This is an optimization exercise on Yosys and OpenROAD, whose aim is a short achievable clock period and few clock cycles per item, not a production implementation. RTL that was checked went through simulation tests only; none was proved equivalent to the original. The series may have gaps, and a smaller design here may also do less where the tests do not look. For runs 4 to 6 and 9, only the layout was checked, not whether the RTL still works. No activity file was given, so power comes from the tool's default toggle rates.

[flow/run.sh]
#!/bin/bash
# synth_recipe.tcl (not shown) runs the flow's synth.tcl, then flattens the netlist and writes it again
# the make line also repeats each setting of config.mk as NAME=value (left out here)
make -C /OpenROAD-flow-scripts/flow DESIGN_CONFIG=/design/flow/config.mk WORK_HOME=/design/flow/orfs CLKGATE_MAP_FILE= SYNTH_SCRIPT=/design/flow/synth_recipe.tcl finish
[flow/config.mk]
export PLATFORM = sky130hd
export DESIGN_NAME = processor
export DESIGN_NICKNAME = processor
export VERILOG_FILES = /design/flow/design.v
export SDC_FILE = /design/flow/constraint.sdc
export NUM_CORES = 8
export LEC_CHECK = 0
export CAP_MARGIN = 20
export CORE_MARGIN = 2
export CORE_UTILIZATION = 40
export SLEW_MARGIN = 20
[flow/constraint.sdc]
create_clock -name core_clock -period 11.0 [get_ports {clk}]
set_input_delay 2.2000 -clock core_clock [delete_from_list [all_inputs] [get_ports {clk}]]
set_output_delay 2.2000 -clock core_clock [all_outputs]
set_load 0.01 [all_outputs]
[flow/design.v]
`timescale 1ns / 1ps
`timescale 1ns / 1ps
`timescale 1ns / 1ps
`timescale 1ns / 1ps
module RegFile(
    input         clk, reset, wen,
    input  [4:0]  waddr,
    input  [31:0] wdata,
    input  [4:0]  raddr1, raddr2,
    output [31:0] rdata1, rdata2
);
    reg [31:0] regs [0:31];
    reg [31:0] valid;
    always @(posedge clk) begin
        if (reset)
            valid <= 32'd0;
        else if (wen)
            valid[waddr] <= 1'b1;
    end
    always @(posedge clk)
        if (wen)
            regs[waddr] <= wdata;
    assign rdata1 = valid[raddr1] ? regs[raddr1] : 32'd0;
    assign rdata2 = valid[raddr2] ? regs[raddr2] : 32'd0;
endmodule
`timescale 1ns / 1ps
module alu_32(
    input  [31:0] A, B,
    input         op_add, op_sub, op_slt, op_nor, op_or, op_and,
    output [31:0] Y
);
    wire        inv = op_sub | op_slt;
    wire [31:0] sum = A + (inv ? ~B : B) + {31'd0, inv};
    wire        lt  = (A[31] ^ B[31]) ? A[31] : sum[31];
    wire [31:0] orv = A | B;
    assign Y = ({32{op_add | op_sub}} & sum)
             | {31'd0, op_slt & lt}
             | ({32{op_nor}} & ~orv)
             | ({32{op_or}}  & orv)
             | ({32{op_and}} & (A & B));
endmodule
`timescale 1ns / 1ps
module Controller(
    input  [31:0] w,
    output        alu_src, mem2reg, reg_write, mem_write,
    output [31:0] imm,
    output        op_add, op_sub, op_slt, op_nor, op_or, op_and
);
    wire [6:0] opc = w[6:0];
    wire [2:0] f3  = w[14:12];
    wire [6:0] f7  = w[31:25];
    wire is_r  = (opc == 7'b0110011);
    wire is_i  = (opc == 7'b0010011);
    wire is_ld = (opc == 7'b0000011);
    wire is_st = (opc == 7'b0100011);
    wire is_mem = is_ld | is_st;
    assign alu_src   = is_i | is_mem;
    assign mem2reg   = is_ld;
    assign reg_write = is_r | is_i | is_ld;
    assign mem_write = is_st;
    assign imm = is_st ? {{20{w[31]}}, w[31:25], w[11:7]}
               : (is_i | is_ld) ? {{20{w[31]}}, w[31:20]}
               : 32'd0;
    wire f0 = (f3 == 3'd0);
    wire mem_add = (f3 == 3'd2);
    assign op_add = is_mem ? mem_add
                  : f0 & (~is_r | (f7 == 7'h00));
    assign op_sub = ~is_mem & is_r & f0 & (f7 == 7'h20);
    assign op_slt = ~is_mem & (f3 == 3'd2);
    assign op_nor = ~is_mem & (f3 == 3'd4);
    assign op_or  = ~is_mem & (f3 == 3'd6);
    assign op_and = ~(op_add | op_sub | op_slt | op_nor | op_or);
endmodule
`timescale 1ns / 1ps
`timescale 1ns / 1ps
`timescale 1ns / 1ps
module processor
(
    input clk, reset,
    output [5:0]  imem_addr,
    input  [31:0] imem_data,
    output [6:0]  dmem_addr,
    output [31:0] dmem_wdata,
    output        dmem_we,
    input  [31:0] dmem_rdata,
    output        result_valid,
    output [31:0] Result
);
    reg  [5:0] pc;
    always @(posedge clk)
        if (reset) pc <= 6'd0;
        else       pc <= pc + 6'd1;
    assign imem_addr = pc;
    wire [31:0] w = imem_data;
    wire [4:0]  rs1 = w[19:15];
    wire [4:0]  rs2 = w[24:20];
    wire        d_alu_src, d_mem2reg, d_reg_write, d_mem_write;
    wire [31:0] d_imm;
    wire        d_sub, d_slt, d_nor, d_or, d_and, d_add;
    Controller ctrl(
        .w(w), .alu_src(d_alu_src), .mem2reg(d_mem2reg), .reg_write(d_reg_write),
        .mem_write(d_mem_write), .imm(d_imm),
        .op_add(d_add), .op_sub(d_sub), .op_slt(d_slt), .op_nor(d_nor),
        .op_or(d_or), .op_and(d_and) );
    wire        e_wen;
    wire [4:0]  e_rd;
    wire [31:0] e_wdata;
    wire [31:0] rdata1, rdata2;
    RegFile RF(
        .clk(clk), .reset(reset), .wen(e_wen), .waddr(e_rd), .wdata(e_wdata),
        .raddr1(rs1), .raddr2(rs2), .rdata1(rdata1), .rdata2(rdata2) );
    reg        e_valid;
    reg [4:0]  e_rd_q;
    reg        e_reg_write, e_mem_write, e_mem2reg;
    reg        e_add, e_sub, e_slt, e_nor, e_or, e_and;
    reg [31:0] a_q, b_q, sd_q;
    reg        fa_q, fb_q, fsd_q;
    reg [31:0] wb_q;
    reg [31:0] res_q;
    reg        rv_q;
    assign e_rd = e_rd_q;
    wire e_writes = e_valid & e_reg_write;
    wire fa  = e_writes & (e_rd_q == rs1);
    wire fsd = e_writes & (e_rd_q == rs2);
    always @(posedge clk) begin
        if (reset) begin
            e_valid <= 1'b0;
            rv_q    <= 1'b0;
        end else begin
            e_valid <= 1'b1;
            rv_q    <= e_valid;
        end
        e_rd_q      <= w[11:7];
        e_reg_write <= d_reg_write;
        e_mem_write <= d_mem_write;
        e_mem2reg   <= d_mem2reg;
        e_add <= d_add; e_sub <= d_sub; e_slt <= d_slt;
        e_nor <= d_nor; e_or  <= d_or;  e_and <= d_and;
        a_q   <= rdata1;
        b_q   <= d_alu_src ? d_imm : rdata2;
        sd_q  <= rdata2;
        fa_q  <= fa;
        fb_q  <= fsd & ~d_alu_src;
        fsd_q <= fsd;
    end
    wire [31:0] A  = fa_q  ? wb_q : a_q;
    wire [31:0] B  = fb_q  ? wb_q : b_q;
    wire [31:0] SD = fsd_q ? wb_q : sd_q;
    wire [31:0] res;
    alu_32 ALU(
        .A(A), .B(B), .op_add(e_add), .op_sub(e_sub), .op_slt(e_slt),
        .op_nor(e_nor), .op_or(e_or), .op_and(e_and), .Y(res) );
    assign dmem_addr  = res[8:2];
    assign dmem_wdata = SD;
    assign dmem_we    = e_valid & e_mem_write;
    assign e_wdata = e_mem2reg ? dmem_rdata : res;
    assign e_wen   = e_writes & ~reset;
    always @(posedge clk) begin
        wb_q  <= e_wdata;
        res_q <= res;
    end
    assign Result       = res_q;
    assign result_valid = rv_q & ~reset;
endmodule  
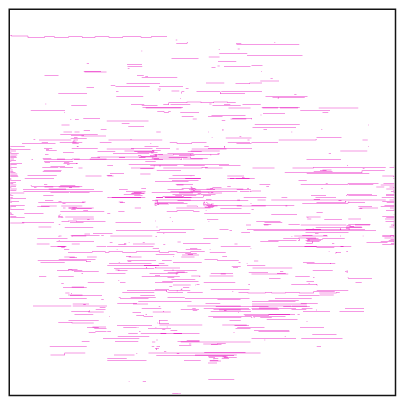
(run_1/layer_met3.png)
(1 px per um)
The layer holds 7.8% of the routed length. The wires run mostly horizontal. The longest straight run is 122 um.
WL final: 177 mm
M3 GR Usage: 0.0435
Via Count: 33000

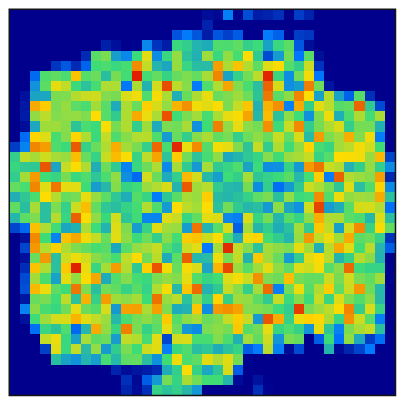
(run_1/cell_density.png)
(1 px per um) 38 x 38 tiles, from dark blue (low) to red (high), 0 to 100% covered.
The fullest tile reaches 97%. The mean over all tiles is 43%. 21% of the tiles are nearly empty. 9.1% of the tiles are over 75% full.
Starting Density: 0.403
final core occ: 0.459
Core Area: 0.144 mm^2

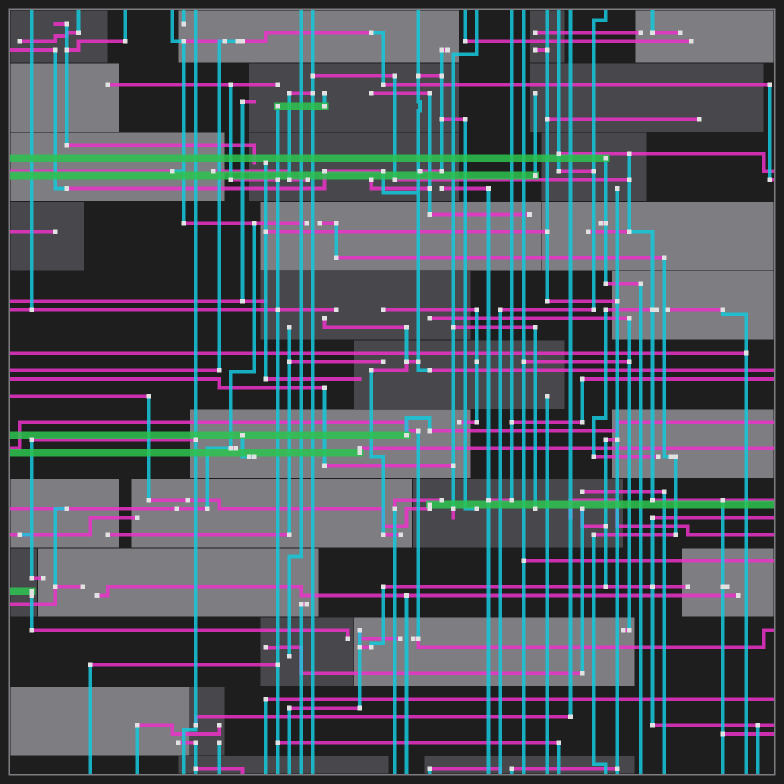
(run_1/detail.png)
Window x 274 to 304, y 274 to 304 um. Cells in grey, sequential cells in the stronger grey; small squares are vias.
metal 3: marked green. metal 1: marked magenta. metal 2: marked cyan.
Netlist names of flops here include `RF.regs` (11). 21 logic cells have their middle in the window. Sequential cells in the window: 11. Most frequent: edfxtp_1 (11), mux4_2 (5).

==> results.py, run 1 <==
metrics = {
    "critical_path": {
        "required_ns": 8.80,
        "max_stage_delay_ns": 0.69,
        "startpoint_type": "flop",
        "r2r_start": "fb_q$_DFF_P_",
    },
    "run_status": {
        "status": "timing/DRC/antenna clean",
    },
    "sta": {
        "whs_ns": 0.467,
        "worst_clock_skew_ns": 0.0270,
    },
    "synthesis": {
        "synth_compound_area_frac": 0.0272,
        "synth_top_family_by_area": "multiplexers",
        "synth_flop_cell": "edfxtp_1",
        "muxShareOfSynthArea": 0.295,
    },
    "global_routing": {
        "top_usage_layer": "met2",
        "grt_pass1_wl_mm": 251,
    },
    "detailed_routing": {
        "drt_iter0_markers": 4013,
        "wl_met1_mm": 73.1,
        "avgRoutedWirePerCell_um": 33.4,
        "met2_length_mm": 84.3,
    },
    "cells_and_area": {
        "final-clk-cell-share": 0.0648,
        "drive_gt1_frac": 0.328,
        "nNonClkInverters": 35,
        "nFlopsAndLatches": 1241,
        "diodes": 4,
        "seq_area_mm2": 0.0351,
    },
    "die": {
        "taps": 1903,
        "die_w_um": 385,
    },
    "power": {
        "ir_drop_uv": 103,
    },
    "clock_tree": {
        "cts_tree": "built",
        "cts_buffers": 136,
    },
}
Testbench counts for the RTL of run 1, summed over its fixed seeds: cycles 51,360, results 51,200.
## run 1: per-stage QoR
step	cell area [um^2]	setup slack [ns]	cells	util
after CTS	66000	3.66	5287	0.459
after global placement	61700	4.55	5037	0.429
after global routing	66000	3.48	5288	0.459
final	66000	3.62	5291	0.459
after detailed placement	61700	4.55	5037	0.429
after floorplan	58000	5.80	3147	-
## run 1: cell usage in the layout, fill, tap and decap left out, types with 7 or more instances in the layout
master	netlist	routed
edfxtp_1	1024	1024
o211ai_1	11	11
buf_4	13	72
and3_1	7	7
mux4_2	649	649
clkbuf_16	0	140
clkbuf_1	109	38
inv_6	0	9
nand4_1	10	10
nand3_1	24	24
a32oi_1	7	7
mux4_1	11	11
clkdlybuf4s50_1	0	134
nand2b_1	31	31
xor2_1	15	15
dfxtp_1	217	212
a211oi_1	9	9
a21oi_1	75	75
nor3_1	17	17
a221oi_1	8	8
nor2b_1	10	10
xnor2_1	57	57
a21oi_2	9	9
mux2i_1	95	94
mux2_2	109	109
nand2_1	101	101
nor2_1	184	149
clkinv_1	0	18
a21o_1	11	11
bufinv_16	0	7
ha_1	37	37
or2_2	7	7
o21ai_0	51	49
inv_1	35	34
a31oi_1	10	9
clkinv_2	0	27
nor2_4	0	34
==> run_1/clock_tree.png <==
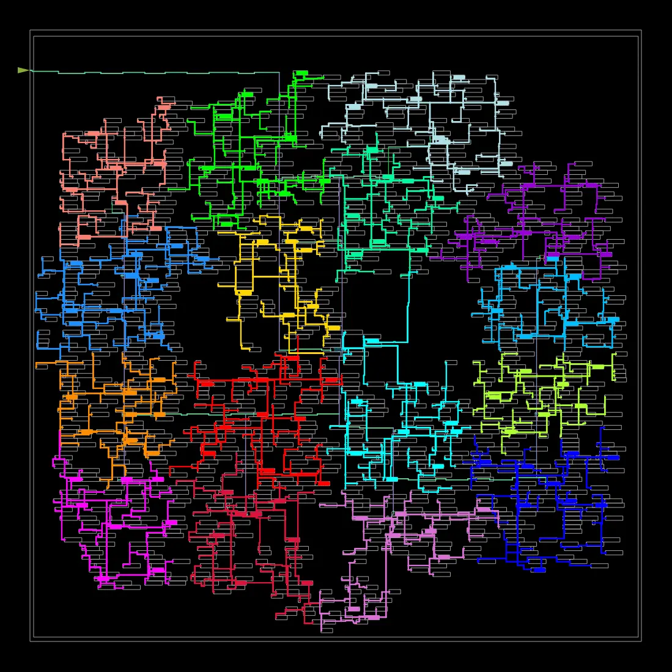

## Run 2: what changed since run 1
--- a/flow/config.mk
+++ b/flow/config.mk
@@ -6,6 +6,8 @@
 export NUM_CORES = 8
 export LEC_CHECK = 0
+export ABC_CLOCK_PERIOD_IN_PS = 4000
 export CAP_MARGIN = 20
 export CORE_MARGIN = 2
 export CORE_UTILIZATION = 40
+export SETUP_SLACK_MARGIN = 5
 export SLEW_MARGIN = 20
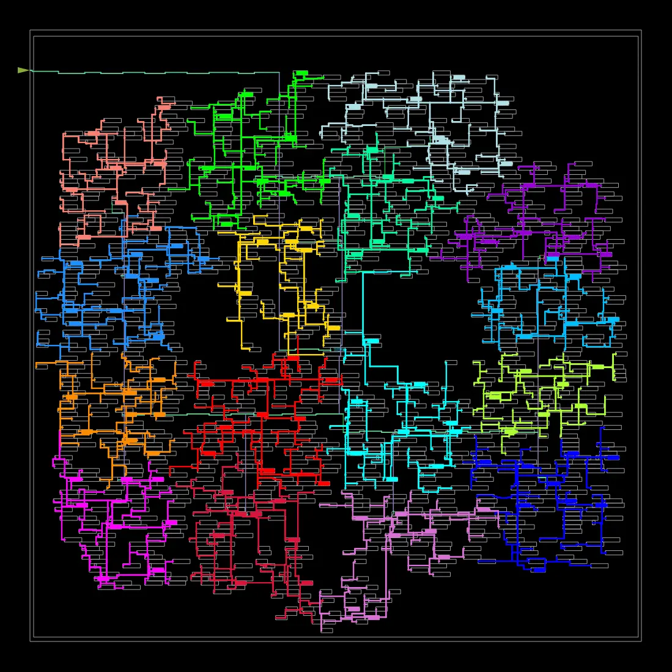
(run_2/clock_tree.png)
clk sink count: 1241
sequential cells: 1241
H-tree levels: 4
CTS buffer count: 136

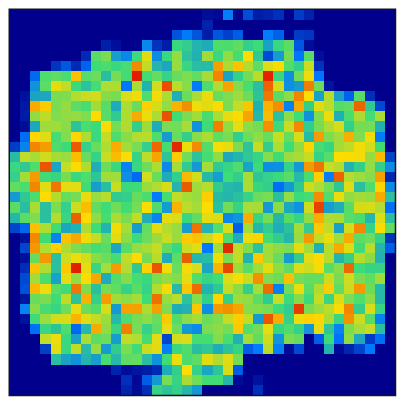
(run_2/cell_density.png)
(1 px per um) 38 x 38 tiles, from dark blue (low) to red (high), 0 to 100% covered.
The fullest tile reaches 97%. 9.2% of the tiles are over 75% full. 21% of the tiles are nearly empty. The mean over all tiles is 43%.
final core occ: 0.461

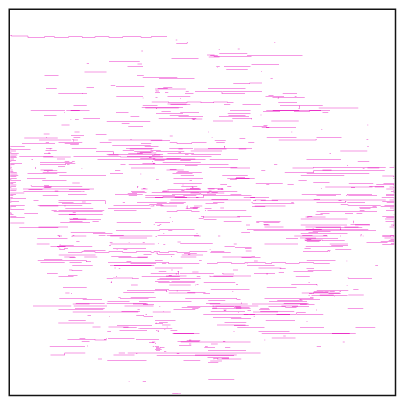
(run_2/layer_met3.png)
(1 px per um)
The layer carries 14800 um of wire. The wires run mostly horizontal. 403 nets have wire on it. The longest straight run is 133 um.
Via Count: 33200
M3 GR Usage: 0.0438

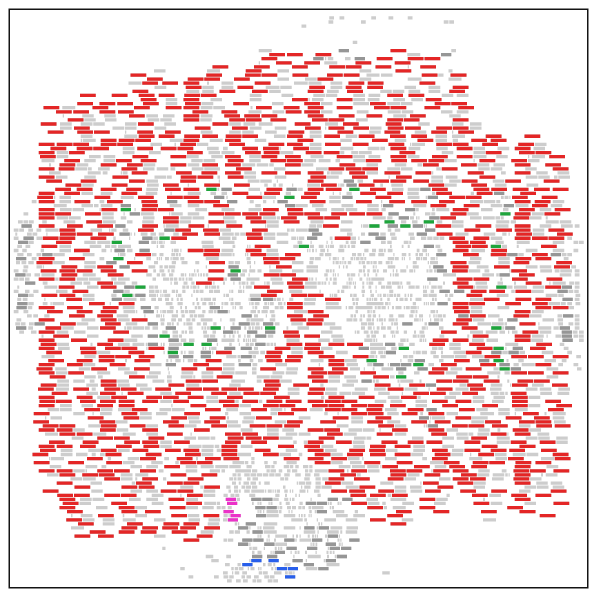
(run_2/flops_by_reg.png)
(1.5 px per um) Other sequential cells in the stronger grey, the rest of the logic in the fainter grey.
`pc`: marked blue, sequential cells 6, where south. `b_q`: marked green, sequential cells 32. `RF.regs`: marked red, sequential cells 1024, where all over the die. `e_rd_q`: marked magenta, sequential cells 5, where south.
Another 174 sequential cells are not coloured.
Seq. cell area: 0.0351 mm^2
seq pwr: 0.00512 W
Seq/total area: 0.529

==> results.py, run 2 <==
metrics = {
    "detailed_routing": {
        "avgRoutedWirePerCell_um": 33.5,
        "ant_nets": 0,
        "wl_met1_mm": 72.7,
        "wirelength_mm": 178,
        "met2_length_mm": 84.8,
    },
    "critical_path": {
        "startpoint_type": "flop",
        "required_ns": 8.80,
        "path_cells": "buf_12 -> mux2_2 -> xnor2_1 -> ha_1 -> buf_4 -> a211oi_2 -> o21ai_0 -> o21ai_1 -> clkdlybuf4s50_1",
        "crit_buf_inv": 3,
        "r2r_start": "fa_q$_DFF_P_",
    },
    "die": {
        "core_mm2": 0.144,
        "initial_core_util": 0.403,
        "die_w_um": 385,
    },
    "sta": {
        "worst_clock_skew_ns": 0.0348,
        "worst_slack_ns": 5.08,
    },
    "place": {
        "dp_slack_ns": 4.55,
    },
    "global_routing": {
        "grt_pass1_wl_mm": 253,
        "top_usage_layer": "met2",
        "grt_antenna_before_repair": 8,
    },
    "power": {
        "ir_drop_uv": 103,
    },
    "cells_and_area": {
        "drive_gt1_frac": 0.337,
        "final_common_cell": "edfxtp_1",
    },
    "synthesis": {
        "yosys_warnings": 2,
        "synth_flop_cell": "edfxtp_1",
    },
    "clock_tree": {
        "cts_tree": "built",
    },
    "run_status": {
        "status": "timing/DRC/antenna clean",
    },
}
run 2: what timing repair did:
action                                  4_1_cts  5_1_grt
endpoints found under the setup margin        7        4
gates resized for setup                      38        6
buffers inserted                              8        9
gates cloned                                  2        1
pin swaps                                     7        9
run 2: kinds of logic after synthesis:
kind of cell,Yosys count,synth area share
simple gates,424,0.0333
flops,1241,0.605
buf+inv,264,0.0201
fa+ha+maj,38,0.00833
mux,865,0.295
xor+xnor,72,0.0109
compound gates,243,0.0272
run 2: cell type report:
class                           count  area, um^2  share of cell area
Tap cell                         1903        2380              0.0359
Inverter                           35         131             0.00198
Antenna cell                        3        7.51            0.000113
Clock inverter                     66         549             0.00829
Sequential cell                  1241       35100               0.529
Timing Repair Buffer              236        2290              0.0345
Clock buffer                      184        3730              0.0562
Multi-Input combinational cell   1642       22100               0.333
run 2: metrics by stage:
step | hold slack (ns) | instance area (um^2) | power (W) | instances
after floorplan | 0.445 | 58000 | 0.00568 | 3147
after global placement | 0.446 | 61700 | 0.00591 | 5037
after detailed placement | 0.453 | 61700 | 0.00591 | 5037
after CTS | 0.468 | 66200 | 0.0103 | 5297
after global routing | 0.492 | 66300 | 0.0105 | 5308
final | 0.466 | 66300 | 0.0103 | 5310
==> run_2/detail.png <==
Window x 274 to 304, y 274 to 304 um. Cells in grey, sequential cells in the stronger grey; small squares are vias.
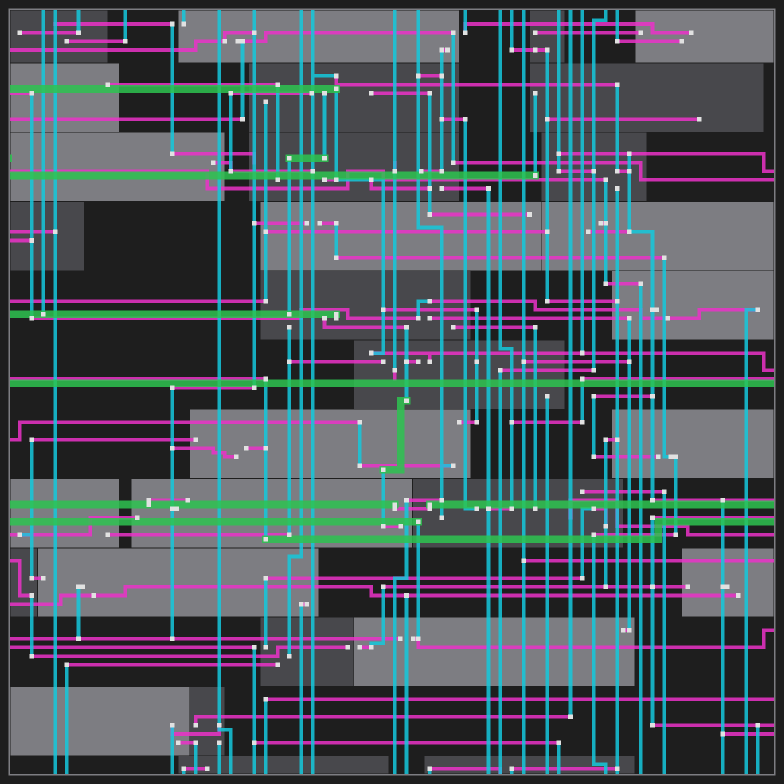

## Run 3: what changed since run 2
==> flow/flow/run.sh (new file) <==
#!/bin/bash
set -euo pipefail
bash standard.sh SETUP_SLACK_MARGIN=6.6 ABC_CLOCK_PERIOD_IN_PS=4000 finish > standard.log 2>&1
==> flow/standard.sh (new file) <==
#!/bin/bash
# synth_recipe.tcl (not shown) runs the flow's synth.tcl, then flattens the netlist and writes it again
# the make line also repeats each setting of config.mk as NAME=value (left out here)
make -C /OpenROAD-flow-scripts/flow DESIGN_CONFIG=/design/flow/config.mk WORK_HOME=/design/flow/orfs CLKGATE_MAP_FILE= SYNTH_SCRIPT=/design/flow/synth_recipe.tcl "${@:-finish}"
--- a/flow/config.mk
+++ b/flow/config.mk
@@ -6,8 +6,6 @@
 export NUM_CORES = 8
 export LEC_CHECK = 0
-export ABC_CLOCK_PERIOD_IN_PS = 4000
 export CAP_MARGIN = 20
 export CORE_MARGIN = 2
 export CORE_UTILIZATION = 40
-export SETUP_SLACK_MARGIN = 5
 export SLEW_MARGIN = 20
removed: flow/run.sh
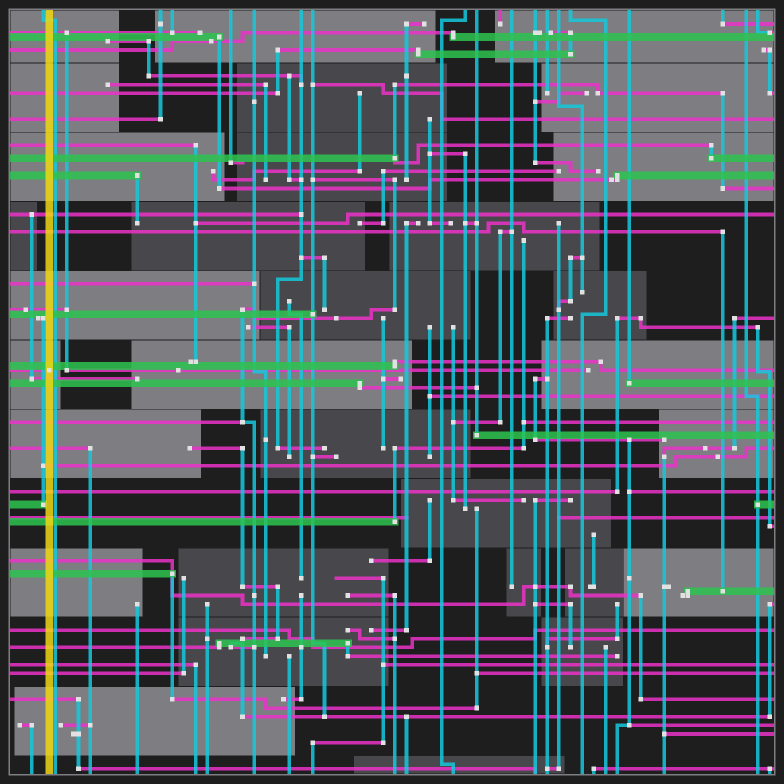
(run_3/detail.png)
Window x 274 to 304, y 274 to 304 um. Cells in grey, sequential cells in the stronger grey; small squares are vias.
metal 2: marked cyan. metal 4: marked yellow. metal 1: marked magenta. metal 3: marked green.
Most frequent: edfxtp_1 (11), mux4_2 (8). Netlist names of flops here include `RF.regs` (11), `a_q` (1). 26 logic cells have their middle in the window. Sequential cells in the window: 12.

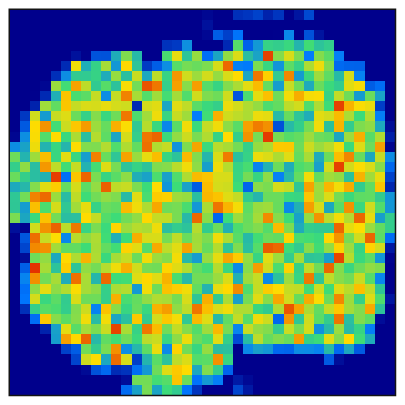
(run_3/cell_density.png)
(1 px per um) 38 x 38 tiles, from dark blue (low) to red (high), 0 to 100% covered.
The fullest tile reaches 94%. The emptiest ninth of the die: north-west. 12% of the tiles are over 75% full.
final core occ: 0.471

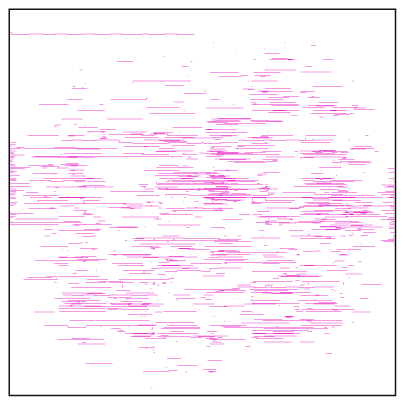
(run_3/layer_met3.png)
(1 px per um)
The layer carries 17100 um of wire. The longest straight run is 149 um. The wires run mostly horizontal. The layer holds 9.4% of the routed length. 412 nets have wire on it.
WL final: 183 mm
Via Count: 34000
M3 GR Usage: 0.0456

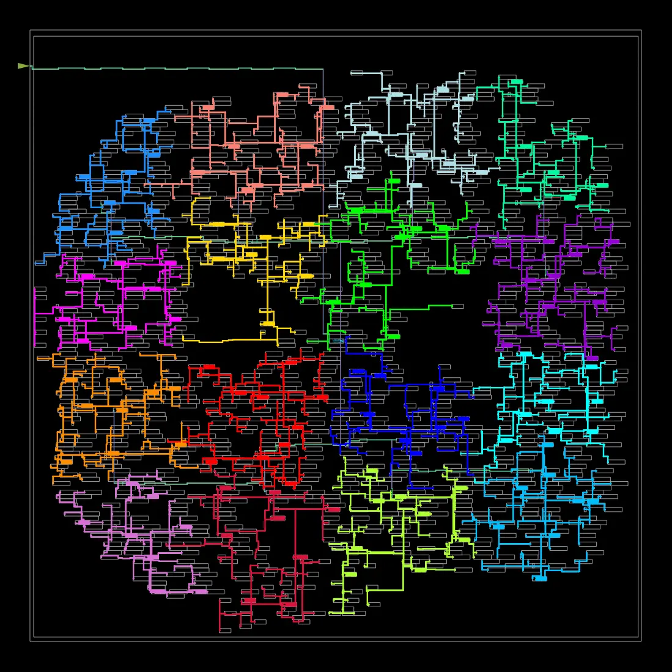
(run_3/clock_tree.png)
clk root buf: clkbuf_16

==> results.py, run 3 <==
metrics = {
    "run_status": {
        "status": "timing/DRC/antenna clean",
    },
    "cells_and_area": {
        "drive_gt1_frac": 0.372,
        "multi_input_area_mm2": 0.0227,
        "stdcell_count": 5368,
        "final_cell_mix": "edfxtp_1, mux4_2, dfxtp_1",
        "fillCellCount": 12000,
        "diodes": 0,
        "seq_area_mm2": 0.0351,
        "final_area_mm2": 0.0677,
        "final_common_cell": "edfxtp_1",
    },
    "global_routing": {
        "grt_overflow": 0,
        "grt_antenna_before_repair": 5,
        "grt_pass1_vias": 33800,
        "grt_max_degree": 91,
        "grt_pass1_wl_mm": 256,
    },
    "place": {
        "dpl_cell_area_mm2": 0.0617,
        "dp_slack_ns": 4.61,
        "portBuffers": 144,
        "dp.cells": 5035,
    },
    "sta": {
        "drv_slew": 0,
        "worst_clock_skew_ns": 0.0373,
        "worst_slack_ns": 5.29,
        "period_needed_ns": 5.71,
        "whs_ns": 0.470,
    },
    "die": {
        "fp.dieArea_mm2": 0.148,
        "die_w_um": 385,
        "core_mm2": 0.144,
        "rows": 139,
        "initial_core_util": 0.403,
    },
    "critical_path": {
        "max_stage_delay_ns": 0.35,
        "required_ns": 8.80,
        "startpoint_type": "flop",
        "path_cells": "buf_12 -> mux2_4 -> xnor2_2 -> ha_4 -> a21o_1 -> a31oi_1 -> nand2_4 -> a21o_1 -> a21oi_2 -> xor2_1 -> o21ai_2 -> buf_2",
        "crit_buf_inv": 2,
        "r2r_start": "fb_q$_DFF_P_",
        "reg2regPathDepth": 13,
        "r2r_end": "RF.regs[4][26]$_DFFE_PP_",
        "criticalPathCategory": "reg2out",
    },
    "clock_tree": {
        "cts_num_sinks": 1241,
        "cts-htree-levels": 4,
        "cts_buffers": 136,
        "cts_tree": "built",
    },
    "power": {
        "finalPower_w": 0.0103,
        "ir_drop_uv": 97.7,
    },
    "detailed_routing": {
        "avgRoutedWirePerCell_um": 34.0,
        "ant_nets": 0,
        "vias_per_cell": 6.34,
        "drt_iter0_markers": 3964,
    },
    "synthesis": {
        "synth_flop_cell": "edfxtp_1",
        "yosys_warnings": 2,
    },
}
## run 3: where the power goes
group | switching [W] | internal, W
sequential | 0.0000204 | 0.00510
clock | 0.00191 | 0.00256
combinational | 0.000384 | 0.000331
total | 0.00231 | 0.00799
## run 3: cells by family (layout without fill, tap and decap cells)
logic type	after synthesis	after routing	share of synthesized area
buffers and inverters	264	573	0.0201
flip-flops	1241	1241	0.605
multiplexers	865	871	0.295
AO/OA/AOI/OAI	243	245	0.0272
adder cells (fa/ha/maj)	38	38	0.00833
XOR/XNOR	72	72	0.0109
AND/OR/NAND/NOR	424	425	0.0333
## run 3: area by class of cell
type                       instances  area share
clock buffer                     187      0.0566
clock inverter                    63     0.00722
inverter                          35     0.00194
multi-input combinational       1651       0.335
sequential                      1241       0.518
tap                             1903      0.0352
timing repair buffer             288      0.0454
## run 3: repair_timing
action / 4_1_cts / 5_1_grt
hold buffers: 0 / 0
gates resized for setup: 199 / 118
setup buffers: 40 / 23
endpoints found under the hold margin: 0 / 0
gates cloned: 13 / 7
setup endpoints to repair: 1230 / 788
pin swaps: 29 / 16
## run 3: metal layers
layer	routed length [um]	global-route usage
met5	28	0
met4	5490	0.0762
met3	17100	0.0456
met2	84700	0.381
met1	75400	0.359
==> run_3/flops_by_reg.png <==
(1.5 px per um) Other sequential cells in the stronger grey, the rest of the logic in the fainter grey.
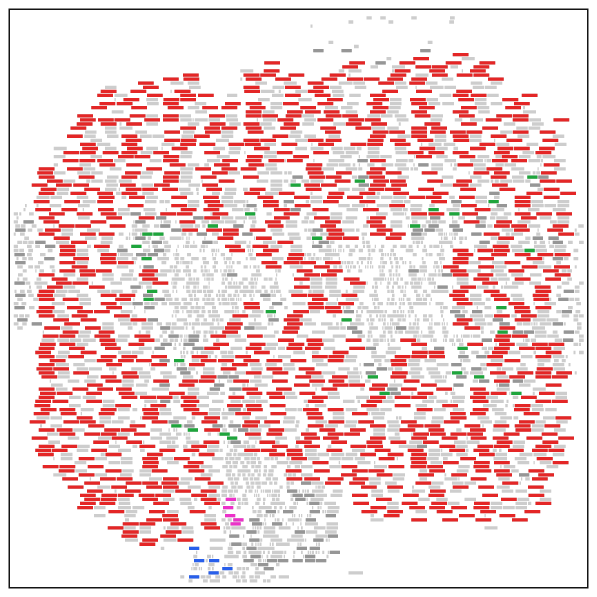

## Run 4: what changed since run 3
--- a/flow/design.v
+++ b/flow/design.v
@@ -98,4 +98,5 @@
     wire [31:0] d_imm;
     wire        d_sub, d_slt, d_nor, d_or, d_and, d_add;
+    wire        d_mem_add = (w[14:12] == 3'd2);    
     Controller ctrl(
         .w(w), .alu_src(d_alu_src), .mem2reg(d_mem2reg), .reg_write(d_reg_write),
@@ -116,4 +117,6 @@
     reg [31:0] a_q, b_q, sd_q;
     reg        fa_q, fb_q, fsd_q;
+    reg        e_mem_add;
+    reg [6:0]  addr_f_q;
     reg [31:0] wb_q;
     reg [31:0] res_q;
@@ -135,4 +138,5 @@
         e_mem_write <= d_mem_write;
         e_mem2reg   <= d_mem2reg;
+        e_mem_add   <= d_mem_add;
         e_add <= d_add; e_sub <= d_sub; e_slt <= d_slt;
         e_nor <= d_nor; e_or  <= d_or;  e_and <= d_and;
@@ -151,9 +155,14 @@
         .A(A), .B(B), .op_add(e_add), .op_sub(e_sub), .op_slt(e_slt),
         .op_nor(e_nor), .op_or(e_or), .op_and(e_and), .Y(res) );
-    assign dmem_addr  = res[8:2];
+    wire [8:0] addr_nf = e_mem_add ? (a_q[8:0] + b_q[8:0]) : (a_q[8:0] & b_q[8:0]);
+    assign dmem_addr  = fa_q ? addr_f_q : addr_nf[8:2];
     assign dmem_wdata = SD;
     assign dmem_we    = e_valid & e_mem_write;
     assign e_wdata = e_mem2reg ? dmem_rdata : res;
-    assign e_wen   = e_writes & ~reset;
+    assign e_wen   = e_writes;
+    wire [8:0] d_mem_add_sum = e_wdata[8:0] + d_imm[8:0];
+    wire [8:0] d_mem_and     = e_wdata[8:0] & d_imm[8:0];
+    always @(posedge clk)
+        addr_f_q <= d_mem_add ? d_mem_add_sum[8:2] : d_mem_and[8:2];
     always @(posedge clk) begin
         wb_q  <= e_wdata;
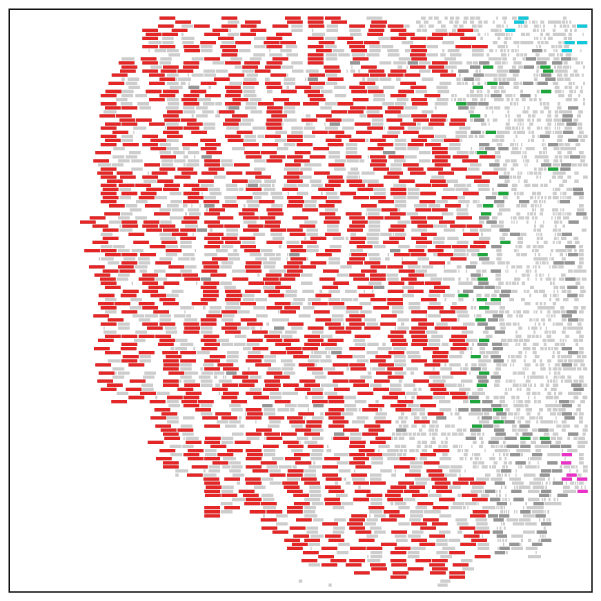
(run_4/flops_by_reg.png)
(1.5 px per um) Other sequential cells in the stronger grey, the rest of the logic in the fainter grey.
`addr_f_q`: marked cyan, sequential cells 7, where north-east. `RF.regs`: marked red, sequential cells 1024. `b_q`: marked green, sequential cells 32. `pc`: marked magenta, sequential cells 6, where south-east.
final core occ: 0.468
Seq. cell area: 0.0353 mm^2
Seq/total area: 0.517
seq pwr: 0.00515 W

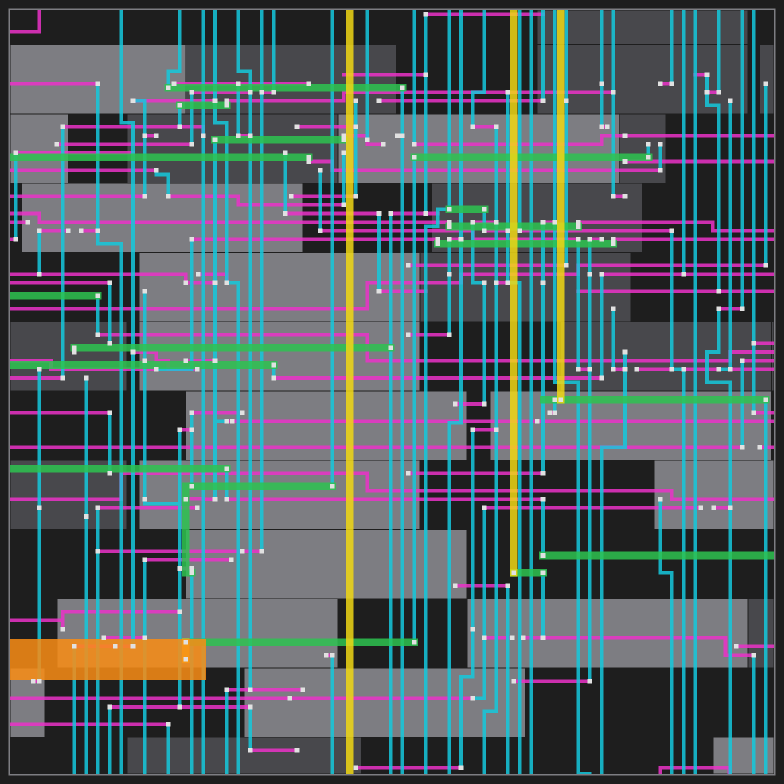
(run_4/detail.png)
Window x 276 to 306, y 276 to 306 um. Cells in grey, sequential cells in the stronger grey; small squares are vias.
metal 1: marked magenta. metal 2: marked cyan. metal 3: marked green. metal 4: marked yellow. metal 5: marked orange.
Most frequent: edfxtp_1 (12), mux4_2 (8). Sequential cells in the window: 12. 22 logic cells have their middle in the window. Netlist names of flops here include `RF.regs` (12).

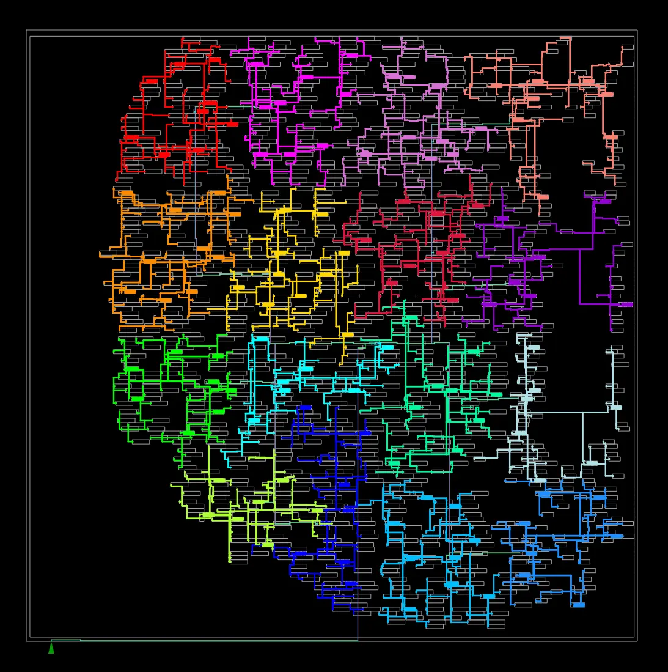
(run_4/clock_tree.png)
clk sink count: 1249
sequential cells: 1249
CTS buffer count: 134

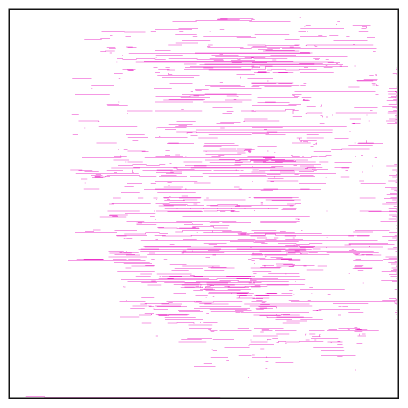
(run_4/layer_met3.png)
(1 px per um)
The wires run mostly horizontal. 403 nets have wire on it. The layer holds 11% of the routed length. The longest straight run is 238 um. The layer carries 19400 um of wire.
WL final: 182 mm
Via Count: 34200
M3 GR Usage: 0.0661

==> results.py, run 4 <==
metrics = {
    "die": {
        "rows": 140,
        "taps": 1917,
        "fp.dieArea_mm2": 0.150,
        "initial_core_util": 0.403,
        "core_mm2": 0.146,
    },
    "place": {
        "dp.cells": 5150,
        "dp_slack_ns": 4.96,
        "dpl_cell_area_mm2": 0.0627,
    },
    "global_routing": {
        "grt_pass1_vias": 34000,
        "top_usage_layer": "met2",
        "grt_pass1_wl_mm": 254,
        "grt_use_met2": 0.380,
        "grt_overflow": 0,
        "grt_max_degree": 101,
    },
    "detailed_routing": {
        "ant_nets": 0,
        "drt_iter0_markers": 4481,
        "avgRoutedWirePerCell_um": 33.5,
        "vias_per_cell": 6.27,
    },
    "sta": {
        "worst_clock_skew_ns": 0.0327,
        "drv_slew": 0,
        "worst_slack_ns": 6.02,
    },
    "cells_and_area": {
        "fillCellCount": 12300,
        "stdcell_count": 5448,
        "drive_gt1_frac": 0.348,
        "final_cell_mix": "edfxtp_1, mux4_2, dfxtp_1",
        "final_common_cell": "edfxtp_1",
        "diodes": 12,
        "clockBufferCount": 168,
        "final-clk-cell-share": 0.0661,
        "nNonClkInverters": 35,
    },
    "synthesis": {
        "synth_adder_area_share": 0.0116,
        "synth_flop_cell": "edfxtp_1",
        "synth_compound_area_frac": 0.0293,
        "muxShareOfSynthArea": 0.291,
        "synth-simple-area-share": 0.0379,
    },
    "power": {
        "pwr.group.clock_w": 0.00464,
        "clkPwrFrac": 0.439,
        "p_sw_w": 0.00237,
        "seq_power_share": 0.487,
    },
    "critical_path": {
        "startpoint_type": "flop",
        "criticalPathCategory": "reg2out",
        "required_ns": 8.80,
    },
    "run_status": {
        "status": "timing/DRC/antenna clean",
    },
    "clock_tree": {
        "cts_hold_buf": 0,
        "cts_resized": 149,
    },
}
==> run 4: changes by cell type in the layout (fill, tap and decap cells not counted), moves of 20 or more <==
cell,change
ha_1,+20
buf_4,-36
dlygate4sd2_1,+23
mux2_2,+29
mux2_4,-20
a21oi_1,+24
==> run 4: worst paths after layout <==
kind | startpoint | to | slack [ns] | cells past startpoint
min reg2reg | pc[0]$_SDFF_PP0_ | pc[0]$_SDFF_PP0_ | 0.46 | 1
min | pc[0]$_SDFF_PP0_ | pc[0]$_SDFF_PP0_ | 0.46 | 1
max reg2reg | fb_q$_DFF_P_ | addr_f_q[6]$_DFF_P_ | 6.43 | 19
max | a_q[1]$_SDFF_PN0_ | dmem_addr[6] | 6.02 | 11
==> run 4: critical path: stages, from the launching register on <==
cell and delay (ns):
dfxtp_4 0.37, ha_4 0.24, a31o_4 0.23, a21oi_4 0.16, o21bai_4 0.09, a21oi_4 0.18
o21bai_2 0.12, a21oi_2 0.15, o21bai_1 0.10, xnor2_1 0.13, o21ai_1 0.11, buf_2 0.14
==> run 4: routing by layer <==
metal | vias up | wire length, um
li1 | 13800 | -
met1 | 18300 | 72600
met2 | 1793 | 85800
met3 | 256 | 19400
met4 | 8 | 4480
met5 | - | 49
==> run_4/cell_density.png <==
(1 px per um) 39 x 39 tiles, from dark blue (low) to red (high), 0 to 100% covered.
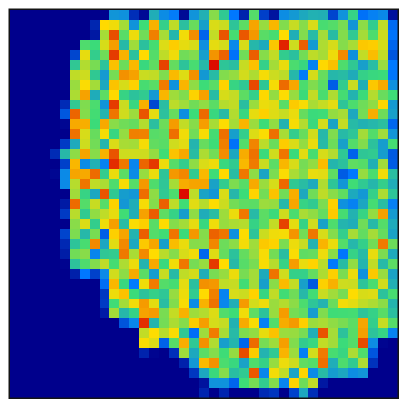

## Run 5: what changed since run 4
==> flow/flow/run.sh (replaced) <==
#!/bin/bash
set -euo pipefail
bash standard.sh SETUP_SLACK_MARGIN=7.2 ABC_CLOCK_PERIOD_IN_PS=4000 finish > standard.log 2>&1
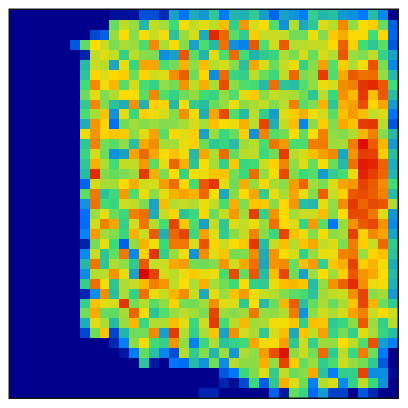
(run_5/cell_density.png)
(1 px per um) 39 x 39 tiles, from dark blue (low) to red (high), 0 to 100% covered.
The emptiest ninth of the die: south-west. 23% of the tiles are nearly empty. The mean over all tiles is 49%. 23% of the tiles are over 75% full. The fullest tile reaches 100%.
Starting Density: 0.403
final core occ: 0.516
Core Area: 0.146 mm^2

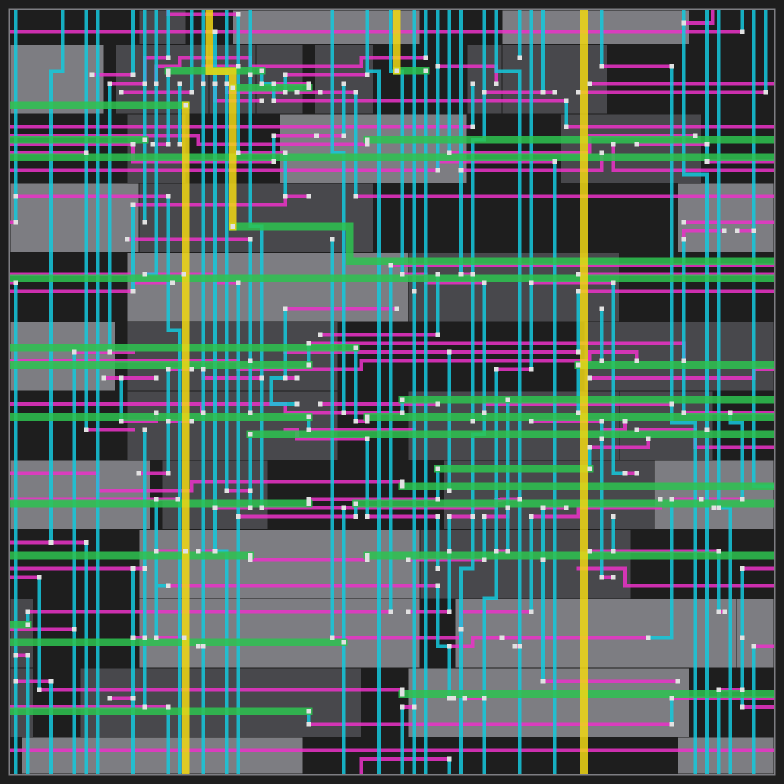
(run_5/detail.png)
Window x 276 to 306, y 276 to 306 um. Cells in grey, sequential cells in the stronger grey; small squares are vias.
metal 2: marked cyan. metal 3: marked green. metal 4: marked yellow. metal 1: marked magenta.
Netlist names of flops here include `RF.regs` (7), `sd_q` (1). Most frequent: edfxtp_1 (7), mux4_2 (6), mux2_2 (2). 27 logic cells have their middle in the window. Sequential cells in the window: 8.

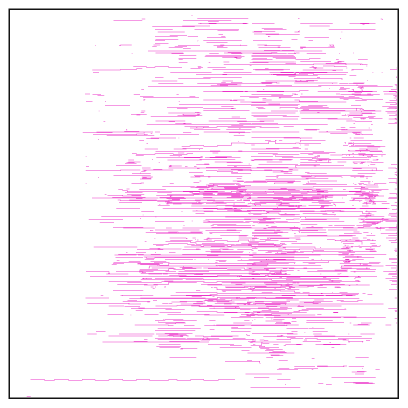
(run_5/layer_met3.png)
(1 px per um)
The layer carries 30.1 mm of wire. The longest straight run is 287 um. The wires run mostly horizontal. The layer holds 14% of the routed length. 703 nets have wire on it.
M3 GR Usage: 0.0747
WL final: 220 mm
Via Count: 38300

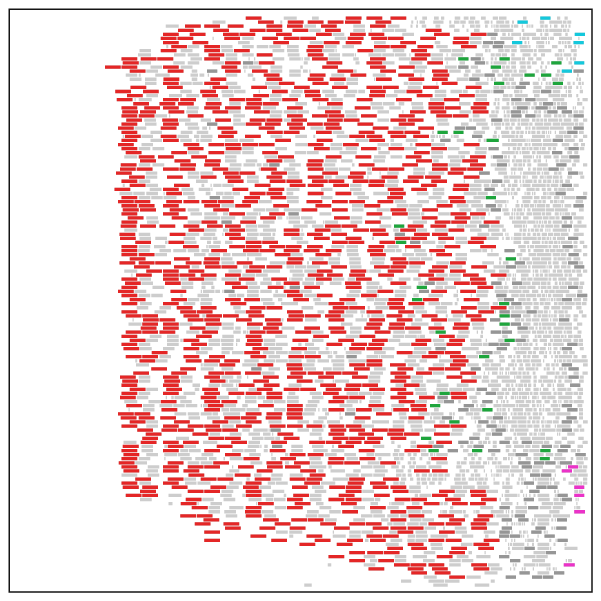
(run_5/flops_by_reg.png)
(1.5 px per um) Other sequential cells in the stronger grey, the rest of the logic in the fainter grey.
`RF.regs`: marked red, sequential cells 1024. `pc`: marked magenta, sequential cells 6, where south-east. `b_q`: marked green, sequential cells 32, where a column on the right. `addr_f_q`: marked cyan, sequential cells 7, where north-east.
Another 180 sequential cells are not coloured.
Seq/total area: 0.468
Seq. cell area: 0.0353 mm^2

==> results.py, run 5 <==
metrics = {
    "run_status": {
        "status": "timing/DRC/antenna clean",
    },
    "detailed_routing": {
        "met2_length_mm": 98.6,
        "avgRoutedWirePerCell_um": 37.9,
        "ant_nets": 0,
        "wl_met1_mm": 81.0,
        "drt_iter0_markers": 5960,
        "top_layer_used": "met5",
        "wl_met3_mm": 30.1,
    },
    "clock_tree": {
        "cts_buffers": 134,
        "clockRootBuffer": "clkbuf_16",
        "cts_resized": 666,
    },
    "critical_path": {
        "startpoint_type": "flop",
        "r2r_start": "fb_q$_DFF_P_",
        "startpoint": "b_q[1]$_DFF_P_",
    },
    "power": {
        "ir_drop_uv": 170,
        "p_seq_w": 0.00515,
        "p_sw_w": 0.00251,
        "p_int_w": 0.00842,
        "pwr.group.clock_w": 0.00477,
        "seq_power_share": 0.471,
        "netSwitchingFraction": 0.230,
        "combPwrFrac": 0.093,
        "power.group.top": "sequential cells",
    },
    "die": {
        "rows": 140,
    },
    "cells_and_area": {
        "final_cell_mix": "edfxtp_1, mux4_2, dfxtp_1",
        "stdcell_count": 5810,
        "final_common_cell": "edfxtp_1",
    },
    "hold_path": {
        "min_from": "pc[0]$_SDFF_PP0_",
    },
    "sta": {
        "period_needed_ns": 4.96,
        "drv_slew": 0,
        "worst_slack_ns": 6.04,
    },
    "global_routing": {
        "grt_pass1_vias": 36200,
        "top_usage_layer": "met2",
        "grt_pass1_wl_mm": 289,
        "grt_use_met2": 0.426,
    },
    "synthesis": {
        "yosys_warnings": 2,
        "synth_xor_area_frac": 0.0121,
    },
    "place": {
        "portBuffers": 144,
    },
}
==> run 5: changes by cell type in the layout (fill, tap and decap cells not counted), sizes merged, moves of 5 or more <==
cell,delta
clkdlybuf4s50,-47
clkinv,-16
clkbuf,+34
bufbuf,+7
dlygate4sd2,+5
buf,+310
diode,-5
mux2,+61
==> run 5: worst max-delay path, stage by stage (launching register included) <==
cell and delay, ns:
dfxtp_4 0.35, ha_4 0.23, a31o_4 0.23, a21oi_4 0.20, o21bai_4 0.08, a21oi_2 0.17, o21bai_2 0.09, a21oi_2 0.16
buf_4 0.13, xnor2_1 0.05, o21ai_1 0.14, buf_2 0.15
==> run 5: final cells by class <==
class	count	area (um^2)
timing repair inverter	1	11.3
inverter	35	144
timing repair buffer	546	6970
sequential	1249	35300
fill	11400	70600
tap	1917	2400
clock buffer	184	3850
antenna	7	17.5
clock inverter	64	766
multi-input combinational	1807	25900
==> run 5: final timing paths <==
kind                                to  slack (ns)  cells past startpoint
max reg2reg  RF.regs[14][31]$_DFFE_PP_        6.52                     17
min reg2reg           pc[0]$_SDFF_PP0_        0.47                      1
max                       dmem_addr[5]        6.04                     11
min                   pc[0]$_SDFF_PP0_        0.47                      1
==> run_5/clock_tree.png <==
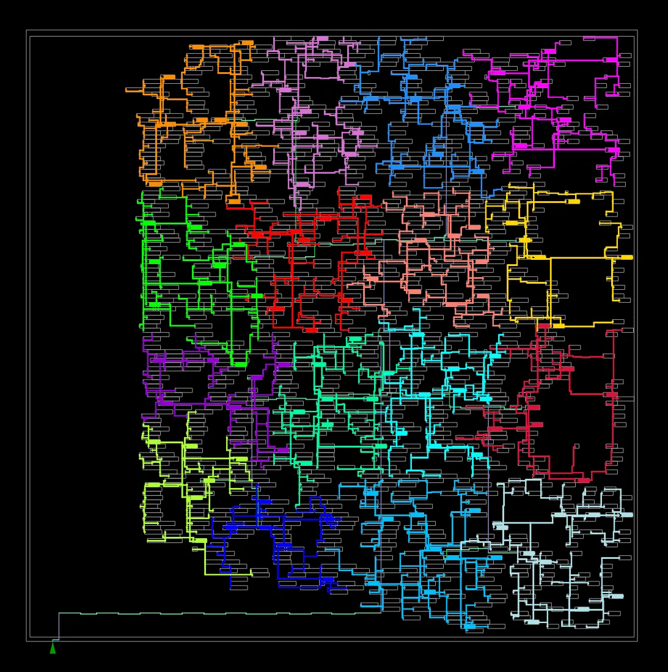

## Run 6: what changed since run 5
--- a/flow/design.v
+++ b/flow/design.v
@@ -39,4 +39,35 @@
              | ({32{op_or}}  & orv)
              | ({32{op_and}} & (A & B));
+endmodule
+module prefix9(
+    input  [8:0] g, p,
+    output [8:0] c
+);
+    wire [8:0] g1, p1, g2, p2, g3;
+    genvar i;
+    generate
+        for (i = 0; i < 9; i = i + 1) begin : pf
+            if (i >= 1) begin : l1
+                assign g1[i] = g[i] | (p[i] & g[i-1]);
+                assign p1[i] = p[i] & p[i-1];
+            end else begin : l1z
+                assign g1[i] = g[i];
+                assign p1[i] = p[i];
+            end
+            if (i >= 2) begin : l2
+                assign g2[i] = g1[i] | (p1[i] & g1[i-2]);
+                assign p2[i] = p1[i] & p1[i-2];
+            end else begin : l2z
+                assign g2[i] = g1[i];
+                assign p2[i] = p1[i];
+            end
+            if (i >= 4) begin : l3
+                assign g3[i] = g2[i] | (p2[i] & g2[i-4]);
+            end else begin : l3z
+                assign g3[i] = g2[i];
+            end
+        end
+    endgenerate
+    assign c = {g3[7:0], 1'b0};
 endmodule
 `timescale 1ns / 1ps
@@ -117,5 +148,6 @@
     reg [31:0] a_q, b_q, sd_q;
     reg        fa_q, fb_q, fsd_q;
-    reg        e_mem_add;
+    reg [8:0]  na_q, nb_q;
+    reg        as_f_q, as_sum_q, as_and_q;
     reg [6:0]  addr_f_q;
     reg [31:0] wb_q;
@@ -138,5 +170,9 @@
         e_mem_write <= d_mem_write;
         e_mem2reg   <= d_mem2reg;
-        e_mem_add   <= d_mem_add;
+        na_q     <= ~rdata1[8:0];
+        nb_q     <= ~d_imm[8:0];
+        as_f_q   <= fa;
+        as_sum_q <= ~fa & d_mem_add;
+        as_and_q <= ~fa & ~d_mem_add;
         e_add <= d_add; e_sub <= d_sub; e_slt <= d_slt;
         e_nor <= d_nor; e_or  <= d_or;  e_and <= d_and;
@@ -155,6 +191,12 @@
         .A(A), .B(B), .op_add(e_add), .op_sub(e_sub), .op_slt(e_slt),
         .op_nor(e_nor), .op_or(e_or), .op_and(e_and), .Y(res) );
-    wire [8:0] addr_nf = e_mem_add ? (a_q[8:0] + b_q[8:0]) : (a_q[8:0] & b_q[8:0]);
-    assign dmem_addr  = fa_q ? addr_f_q : addr_nf[8:2];
+    wire [8:0] ag_p = a_q[8:0] ^ b_q[8:0];
+    wire [8:0] ag_g = ~(na_q | nb_q);
+    wire [8:0] ag_c;
+    prefix9 APFX(.g(ag_g), .p(ag_p), .c(ag_c));
+    wire [8:2] ag_sum = ag_p[8:2] ^ ag_c[8:2];
+    assign dmem_addr  = ({7{as_f_q}} & addr_f_q)
+                      | ({7{as_sum_q}} & ag_sum)
+                      | ({7{as_and_q}} & ag_g[8:2]);
     assign dmem_wdata = SD;
     assign dmem_we    = e_valid & e_mem_write;
==> flow/flow/run.sh (replaced) <==
#!/bin/bash
set -euo pipefail
bash standard.sh SETUP_SLACK_MARGIN=6.6 TNS_END_PERCENT=5 finish > standard.log 2>&1
--- a/flow/config.mk
+++ b/flow/config.mk
@@ -10,2 +10,3 @@
 export CORE_UTILIZATION = 40
 export SLEW_MARGIN = 20
+export SYNTH_HIERARCHICAL = 1
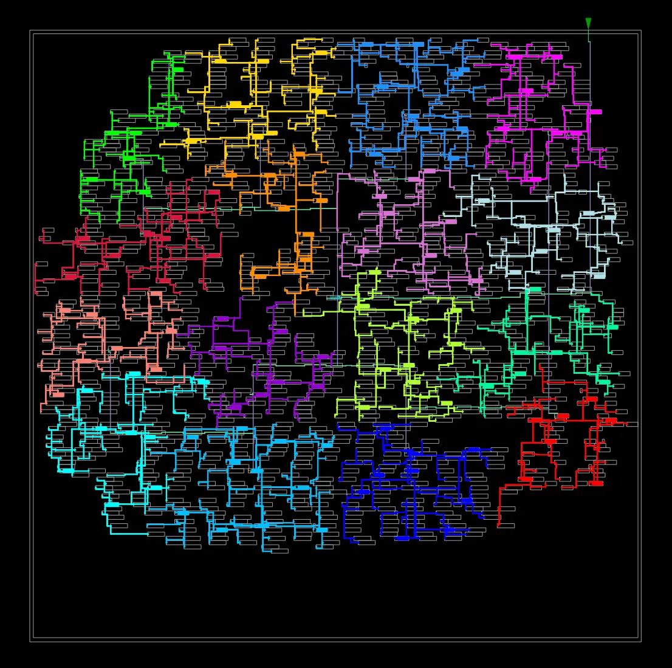
(run_6/clock_tree.png)
sequential cells: 1268
CTS buffer count: 138
clk sink count: 1268

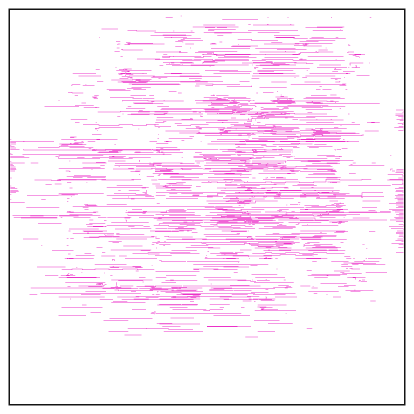
(run_6/layer_met3.png)
(1 px per um)
508 nets have wire on it. The longest straight run is 149 um. The wires run mostly horizontal.
M3 GR Usage: 0.0677
WL final: 216 mm
Via Count: 41800

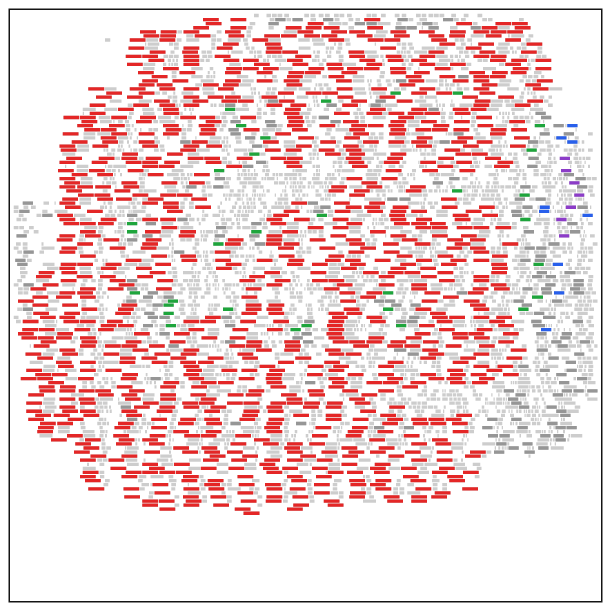
(run_6/flops_by_reg.png)
(1.5 px per um) Other sequential cells in the stronger grey, the rest of the logic in the fainter grey.
`addr_f_q`: marked purple, sequential cells 7. `b_q`: marked green, sequential cells 32. `RF.regs`: marked red, sequential cells 1024, where all over the die. `nb_q`: marked blue, sequential cells 9.
Another 196 sequential cells are not coloured.
seq pwr: 0.00531 W
final core occ: 0.459
Seq/total area: 0.513

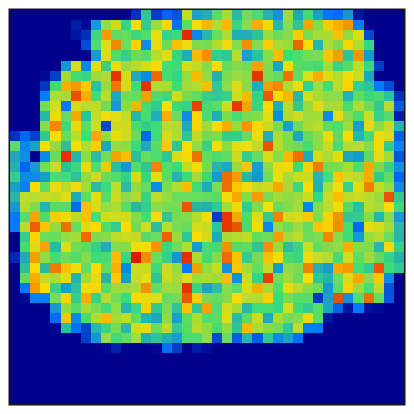
(run_6/cell_density.png)
(1 px per um) 39 x 39 tiles, from dark blue (low) to red (high), 0 to 100% covered.
The mean over all tiles is 43%. 11% of the tiles are over 75% full. The emptiest ninth of the die: south-east. The fullest tile reaches 97%. 25% of the tiles are nearly empty.
Starting Density: 0.401
Core Area: 0.152 mm^2

==> results.py, run 6 <==
metrics = {
    "clock_tree": {
        "cts_tree": "built",
        "cts_resized": 91,
        "cts-htree-levels": 4,
        "clockRootBuffer": "clkbuf_16",
    },
    "cells_and_area": {
        "multi_input_area_mm2": 0.0238,
        "stdcell_count": 6371,
        "fillCellCount": 13200,
        "seq_area_mm2": 0.0357,
    },
    "critical_path": {
        "reg2regPathDepth": 15,
        "cp_num_cells": 9,
        "r2r_end": "RF.regs[23][19]$_DFFE_PP_",
        "critical-path-top-delay-family": "compound AO/OA/AOI/OAI gates",
        "crit_slowest_cell": "dfxtp_4",
        "path_cells": "xor2_4 -> a211oi_4 -> o31ai_2 -> a21o_1 -> a21o_2 -> xor2_1 -> a222oi_1 -> inv_1 -> buf_2",
        "r2r_start": "fb_q$_DFF_P_",
        "max_stage_delay_ns": 0.39,
        "crit_end": "dmem_addr[5]",
        "criticalPathCategory": "reg2out",
        "crit_buf_inv": 2,
    },
    "place": {
        "dpl_cell_area_mm2": 0.0640,
        "portBuffers": 144,
        "dp_slack_ns": 5.04,
    },
    "sta": {
        "worst_slack_ns": 5.99,
        "worst_clock_skew_ns": 0.0328,
        "drv_slew": 0,
    },
    "power": {
        "netSwitchingFraction": 0.247,
        "power.group.top": "sequential cells",
        "pwr.group.clock_w": 0.00460,
        "p_int_w": 0.00829,
        "power_combinational_w": 0.00110,
    },
    "detailed_routing": {
        "ant_nets": 0,
        "wl_met3_mm": 26.6,
        "met2_length_mm": 92.1,
        "avgRoutedWirePerCell_um": 33.9,
        "drt_iter0_markers": 5890,
    },
    "global_routing": {
        "grt_max_degree": 108,
        "grt_pass1_wl_mm": 301,
        "grt_antenna_before_repair": 8,
        "grt_overflow": 0,
    },
    "die": {
        "fp.dieArea_mm2": 0.155,
    },
    "run_status": {
        "status": "timing/DRC/antenna clean",
    },
}
run 6: worst min-delay path by stage:
stage,from,end,depth (start not counted)
after floorplan,RF.valid[14]$_SDFFE_PP0P_,RF.valid[14]$_SDFFE_PP0P_,2
after global placement,pc[0]$_SDFF_PP0_,pc[0]$_SDFF_PP0_,1
after detailed placement,pc[0]$_SDFF_PP0_,pc[0]$_SDFF_PP0_,1
after CTS,pc[0]$_SDFF_PP0_,pc[0]$_SDFF_PP0_,1
after global routing,pc[0]$_SDFF_PP0_,pc[0]$_SDFF_PP0_,1
final,pc[0]$_SDFF_PP0_,pc[0]$_SDFF_PP0_,1
run 6: final cells by class:
cell class	instances	share of cell area
sequential	1268	0.513
multi-input combinational	2490	0.342
clock buffer	213	0.0586
timing repair buffer	269	0.0409
tap	2030	0.0365
clock inverter	42	0.00554
inverter	56	0.00315
antenna	3	0.000108
run 6: per-stage QoR:
step	total power [W]	utilization	hold WS [ns]
detailed placement	0.00643	0.422	0.462
global placement	0.00643	0.422	0.451
floorplan	0.00606	-	0.448
global route	0.0113	0.459	0.495
finish	0.0110	0.459	0.476
CTS	0.0110	0.457	0.474
==> run_6/detail.png <==
Window x 280 to 310, y 280 to 310 um. Cells in grey, sequential cells in the stronger grey; small squares are vias.
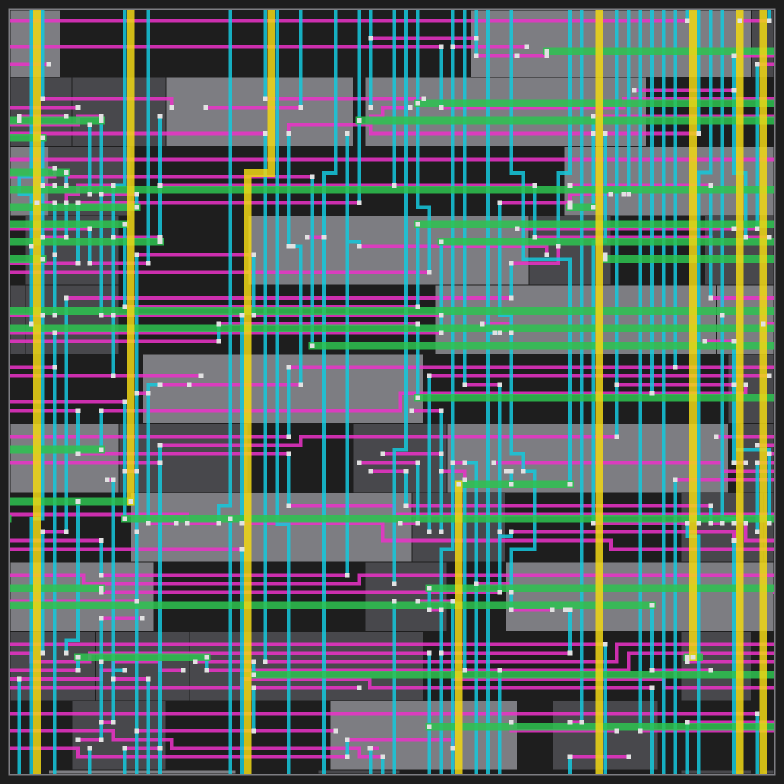

--- run 7 (changed files replaced; the others as in run 6) ---
==> flow/design.v <==
`timescale 1ns / 1ps
`timescale 1ns / 1ps
`timescale 1ns / 1ps
`timescale 1ns / 1ps
module RegFile(
    input         clk, reset, wen,
    input  [4:0]  waddr,
    input  [31:0] wdata,
    input  [4:0]  raddr1, raddr2,
    output [31:0] rdata1, rdata2
);
    reg [31:0] regs [0:31];
    reg [31:0] valid;
    always @(posedge clk) begin
        if (reset)
            valid <= 32'd0;
        else if (wen)
            valid[waddr] <= 1'b1;
    end
    always @(posedge clk)
        if (wen)
            regs[waddr] <= wdata;
    assign rdata1 = valid[raddr1] ? regs[raddr1] : 32'd0;
    assign rdata2 = valid[raddr2] ? regs[raddr2] : 32'd0;
endmodule
`timescale 1ns / 1ps
module alu_32(
    input  [31:0] A, B,
    input         op_add, op_sub, op_slt, op_nor, op_or, op_and,
    output [31:0] Y,
    output [31:0] Y_nslt,
    output        lt
);
    wire        inv = op_sub | op_slt;
    wire [31:0] sum = A + (inv ? ~B : B) + {31'd0, inv};
    assign lt = (A[31] ^ B[31]) ? A[31] : sum[31];
    wire [31:0] orv = A | B;
    assign Y_nslt = ({32{op_add | op_sub}} & sum)
                  | ({32{op_nor}} & ~orv)
                  | ({32{op_or}}  & orv)
                  | ({32{op_and}} & (A & B));
    assign Y = Y_nslt | {31'd0, op_slt & lt};
endmodule
`timescale 1ns / 1ps
module Controller(
    input  [31:0] w,
    output        alu_src, mem2reg, reg_write, mem_write,
    output [31:0] imm,
    output        op_add, op_sub, op_slt, op_nor, op_or, op_and
);
    wire [6:0] opc = w[6:0];
    wire [2:0] f3  = w[14:12];
    wire [6:0] f7  = w[31:25];
    wire is_r  = (opc == 7'b0110011);
    wire is_i  = (opc == 7'b0010011);
    wire is_ld = (opc == 7'b0000011);
    wire is_st = (opc == 7'b0100011);
    wire is_mem = is_ld | is_st;
    assign alu_src   = is_i | is_mem;
    assign mem2reg   = is_ld;
    assign reg_write = is_r | is_i | is_ld;
    assign mem_write = is_st;
    assign imm = is_st ? {{20{w[31]}}, w[31:25], w[11:7]}
               : (is_i | is_ld) ? {{20{w[31]}}, w[31:20]}
               : 32'd0;
    wire f0 = (f3 == 3'd0);
    wire mem_add = (f3 == 3'd2);
    assign op_add = is_mem ? mem_add
                  : f0 & (~is_r | (f7 == 7'h00));
    assign op_sub = ~is_mem & is_r & f0 & (f7 == 7'h20);
    assign op_slt = ~is_mem & (f3 == 3'd2);
    assign op_nor = ~is_mem & (f3 == 3'd4);
    assign op_or  = ~is_mem & (f3 == 3'd6);
    assign op_and = ~(op_add | op_sub | op_slt | op_nor | op_or);
endmodule
`timescale 1ns / 1ps
`timescale 1ns / 1ps
`timescale 1ns / 1ps
module processor
(
    input clk, reset,
    output [5:0]  imem_addr,
    input  [31:0] imem_data,
    output [6:0]  dmem_addr,
    output [31:0] dmem_wdata,
    output        dmem_we,
    input  [31:0] dmem_rdata,
    output        result_valid,
    output [31:0] Result
);
    reg  [5:0]  pc;
    reg  [31:0] ir_q;
    reg         d_valid;
    always @(posedge clk) begin
        if (reset) pc <= 6'd0;
        else       pc <= pc + 6'd1;
        d_valid <= ~reset;
        ir_q    <= imem_data;
    end
    assign imem_addr = pc;
    wire [31:0] w   = ir_q;
    wire [4:0]  rs1 = w[19:15];
    wire [4:0]  rs2 = w[24:20];
    wire        d_alu_src, d_mem2reg, d_reg_write, d_mem_write;
    wire [31:0] d_imm;
    wire        d_sub, d_slt, d_nor, d_or, d_and, d_add;
    wire        d_mem_add = (w[14:12] == 3'd2);    
    Controller ctrl(
        .w(w), .alu_src(d_alu_src), .mem2reg(d_mem2reg), .reg_write(d_reg_write),
        .mem_write(d_mem_write), .imm(d_imm),
        .op_add(d_add), .op_sub(d_sub), .op_slt(d_slt), .op_nor(d_nor),
        .op_or(d_or), .op_and(d_and) );
    wire [31:0] res, res_nslt;
    wire        res_lt;
    reg         e_valid;
    reg  [4:0]  e_rd;
    reg         e_reg_write;
    wire [31:0] e_wdata;
    wire        e_writes = e_valid & e_reg_write;
    wire [31:0] rdata1, rdata2;
    RegFile RF(
        .clk(clk), .reset(reset), .wen(e_writes), .waddr(e_rd), .wdata(e_wdata),
        .raddr1(rs1), .raddr2(rs2), .rdata1(rdata1), .rdata2(rdata2) );
    wire fa  = e_writes & (e_rd == rs1);
    wire fsd = e_writes & (e_rd == rs2);
    wire [8:0] a9_nf = d_mem_add ? (rdata1[8:0] + d_imm[8:0]) : (rdata1[8:0] & d_imm[8:0]);
    wire [8:0] a9_rd  = d_mem_add ? (dmem_rdata[8:0] + d_imm[8:0]) : (dmem_rdata[8:0] & d_imm[8:0]);
    wire [8:0] a9_alu = d_mem_add ? (res_nslt[8:0] + d_imm[8:0]) : (res_nslt[8:0] & d_imm[8:0]);
    wire [8:0] a9_lt0 = d_mem_add ? d_imm[8:0] : 9'd0;
    wire [8:0] a9_lt1 = d_mem_add ? (d_imm[8:0] + 9'd1) : {8'd0, d_imm[0]};
    wire [8:0] a9_f   = e_mem2reg ? a9_rd
                      : e_slt     ? (res_lt ? a9_lt1 : a9_lt0)
                      : a9_alu;
    reg        e_mem2reg;
    reg        e_add, e_sub, e_slt, e_nor, e_or, e_and;
    reg [31:0] a_q, b_q;
    reg        fa_q, fb_q;
    reg [6:0]  dmem_addr_q;
    reg [31:0] dmem_wdata_q;
    reg        dmem_we_q;
    reg [31:0] wb_q;
    reg [31:0] res_q;
    reg        rv_q;
    always @(posedge clk) begin
        e_valid     <= d_valid & ~reset;
        dmem_we_q   <= d_valid & d_mem_write & ~reset;
        e_rd        <= w[11:7];
        e_reg_write <= d_reg_write;
        e_mem2reg   <= d_mem2reg;
        e_add <= d_add; e_sub <= d_sub; e_slt <= d_slt;
        e_nor <= d_nor; e_or  <= d_or;  e_and <= d_and;
        a_q   <= rdata1;
        b_q   <= d_alu_src ? d_imm : rdata2;
        fa_q  <= fa;
        fb_q  <= fsd & ~d_alu_src;
        dmem_addr_q  <= fa  ? a9_f[8:2] : a9_nf[8:2];
        dmem_wdata_q <= fsd ? e_wdata   : rdata2;
    end
    wire [31:0] A = fa_q ? wb_q : a_q;
    wire [31:0] B = fb_q ? wb_q : b_q;
    alu_32 ALU(
        .A(A), .B(B), .op_add(e_add), .op_sub(e_sub), .op_slt(e_slt),
        .op_nor(e_nor), .op_or(e_or), .op_and(e_and),
        .Y(res), .Y_nslt(res_nslt), .lt(res_lt) );
    assign dmem_addr  = dmem_addr_q;
    assign dmem_wdata = dmem_wdata_q;
    assign dmem_we    = dmem_we_q;
    assign e_wdata = e_mem2reg ? dmem_rdata : res;
    always @(posedge clk) begin
        wb_q  <= e_wdata;
        res_q <= res;
        rv_q  <= e_valid & ~reset;
    end
    assign Result       = res_q;
    assign result_valid = rv_q & ~reset;
endmodule  
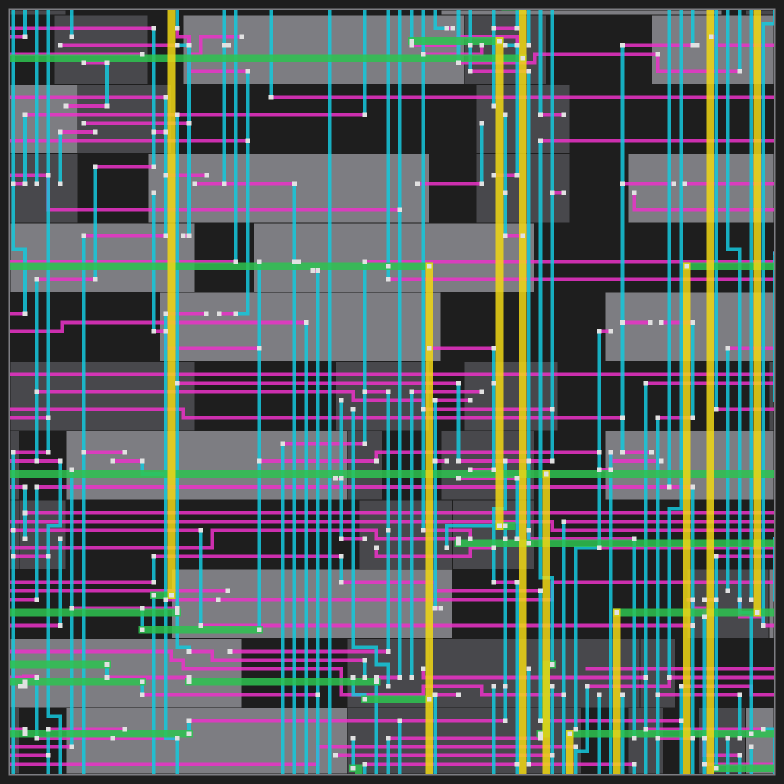
(run_7/detail.png)
Window x 283 to 313, y 283 to 313 um. Cells in grey, sequential cells in the stronger grey; small squares are vias.
metal 4: marked yellow. metal 2: marked cyan. metal 1: marked magenta. metal 3: marked green.
33 logic cells have their middle in the window. Netlist names of flops here include `RF.regs` (12). Sequential cells in the window: 12. Most frequent: edfxtp_1 (12), mux2i_1 (8), a221oi_1 (5).

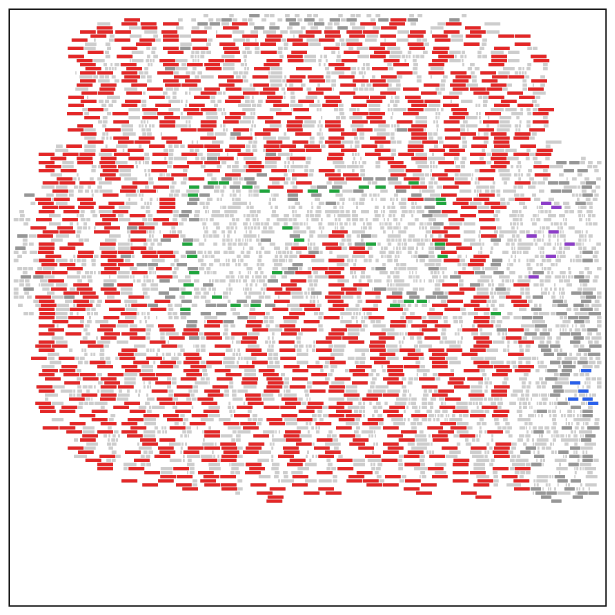
(run_7/flops_by_reg.png)
(1.5 px per um) Other sequential cells in the stronger grey, the rest of the logic in the fainter grey.
`pc`: marked blue, sequential cells 6. `dmem_addr_q`: marked purple, sequential cells 7. `b_q`: marked green, sequential cells 32. `RF.regs`: marked red, sequential cells 1024, where all over the die.
Another 211 sequential cells are not coloured.
final core occ: 0.457
Seq/total area: 0.512
seq pwr: 0.00540 W
Seq. cell area: 0.0359 mm^2

==> results.py, run 7 <==
metrics = {
    "clock_tree": {
        "cts_hold_buf": 0,
        "postCtsSetupBuffers": 15,
        "cts_tree": "built",
    },
    "cells_and_area": {
        "diodes": 1,
        "buffers": 255,
        "nNonClkInverters": 21,
        "drive_gt1_frac": 0.203,
    },
    "run_status": {
        "status": "timing/DRC/antenna clean",
    },
    "place": {
        "dpl_cell_area_mm2": 0.0647,
    },
    "synthesis": {
        "yosys_warnings": 8,
    },
    "critical_path": {
        "crit_buf_inv": 3,
        "required_ns": 8.80,
        "r2r_end": "dmem_addr_q[6]$_DFF_P_",
        "cp_num_cells": 4,
        "reg2regPathDepth": 13,
    },
    "detailed_routing": {
        "ant_nets": 0,
        "met2_length_mm": 90.7,
        "drt_iter0_markers": 4929,
        "wl_met1_mm": 83.6,
        "vias_per_cell": 6.39,
        "top_layer_used": "met5",
    },
    "global_routing": {
        "use_met3": 0.0533,
        "grt_overflow": 0,
        "top_usage_layer": "met2",
    },
    "hold_path": {
        "min_from": "ir_q[11]$_DFF_P_",
        "min_to": "e_rd[4]$_DFF_P_",
    },
    "die": {
        "fp.dieArea_mm2": 0.157,
        "die_w_um": 397,
    },
    "power": {
        "ir_drop_uv": 171,
    },
}
Testbench counts for the RTL of run 7, summed over its fixed seeds: cycles 51,440, results 51,200.
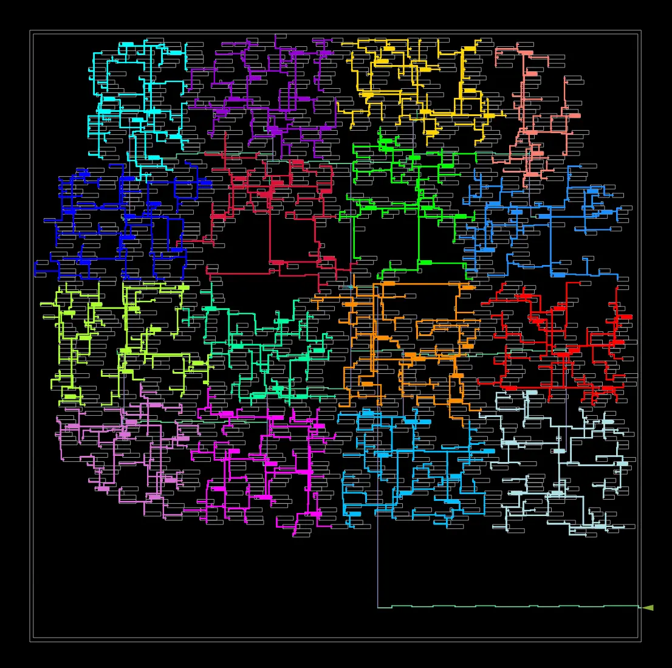
(run_7/clock_tree.png)
CTS buffer count: 136
clk sink count: 1280
sequential cells: 1280

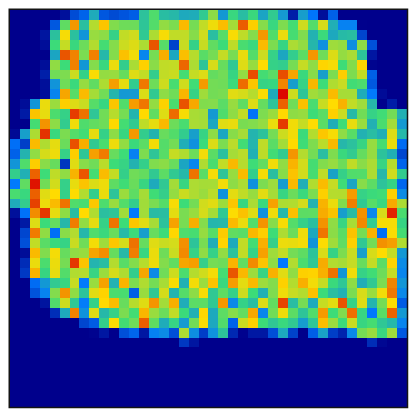
(run_7/cell_density.png)
(1 px per um) 40 x 40 tiles, from dark blue (low) to red (high), 0 to 100% covered.
The mean over all tiles is 43%. 24% of the tiles are nearly empty. The fullest tile reaches 99%. 12% of the tiles are over 75% full. The emptiest ninth of the die: south-west.
Starting Density: 0.402
Core Area: 0.154 mm^2

-- run 7: cell count changes in the layout (fill, tap and decap cells not counted), moves of 21 or more --
cell     previous run  this run
inv_1              54        19
mux2_4             14        44
o21ai_0           125       146
ha_1               39        61
mux2_2            158       122
-- run 7: power by group --
part           total (W)  switching (W)  internal (W)
Sequential       0.00540      0.0000784       0.00532
Clock            0.00465        0.00196       0.00269
Combinational    0.00103       0.000629      0.000402
-- run 7: per-stage QoR --
stage                     power, W  hold slack (ns)  instances  utilization  worst slack [ns]
after global routing        0.0114            0.370       6396        0.457              6.17
after detailed placement   0.00647            0.348       6105        0.421              5.19
final                       0.0111            0.357       6397        0.457              6.19
after CTS                   0.0111            0.357       6377        0.454              6.19
after global placement     0.00646            0.342       6105        0.421              5.19
after floorplan            0.00612            0.331       4176            -              6.35
-- run 7: worst reg2reg max path, stage by stage (launching register included) --
cell and delay, ns:
dfxtp_4 0.73, and2_4 0.46, buf_8 0.49, a221oi_1 0.29
nor3_1 0.30, a21oi_1 0.13, and3_1 0.29, ha_1 0.36
a21o_1 0.19, a21o_1 0.20, o211ai_1 0.27, a211oi_1 0.12
a2111oi_0 0.43, a221oi_1 0.09
==> run_7/layer_met3.png <==
(1 px per um)
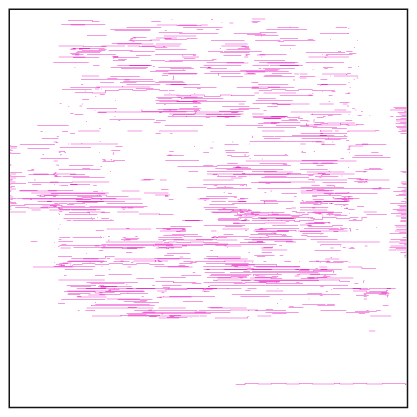

## Run 8: what changed since run 7
--- a/flow/config.mk
+++ b/flow/config.mk
@@ -10,3 +10,2 @@
 export CORE_UTILIZATION = 40
 export SLEW_MARGIN = 20
-export SYNTH_HIERARCHICAL = 1
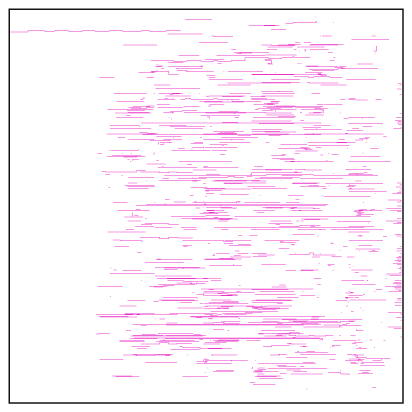
(run_8/layer_met3.png)
(1 px per um)
The layer holds 8.8% of the routed length. 409 nets have wire on it. The layer carries 16300 um of wire. The longest straight run is 190 um.
WL final: 186 mm
Via Count: 35500

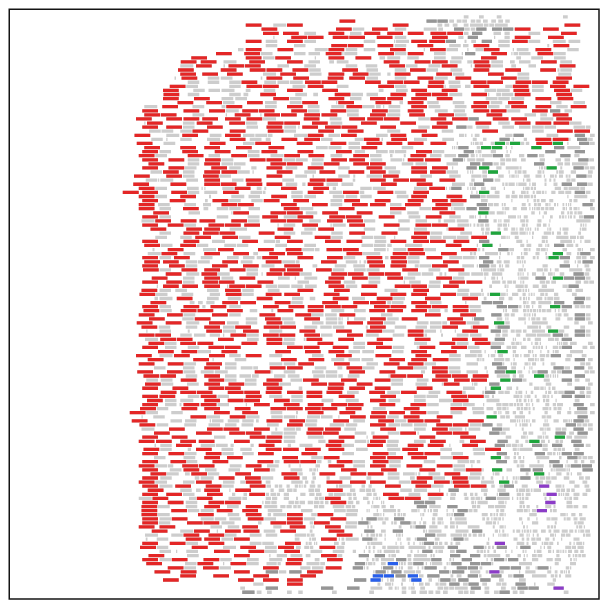
(run_8/flops_by_reg.png)
(1.5 px per um) Other sequential cells in the stronger grey, the rest of the logic in the fainter grey.
`b_q`: marked green, sequential cells 32. `RF.regs`: marked red, sequential cells 1024. `dmem_addr_q`: marked purple, sequential cells 7, where south-east. `pc`: marked blue, sequential cells 6.
Another 211 sequential cells are not coloured.
Seq/total area: 0.517
final core occ: 0.464
seq pwr: 0.00537 W
Seq. cell area: 0.0359 mm^2

==> results.py, run 8 <==
metrics = {
    "run_status": {
        "status": "timing/DRC/antenna clean",
    },
    "global_routing": {
        "grt_pass1_vias": 35600,
        "grt_antenna_before_repair": 2,
        "grt_max_degree": 113,
        "top_usage_layer": "met2",
        "use_met3": 0.0488,
        "grt_pass1_wl_mm": 265,
        "grt_use_met2": 0.398,
    },
    "clock_tree": {
        "cts_hold_buf": 0,
        "cts_num_sinks": 1280,
        "cts-htree-levels": 4,
        "clockRootBuffer": "clkbuf_16",
    },
    "detailed_routing": {
        "drt_iter0_markers": 4305,
        "top_layer_used": "met4",
        "wl_met3_mm": 16.3,
        "ant_nets": 0,
        "avgRoutedWirePerCell_um": 32.3,
    },
    "critical_path": {
        "rrSetupSlack_ns": 6.41,
        "r2r_end": "dmem_wdata_q[21]$_DFF_P_",
        "criticalPathCategory": "in2out",
        "startpoint": "reset",
        "path_cells": "buf_8 -> buf_12 -> nor2b_4 -> buf_6",
        "r2r_start": "ir_q[21]$_DFF_P_",
        "max_stage_delay_ns": 0.11,
        "required_ns": 8.80,
        "crit_end": "result_valid",
        "reg2regPathDepth": 8,
    },
    "cells_and_area": {
        "final_area_mm2": 0.0694,
        "final_common_cell": "edfxtp_1",
        "drive_gt1_frac": 0.307,
        "multi_input_area_mm2": 0.0238,
        "stdcell_count": 5755,
        "fillCellCount": 12600,
        "final_cell_mix": "edfxtp_1, mux4_2, dfxtp_1",
    },
    "hold_path": {
        "min_to": "e_rd[2]$_DFF_P_",
        "holdPathStages": 0,
    },
    "die": {
        "fp.dieArea_mm2": 0.154,
        "die_w_um": 392,
        "initial_core_util": 0.403,
        "rows": 142,
        "core_mm2": 0.150,
    },
    "place": {
        "dp.cells": 5465,
        "dp_slack_ns": 5.19,
        "portBuffers": 144,
        "dpl_cell_area_mm2": 0.0643,
    },
    "synthesis": {
        "yosys_warnings": 2,
        "synth_xor_area_frac": 0.0125,
        "synth_top_family_by_area": "multiplexers",
        "synth_compound_area_frac": 0.0402,
        "synth_adder_area_share": 0.0130,
        "muxShareOfSynthArea": 0.277,
        "synth_flop_cell": "edfxtp_1",
        "synth-simple-area-share": 0.0415,
    },
    "sta": {
        "drv_slew": 0,
        "worst_slack_ns": 6.19,
        "period_needed_ns": 4.81,
        "worst_clock_skew_ns": 0.0248,
    },
    "power": {
        "ir_drop_uv": 171,
        "finalPower_w": 0.0108,
    },
}
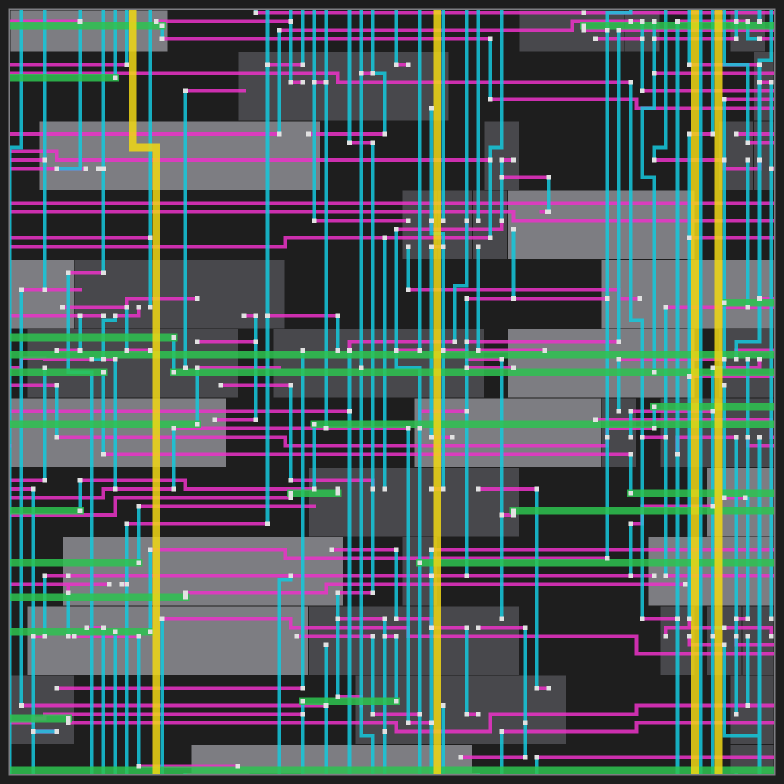
(run_8/detail.png)
Window x 279 to 309, y 279 to 309 um. Cells in grey, sequential cells in the stronger grey; small squares are vias.
metal 2: marked cyan. metal 1: marked magenta. metal 4: marked yellow. metal 3: marked green.
Netlist names of flops here include `RF.regs` (5), `a_q` (4). Sequential cells in the window: 10. Most frequent: nor2_1 (8), mux4_2 (7). 33 logic cells have their middle in the window.

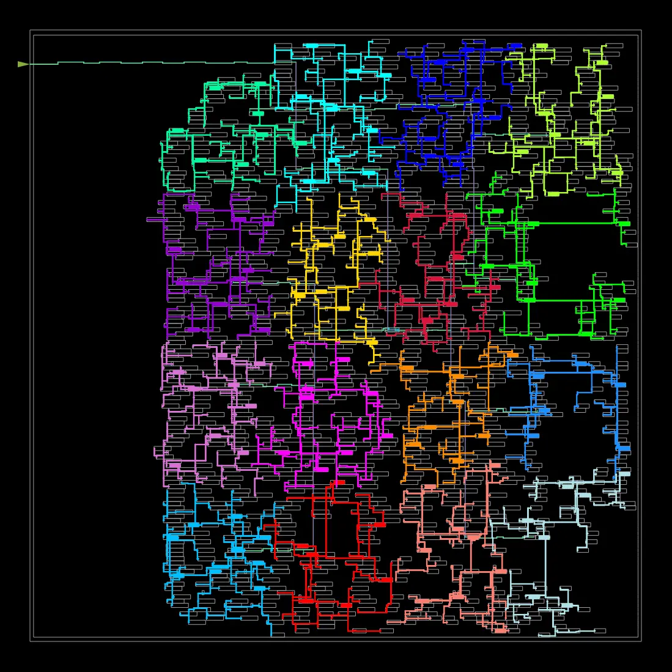
(run_8/clock_tree.png)
CTS buffer count: 134

run 8: cell types whose count changed in the layout (fill, tap and decap cells not counted), sizes merged, moves of 83 or more:
cell,delta
o21ai,-124
mux4,+372
a221oi,-279
mux2,-83
nand2,+86
mux2i,-387
run 8: report_power, final:
part	internal [W]	switching (W)
sequential	0.00532	0.0000516
combinational	0.000425	0.000575
clock	0.00252	0.00191
run 8: what timing repair did:
action | CTS | global route
gates resized for setup | 70 | 17
cloned | 10 | 0
endpoints found under the setup margin | 714 | 733
pin swaps | 5 | 8
buffers inserted | 14 | 17
run 8: area by class of cell:
cell class | instances | share of cell area
Antenna cell | 4 | 0.000144
Clock buffer | 181 | 0.0541
Clock inverter | 64 | 0.00681
Inverter | 66 | 0.00357
Multi-Input combinational cell | 1886 | 0.342
Sequential cell | 1280 | 0.517
Tap cell | 2016 | 0.0363
Timing Repair Buffer | 258 | 0.0395
run 8: critical path, delay by kind of cell:
family	cells	cell delay [ns]
and+or+nand+nor	1	0.09
buffers and inverters	3	0.31
==> run_8/cell_density.png <==
(1 px per um) 39 x 39 tiles, from dark blue (low) to red (high), 0 to 100% covered.
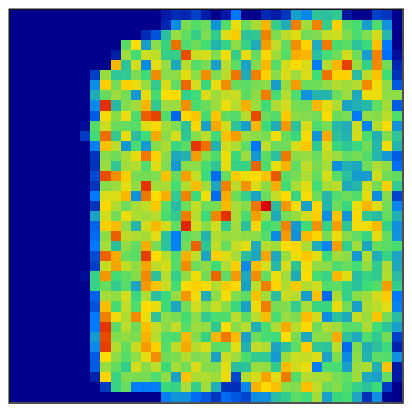

## Run 9: what changed since run 8
--- a/flow/design.v
+++ b/flow/design.v
@@ -4,5 +4,5 @@
 `timescale 1ns / 1ps
 module RegFile(
-    input         clk, reset, wen,
+    input         clk, clear, wen,
     input  [4:0]  waddr,
     input  [31:0] wdata,
@@ -13,5 +13,5 @@
     reg [31:0] valid;
     always @(posedge clk) begin
-        if (reset)
+        if (clear)
             valid <= 32'd0;
         else if (wen)
@@ -89,15 +89,13 @@
     output [31:0] Result
 );
+    reg rst_q;
+    always @(posedge clk)
+        rst_q <= reset;
     reg  [5:0]  pc;
-    reg  [31:0] ir_q;
-    reg         d_valid;
-    always @(posedge clk) begin
-        if (reset) pc <= 6'd0;
-        else       pc <= pc + 6'd1;
-        d_valid <= ~reset;
-        ir_q    <= imem_data;
-    end
-    assign imem_addr = pc;
-    wire [31:0] w   = ir_q;
+    wire [5:0]  pc_now = rst_q ? 6'd0 : pc;
+    always @(posedge clk)
+        pc <= pc_now + 6'd1;
+    assign imem_addr = pc_now;
+    wire [31:0] w   = imem_data;
     wire [4:0]  rs1 = w[19:15];
     wire [4:0]  rs2 = w[24:20];
@@ -118,18 +116,20 @@
     wire [31:0] e_wdata;
     wire        e_writes = e_valid & e_reg_write;
+    reg         w_we;
+    reg  [4:0]  w_rd;
+    reg  [31:0] wb_q;
     wire [31:0] rdata1, rdata2;
     RegFile RF(
-        .clk(clk), .reset(reset), .wen(e_writes), .waddr(e_rd), .wdata(e_wdata),
+        .clk(clk), .clear(rst_q), .wen(w_we), .waddr(w_rd), .wdata(wb_q),
         .raddr1(rs1), .raddr2(rs2), .rdata1(rdata1), .rdata2(rdata2) );
+    wire [31:0] r1 = rst_q ? 32'd0 : (w_we & (w_rd == rs1)) ? wb_q : rdata1;
+    wire [31:0] r2 = rst_q ? 32'd0 : (w_we & (w_rd == rs2)) ? wb_q : rdata2;
     wire fa  = e_writes & (e_rd == rs1);
     wire fsd = e_writes & (e_rd == rs2);
-    wire [8:0] a9_nf = d_mem_add ? (rdata1[8:0] + d_imm[8:0]) : (rdata1[8:0] & d_imm[8:0]);
+    wire [8:0] a9_nf = d_mem_add ? (r1[8:0] + d_imm[8:0]) : (r1[8:0] & d_imm[8:0]);
     wire [8:0] a9_rd  = d_mem_add ? (dmem_rdata[8:0] + d_imm[8:0]) : (dmem_rdata[8:0] & d_imm[8:0]);
     wire [8:0] a9_alu = d_mem_add ? (res_nslt[8:0] + d_imm[8:0]) : (res_nslt[8:0] & d_imm[8:0]);
     wire [8:0] a9_lt0 = d_mem_add ? d_imm[8:0] : 9'd0;
     wire [8:0] a9_lt1 = d_mem_add ? (d_imm[8:0] + 9'd1) : {8'd0, d_imm[0]};
-    wire [8:0] a9_f   = e_mem2reg ? a9_rd
-                      : e_slt     ? (res_lt ? a9_lt1 : a9_lt0)
-                      : a9_alu;
     reg        e_mem2reg;
     reg        e_add, e_sub, e_slt, e_nor, e_or, e_and;
@@ -139,10 +139,12 @@
     reg [31:0] dmem_wdata_q;
     reg        dmem_we_q;
-    reg [31:0] wb_q;
     reg [31:0] res_q;
     reg        rv_q;
+    wire [8:0] a9_f = e_mem2reg ? a9_rd
+                    : e_slt     ? (res_lt ? a9_lt1 : a9_lt0)
+                    : a9_alu;
     always @(posedge clk) begin
-        e_valid     <= d_valid & ~reset;
-        dmem_we_q   <= d_valid & d_mem_write & ~reset;
+        e_valid     <= ~reset;
+        dmem_we_q   <= d_mem_write & ~reset;
         e_rd        <= w[11:7];
         e_reg_write <= d_reg_write;
@@ -150,10 +152,10 @@
         e_add <= d_add; e_sub <= d_sub; e_slt <= d_slt;
         e_nor <= d_nor; e_or  <= d_or;  e_and <= d_and;
-        a_q   <= rdata1;
-        b_q   <= d_alu_src ? d_imm : rdata2;
+        a_q   <= r1;
+        b_q   <= d_alu_src ? d_imm : r2;
         fa_q  <= fa;
         fb_q  <= fsd & ~d_alu_src;
         dmem_addr_q  <= fa  ? a9_f[8:2] : a9_nf[8:2];
-        dmem_wdata_q <= fsd ? e_wdata   : rdata2;
+        dmem_wdata_q <= fsd ? e_wdata   : r2;
     end
     wire [31:0] A = fa_q ? wb_q : a_q;
@@ -169,4 +171,6 @@
     always @(posedge clk) begin
         wb_q  <= e_wdata;
+        w_rd  <= e_rd;
+        w_we  <= e_writes & ~rst_q;
         res_q <= res;
         rv_q  <= e_valid & ~reset;
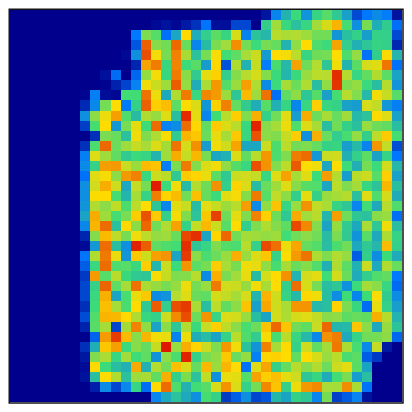
(run_9/cell_density.png)
(1 px per um) 39 x 39 tiles, from dark blue (low) to red (high), 0 to 100% covered.
The fullest tile reaches 98%. 23% of the tiles are nearly empty. The densest ninth of the die: centre. The mean over all tiles is 44%.
final core occ: 0.465
Core Area: 0.150 mm^2
Starting Density: 0.402

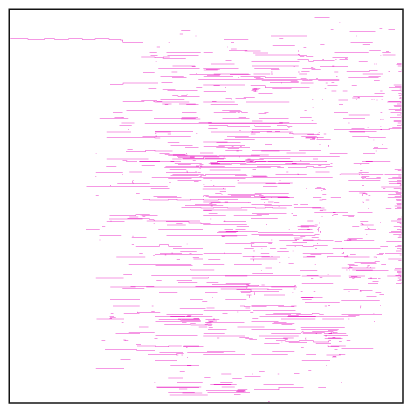
(run_9/layer_met3.png)
(1 px per um)
The longest straight run is 181 um. 453 nets have wire on it. The wires run mostly horizontal. The layer carries 14800 um of wire. The layer holds 8.0% of the routed length.
WL final: 185 mm
M3 GR Usage: 0.0402

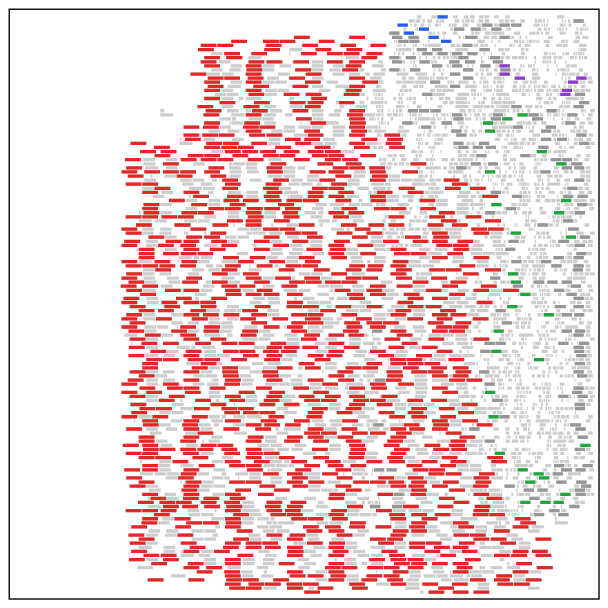
(run_9/flops_by_reg.png)
(1.5 px per um) Other sequential cells in the stronger grey, the rest of the logic in the fainter grey.
`dmem_addr_q`: marked purple, sequential cells 7, where north-east. `b_q`: marked green, sequential cells 32, where a column on the right. `pc`: marked blue, sequential cells 6. `RF.regs`: marked red, sequential cells 1024.
Another 185 sequential cells are not coloured.
seq pwr: 0.00524 W
Seq. cell area: 0.0354 mm^2
Seq/total area: 0.508

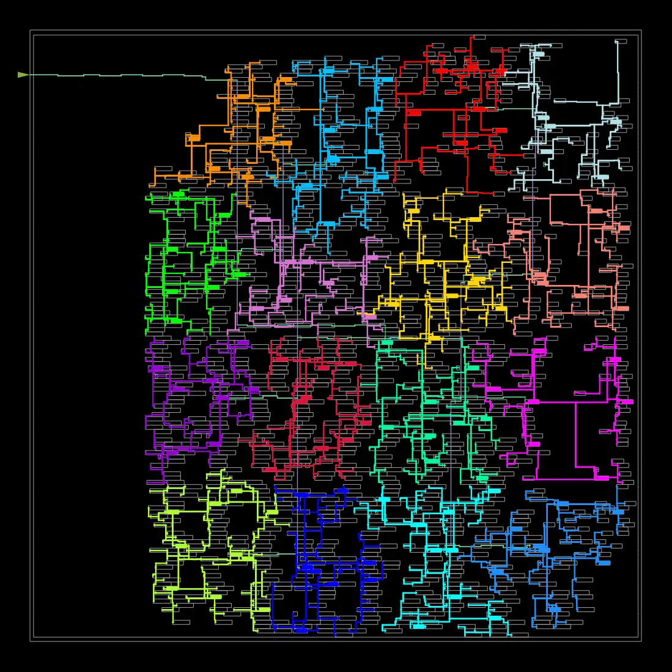
(run_9/clock_tree.png)
CTS buffer count: 131
sequential cells: 1254

==> results.py, run 9 <==
metrics = {
    "critical_path": {
        "startpoint_type": "input port",
        "cp_num_cells": 15,
        "crit_slowest_cell": "mux4_2",
        "r2r_end": "dmem_wdata_q[26]$_DFF_P_",
        "max_stage_delay_ns": 0.51,
        "critical-path-top-delay-family": "multiplexers",
        "reg2regPathDepth": 15,
        "criticalPathCategory": "in2reg",
        "crit_buf_inv": 2,
    },
    "global_routing": {
        "top_usage_layer": "met2",
        "grt_max_degree": 99,
        "grt_pass1_vias": 36100,
        "use_met1": 0.315,
    },
    "detailed_routing": {
        "ant_nets": 0,
        "wl_met1_mm": 72.2,
        "met2_length_mm": 91.5,
        "vias_per_cell": 6.22,
    },
    "power": {
        "p_int_w": 0.00812,
        "power.group.top": "sequential cells",
        "finalPower_w": 0.0106,
        "pwr.group.clock_w": 0.00442,
        "clkPwrFrac": 0.416,
    },
    "cells_and_area": {
        "final_common_cell": "edfxtp_1",
        "final_cell_mix": "edfxtp_1, mux4_2, dfxtp_1",
    },
    "clock_tree": {
        "clockRootBuffer": "clkbuf_16",
        "cts_resized": 54,
        "cts_hold_buf": 0,
        "cts_tree": "built",
    },
    "die": {
        "rows": 142,
    },
    "synthesis": {
        "synth_xor_area_frac": 0.0148,
        "muxShareOfSynthArea": 0.277,
        "synth_compound_area_frac": 0.0460,
    },
    "sta": {
        "worst_clock_skew_ns": 0.0237,
        "period_needed_ns": 5.37,
        "drv_slew": 0,
    },
    "hold_path": {
        "holdPathStages": 0,
    },
    "run_status": {
        "status": "timing/DRC/antenna clean",
    },
}
==> run 9: cell types whose count changed in the layout (fill, tap and decap cells not counted), moves of 15 or more <==
cell / previous run / this run
a21oi_1: 91 / 113
a22oi_1: 13 / 36
buf_4: 79 / 98
clkinv_2: 15 / 30
dfxtp_1: 243 / 220
mux2_2: 76 / 97
mux2i_1: 131 / 106
nor3_1: 20 / 50
o211ai_1: 3 / 18
o21ai_0: 43 / 66
xor2_1: 34 / 56
==> run 9: layout make-up <==
cell class	instances	area (um^2)	area share
diodes	3	7.51	0.000108
clock buffers	162	3570	0.0513
clock inverters	77	649	0.00933
inverters	54	203	0.00291
multi-input cells	1987	24200	0.348
flip-flops and latches	1254	35400	0.508
well taps	2016	2520	0.0363
repair buffers	279	3060	0.0439
==> run 9: kinds of logic after synthesis <==
| kind of cell | after synthesis |
|---|---|
| buffers and inverters | 306 |
| DFF | 1254 |
| muxes | 852 |
| xor gates and xnor gates | 102 |
| and+or+nand+nor | 550 |
| adders and majority gates | 63 |
| AOI/OAI and AO/OA | 416 |
==> run_9/detail.png <==
Window x 279 to 309, y 279 to 309 um. Cells in grey, sequential cells in the stronger grey; small squares are vias.
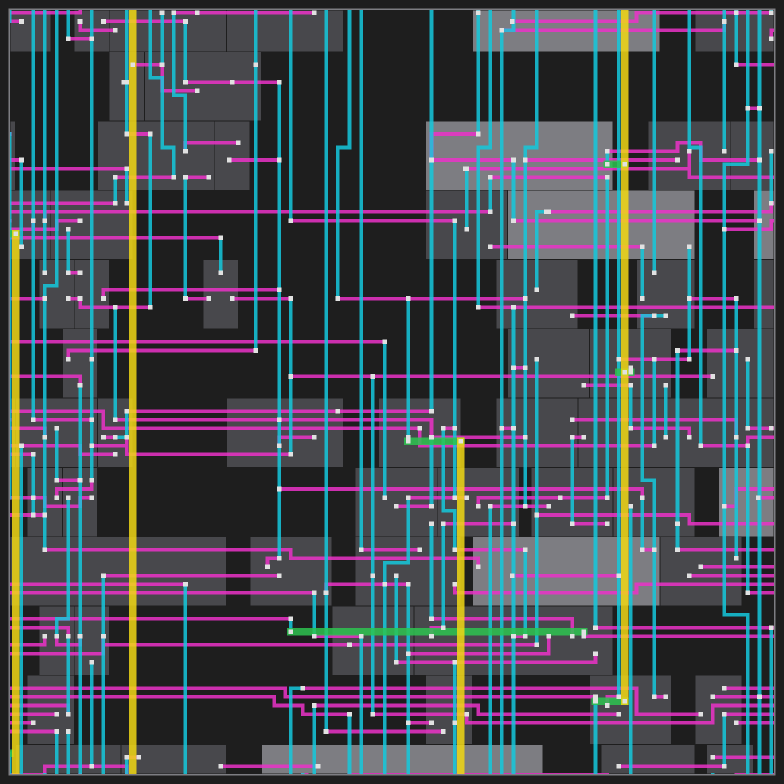

## Run 10: what changed since run 9
--- a/flow/design.v
+++ b/flow/design.v
@@ -93,9 +93,13 @@
         rst_q <= reset;
     reg  [5:0]  pc;
+    reg  [31:0] ir_q;
     wire [5:0]  pc_now = rst_q ? 6'd0 : pc;
-    always @(posedge clk)
-        pc <= pc_now + 6'd1;
+    always @(posedge clk) begin
+        pc   <= pc_now + 6'd1;
+        ir_q <= imem_data;
+    end
     assign imem_addr = pc_now;
-    wire [31:0] w   = imem_data;
+    wire        d_valid = ~rst_q;
+    wire [31:0] w   = ir_q;
     wire [4:0]  rs1 = w[19:15];
     wire [4:0]  rs2 = w[24:20];
@@ -123,6 +127,6 @@
         .clk(clk), .clear(rst_q), .wen(w_we), .waddr(w_rd), .wdata(wb_q),
         .raddr1(rs1), .raddr2(rs2), .rdata1(rdata1), .rdata2(rdata2) );
-    wire [31:0] r1 = rst_q ? 32'd0 : (w_we & (w_rd == rs1)) ? wb_q : rdata1;
-    wire [31:0] r2 = rst_q ? 32'd0 : (w_we & (w_rd == rs2)) ? wb_q : rdata2;
+    wire [31:0] r1 = (w_we & (w_rd == rs1)) ? wb_q : rdata1;
+    wire [31:0] r2 = (w_we & (w_rd == rs2)) ? wb_q : rdata2;
     wire fa  = e_writes & (e_rd == rs1);
     wire fsd = e_writes & (e_rd == rs2);
@@ -145,6 +149,6 @@
                     : a9_alu;
     always @(posedge clk) begin
-        e_valid     <= ~reset;
-        dmem_we_q   <= d_mem_write & ~reset;
+        e_valid     <= d_valid;
+        dmem_we_q   <= d_valid & d_mem_write & ~reset;
         e_rd        <= w[11:7];
         e_reg_write <= d_reg_write;
@@ -174,5 +178,5 @@
         w_we  <= e_writes & ~rst_q;
         res_q <= res;
-        rv_q  <= e_valid & ~reset;
+        rv_q  <= e_valid & ~rst_q & ~reset;
     end
     assign Result       = res_q;
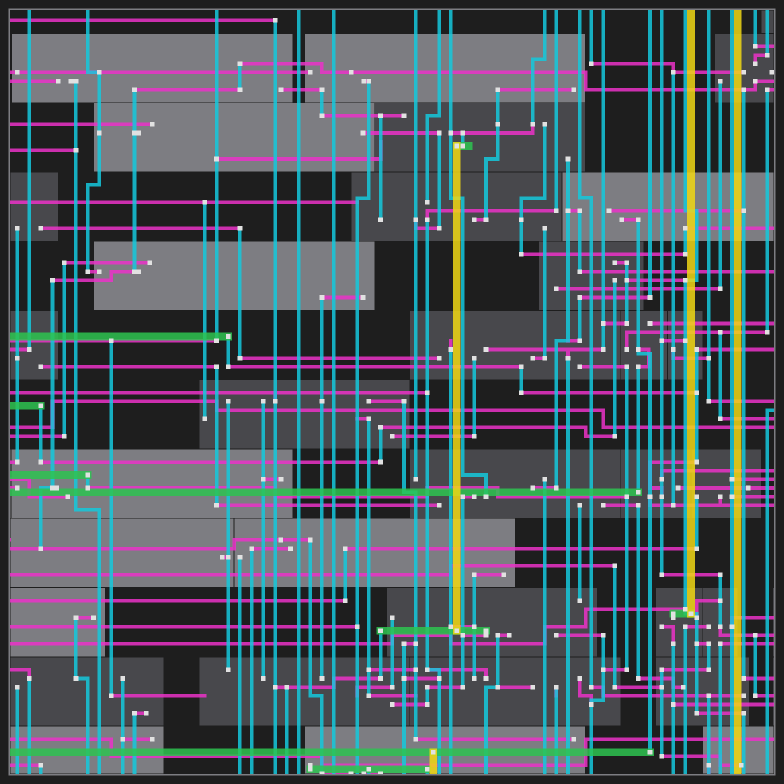
(run_10/detail.png)
Window x 281 to 311, y 281 to 311 um. Cells in grey, sequential cells in the stronger grey; small squares are vias.
metal 4: marked yellow. metal 3: marked green. metal 1: marked magenta. metal 2: marked cyan.
Most frequent: edfxtp_1 (10), mux4_2 (9), a22oi_1 (3). Netlist names of flops here include `RF.regs` (10). Sequential cells in the window: 10. 28 logic cells have their middle in the window.

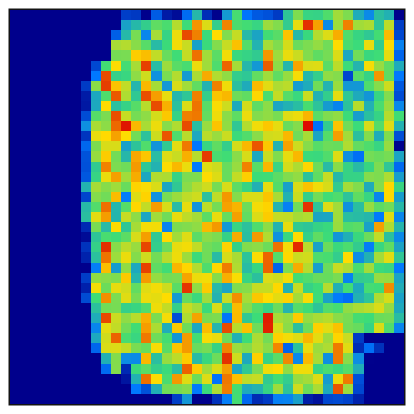
(run_10/cell_density.png)
(1 px per um) 39 x 39 tiles, from dark blue (low) to red (high), 0 to 100% covered.
12% of the tiles are over 75% full. The mean over all tiles is 43%. The emptiest ninth of the die: south-west. 23% of the tiles are nearly empty. The fullest tile reaches 99%.
Core Area: 0.152 mm^2
Starting Density: 0.402
final core occ: 0.461

==> results.py, run 10 <==
metrics = {
    "cells_and_area": {
        "largestClassByArea": "flip-flops and latches",
        "final-clk-cell-share": 0.0614,
        "nNonClkInverters": 60,
        "final_area_mm2": 0.0699,
        "final_cell_mix": "edfxtp_1, mux4_2, dfxtp_1",
        "multi_input_area_mm2": 0.0240,
        "clockBufferCount": 184,
        "stdcell_count": 5798,
        "nonClkBufAreaFrac": 0.0397,
        "final_common_cell": "edfxtp_1",
        "diodes": 0,
        "multi_input_comb_cells": 1903,
        "buffers": 273,
    },
    "global_routing": {
        "grt_pass1_wl_mm": 264,
        "use_met1": 0.320,
        "grt_overflow": 0,
        "top_usage_layer": "met2",
        "grt_max_degree": 126,
        "use_met3": 0.0400,
        "grt_use_met2": 0.389,
        "grt_antenna_before_repair": 3,
    },
    "detailed_routing": {
        "wl_met1_mm": 74.2,
        "avgRoutedWirePerCell_um": 31.8,
        "vias_per_cell": 6.18,
        "ant_nets": 0,
        "top_layer_used": "met4",
        "wl_met3_mm": 14.5,
        "via_count": 35800,
    },
    "critical_path": {
        "reg2regPathDepth": 14,
        "crit_buf_inv": 2,
        "crit_slowest_cell": "buf_8",
        "required_ns": 8.80,
        "crit_end": "result_valid",
        "startpoint": "reset",
        "cp_num_cells": 3,
        "r2r_start": "fb_q$_DFF_P_",
        "startpoint_type": "input port",
        "max_stage_delay_ns": 0.10,
    },
    "die": {
        "rows": 143,
        "taps": 2030,
        "fp.dieArea_mm2": 0.155,
    },
    "sta": {
        "drv_slew": 0,
        "period_needed_ns": 4.70,
        "worst_clock_skew_ns": 0.0299,
    },
    "place": {
        "portBuffers": 144,
        "dp_slack_ns": 5.22,
        "dpl_cell_area_mm2": 0.0650,
        "dp.cells": 5528,
    },
    "run_status": {
        "status": "timing/DRC/antenna clean",
    },
    "clock_tree": {
        "cts_hold_buf": 0,
        "cts-htree-levels": 4,
        "cts_tree": "built",
        "postCtsSetupBuffers": 10,
        "clockRootBuffer": "clkbuf_16",
    },
    "power": {
        "finalPower_w": 0.0108,
    },
    "synthesis": {
        "synth_flop_cell": "edfxtp_1",
    },
}
Testbench counts for the RTL of run 10, summed over its fixed seeds: cycles 51,440, results 51,200.
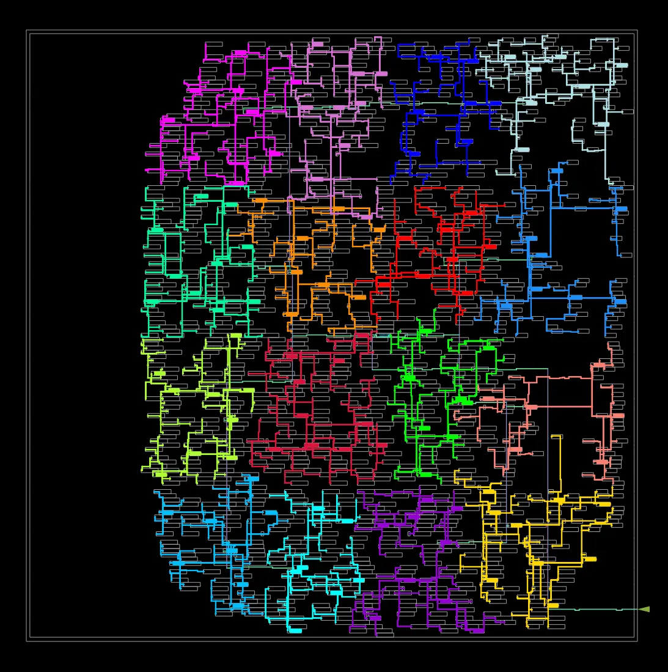
(run_10/clock_tree.png)
sequential cells: 1286
CTS buffer count: 134
clk sink count: 1286

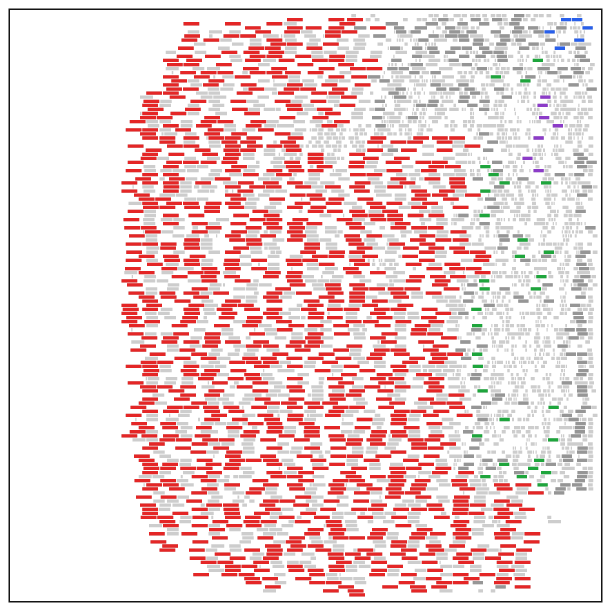
(run_10/flops_by_reg.png)
(1.5 px per um) Other sequential cells in the stronger grey, the rest of the logic in the fainter grey.
`b_q`: marked green, sequential cells 32. `dmem_addr_q`: marked purple, sequential cells 7, where north-east. `pc`: marked blue, sequential cells 6, where north-east. `RF.regs`: marked red, sequential cells 1024.
Another 217 sequential cells are not coloured.
Seq. cell area: 0.0360 mm^2
seq pwr: 0.00537 W
Seq/total area: 0.516

==> run 10: kinds of logic after synthesis <==
group | count (synthesis) | synth area share
XOR/XNOR | 101 | 0.0147
adder cells (fa/ha/maj) | 62 | 0.0129
flip-flops | 1286 | 0.591
buffers and inverters | 305 | 0.0204
multiplexers | 850 | 0.277
AND/OR/NAND/NOR | 492 | 0.0400
AO/OA/AOI/OAI | 397 | 0.0436
==> run 10: worst min-delay path by stage <==
stage                           from               to  slack, ns  cells after the start
detailed placement   ir_q[9]$_DFF_P_  e_rd[2]$_DFF_P_       0.35                      0
global placement     ir_q[9]$_DFF_P_  e_rd[2]$_DFF_P_       0.34                      0
floorplan            ir_q[8]$_DFF_P_  e_rd[1]$_DFF_P_       0.33                      0
finish              ir_q[10]$_DFF_P_  e_rd[3]$_DFF_P_       0.36                      0
global route        ir_q[10]$_DFF_P_  e_rd[3]$_DFF_P_       0.36                      0
CTS                 ir_q[10]$_DFF_P_  e_rd[3]$_DFF_P_       0.36                      0
==> run 10: power by group <==
part           internal, W  switching, W  total, W
combinational     0.000404      0.000503  0.000906
sequential         0.00531     0.0000601   0.00537
clock              0.00259       0.00193   0.00452
total              0.00830       0.00249    0.0108
==> run_10/layer_met3.png <==
(1 px per um)
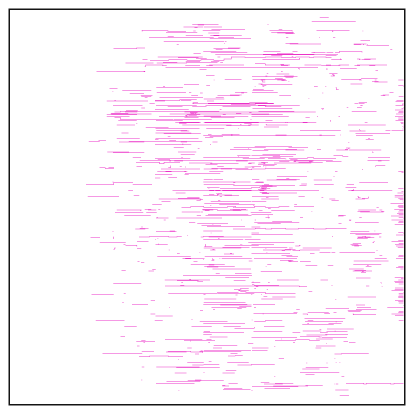

## Run 11: what changed since run 10
--- a/flow/design.v
+++ b/flow/design.v
@@ -144,5 +144,5 @@
     reg        dmem_we_q;
     reg [31:0] res_q;
-    reg        rv_q;
+    reg        rvn_q;    
     wire [8:0] a9_f = e_mem2reg ? a9_rd
                     : e_slt     ? (res_lt ? a9_lt1 : a9_lt0)
@@ -178,7 +178,7 @@
         w_we  <= e_writes & ~rst_q;
         res_q <= res;
-        rv_q  <= e_valid & ~rst_q & ~reset;
+        rvn_q <= ~(e_valid & ~rst_q & ~reset);
     end
     assign Result       = res_q;
-    assign result_valid = rv_q & ~reset;
+    assign result_valid = ~(rvn_q | reset);
 endmodule  
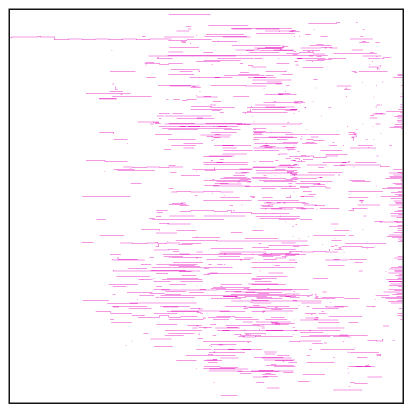
(run_11/layer_met3.png)
(1 px per um)
The longest straight run is 160 um. The layer carries 14900 um of wire.
WL final: 184 mm
Via Count: 35800
M3 GR Usage: 0.0392

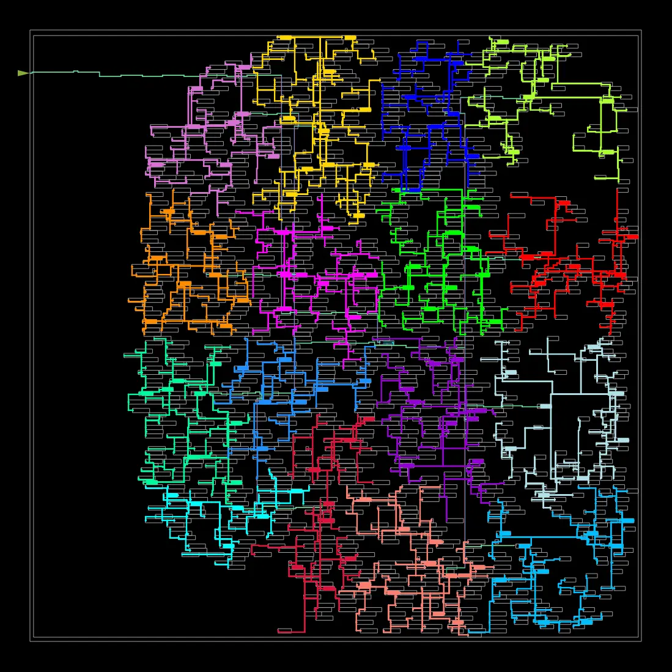
(run_11/clock_tree.png)
CTS buffer count: 138

==> results.py, run 11 <==
metrics = {
    "run_status": {
        "status": "timing/DRC/antenna clean",
    },
    "critical_path": {
        "criticalPathCategory": "in2out",
        "required_ns": 8.80,
        "crit_buf_inv": 2,
        "max_stage_delay_ns": 0.10,
        "path_cells": "buf_8 -> nor2_4 -> buf_6",
        "crit_slowest_cell": "buf_8",
    },
    "place": {
        "portBuffers": 144,
        "dp.cells": 5549,
        "dpl_cell_area_mm2": 0.0646,
        "dp_slack_ns": 5.49,
    },
    "cells_and_area": {
        "final_common_cell": "edfxtp_1",
        "diodes": 1,
        "stdcell_count": 5848,
        "final_cell_mix": "edfxtp_1, mux4_2, nand2_1",
        "multi_input_area_mm2": 0.0237,
        "largestClassByArea": "flip-flops and latches",
        "drive_gt1_frac": 0.314,
        "buffers": 292,
        "nonClkBufAreaFrac": 0.0437,
        "post-route-util": 0.467,
        "multi_input_area_share": 0.338,
        "final_area_mm2": 0.0700,
    },
    "power": {
        "finalPower_w": 0.0108,
        "p_sw_w": 0.00249,
        "power.group.top": "sequential cells",
        "netSwitchingFraction": 0.232,
        "power_combinational_w": 0.000796,
        "combPwrFrac": 0.074,
        "p_seq_w": 0.00533,
        "p_int_w": 0.00826,
        "seq_power_share": 0.496,
        "pwr.group.clock_w": 0.00463,
    },
    "clock_tree": {
        "cts_hold_buf": 0,
        "clockRootBuffer": "clkbuf_16",
        "cts_num_sinks": 1286,
        "cts_resized": 55,
        "cts_tree": "built",
        "postCtsSetupBuffers": 13,
    },
    "sta": {
        "whs_ns": 0.381,
        "period_needed_ns": 4.67,
        "worst_slack_ns": 6.33,
        "worst_clock_skew_ns": 0.0373,
    },
    "detailed_routing": {
        "avgRoutedWirePerCell_um": 31.5,
        "ant_nets": 0,
        "vias_per_cell": 6.13,
    },
    "global_routing": {
        "grt_pass1_wl_mm": 261,
        "use_met1": 0.319,
        "grt_overflow": 0,
        "grt_pass1_vias": 36000,
        "grt_use_met2": 0.394,
        "grt_antenna_before_repair": 2,
    },
    "die": {
        "rows": 142,
        "fp.dieArea_mm2": 0.154,
    },
    "synthesis": {
        "yosys_warnings": 2,
    },
}
Testbench counts for the RTL of run 11, summed over its fixed seeds: cycles 51,440, results 51,200.
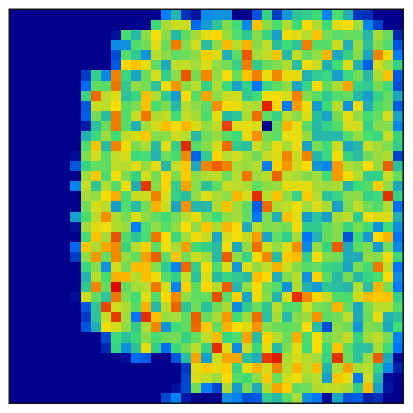
(run_11/cell_density.png)
(1 px per um) 39 x 39 tiles, from dark blue (low) to red (high), 0 to 100% covered.
The emptiest ninth of the die: south-west. The mean over all tiles is 44%. 23% of the tiles are nearly empty.
Core Area: 0.150 mm^2
Starting Density: 0.403

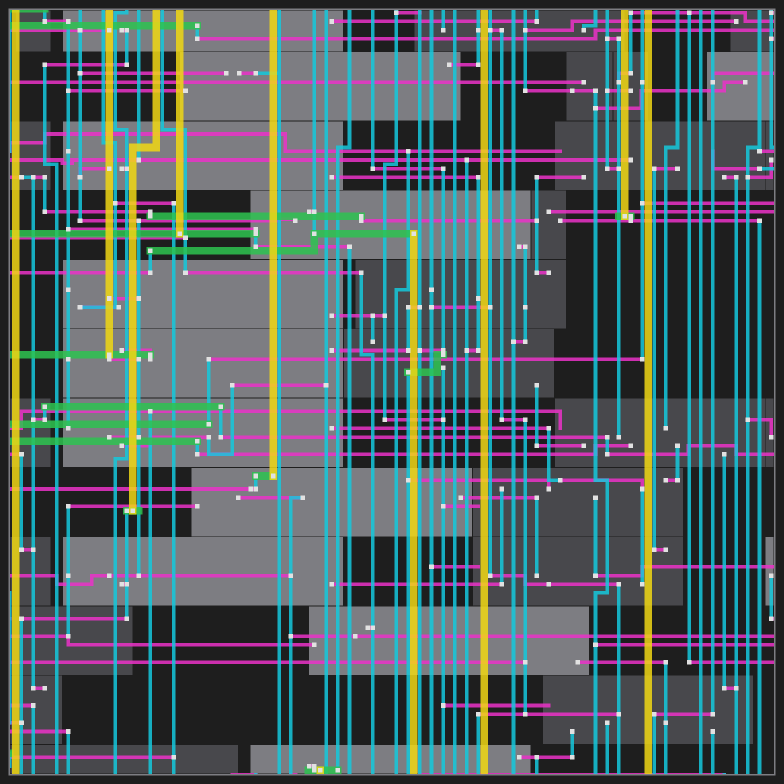
(run_11/detail.png)
Window x 279 to 309, y 279 to 309 um. Cells in grey, sequential cells in the stronger grey; small squares are vias.
metal 1: marked magenta. metal 2: marked cyan. metal 3: marked green. metal 4: marked yellow.
Netlist names of flops here include `RF.regs` (10). Sequential cells in the window: 10. 24 logic cells have their middle in the window. Most frequent: edfxtp_1 (10), mux4_2 (8), nand2_1 (2).

==> run 11: kinds of logic (layout without fill, tap and decap cells) <==
| kind of cell | count (synthesis) | in the layout | share of synthesized area |
|---|---|---|---|
| flip-flops | 1286 | 1286 | 0.596 |
| multiplexers | 824 | 824 | 0.275 |
| AND/OR/NAND/NOR | 571 | 571 | 0.0412 |
| AO/OA/AOI/OAI | 371 | 371 | 0.0406 |
| buffers and inverters | 300 | 612 | 0.0194 |
| XOR/XNOR | 105 | 105 | 0.0152 |
| adder cells (fa/ha/maj) | 62 | 62 | 0.0130 |
| other | 0 | 1 | 0 |
==> run 11: final timing paths <==
check                      endpoint             start  depth (start not counted)
min                 w_rd[3]$_DFF_P_   e_rd[3]$_DFF_P_                          0
max reg2reg  dmem_addr_q[6]$_DFF_P_  ir_q[15]$_DFF_P_                         16
min reg2reg         w_rd[3]$_DFF_P_   e_rd[3]$_DFF_P_                          0
max                    result_valid             reset                          3
==> run 11: layer usage <==
metal,wire [um],vias up
li1,-,14800
met1,72400,19000
met2,89800,1725
met3,14900,315
met4,7320,0
met5,0,-

[afterwards: timing with drivers on the ports]
How much do the figures lean on ideal ports? The routed layouts below were timed once more, with nothing changed but the port constraints.
Step 1: set_driving_cell puts a clkbuf_16 on clk and a buf_2 on each other input, an assumption about the parent block.
Step 2 moves the port delays by t, midway between the first and last clock arrival at a register: inputs arrive t later, outputs are due t later. That takes back most of the time a late clock gives input paths.
Three values: ideal ports, drivers, drivers and shift; two values: the first two.
run | shift t [ns] | setup slack, ns | hold WS [ns]
run 1 | 0.845 | 3.615 / 3.537 / 4.381 | 0.467 / 0.467 / 0.467
run 2 | 0.843 | 5.080 / 5.000 / 5.022 | 0.466 / 0.466 / 0.466
run 3 | 0.833 | 5.291 / 5.214 / 5.860 | 0.470 / 0.470 / 0.470
run 4 | 0.837 | 6.019 / 5.945 / 5.687 | 0.465 / 0.465 / 0.465
run 5 | 0.853 | 6.043 / 5.958 / 5.987 | 0.472 / 0.472 / 0.472
run 6 | 0.871 | 5.988 / 5.902 / 5.533 | 0.476 / 0.476 / 0.476
run 7 | 0.864 | 6.194 / 6.148 / 6.148 | 0.357 / 0.357 / 0.357
run 8 | 0.855 | 6.191 / 6.153 / 5.919 | 0.371 / 0.371 / 0.371
run 9 | 0.848 | 5.626 / 5.409 / 4.561 | 0.405 / 0.405 / 0.405
run 10 | 0.848 | 6.301 / 6.262 / 6.104 | 0.364 / 0.364 / 0.364
run 11 | 0.873 | 6.333 / 6.289 / 5.851 | 0.381 / 0.381 / 0.381
After both steps every run listed still meets setup and hold. The setup slack of run 9, which loses most, moves by -0.217 ns with the drivers and by -1.065 ns with both steps.
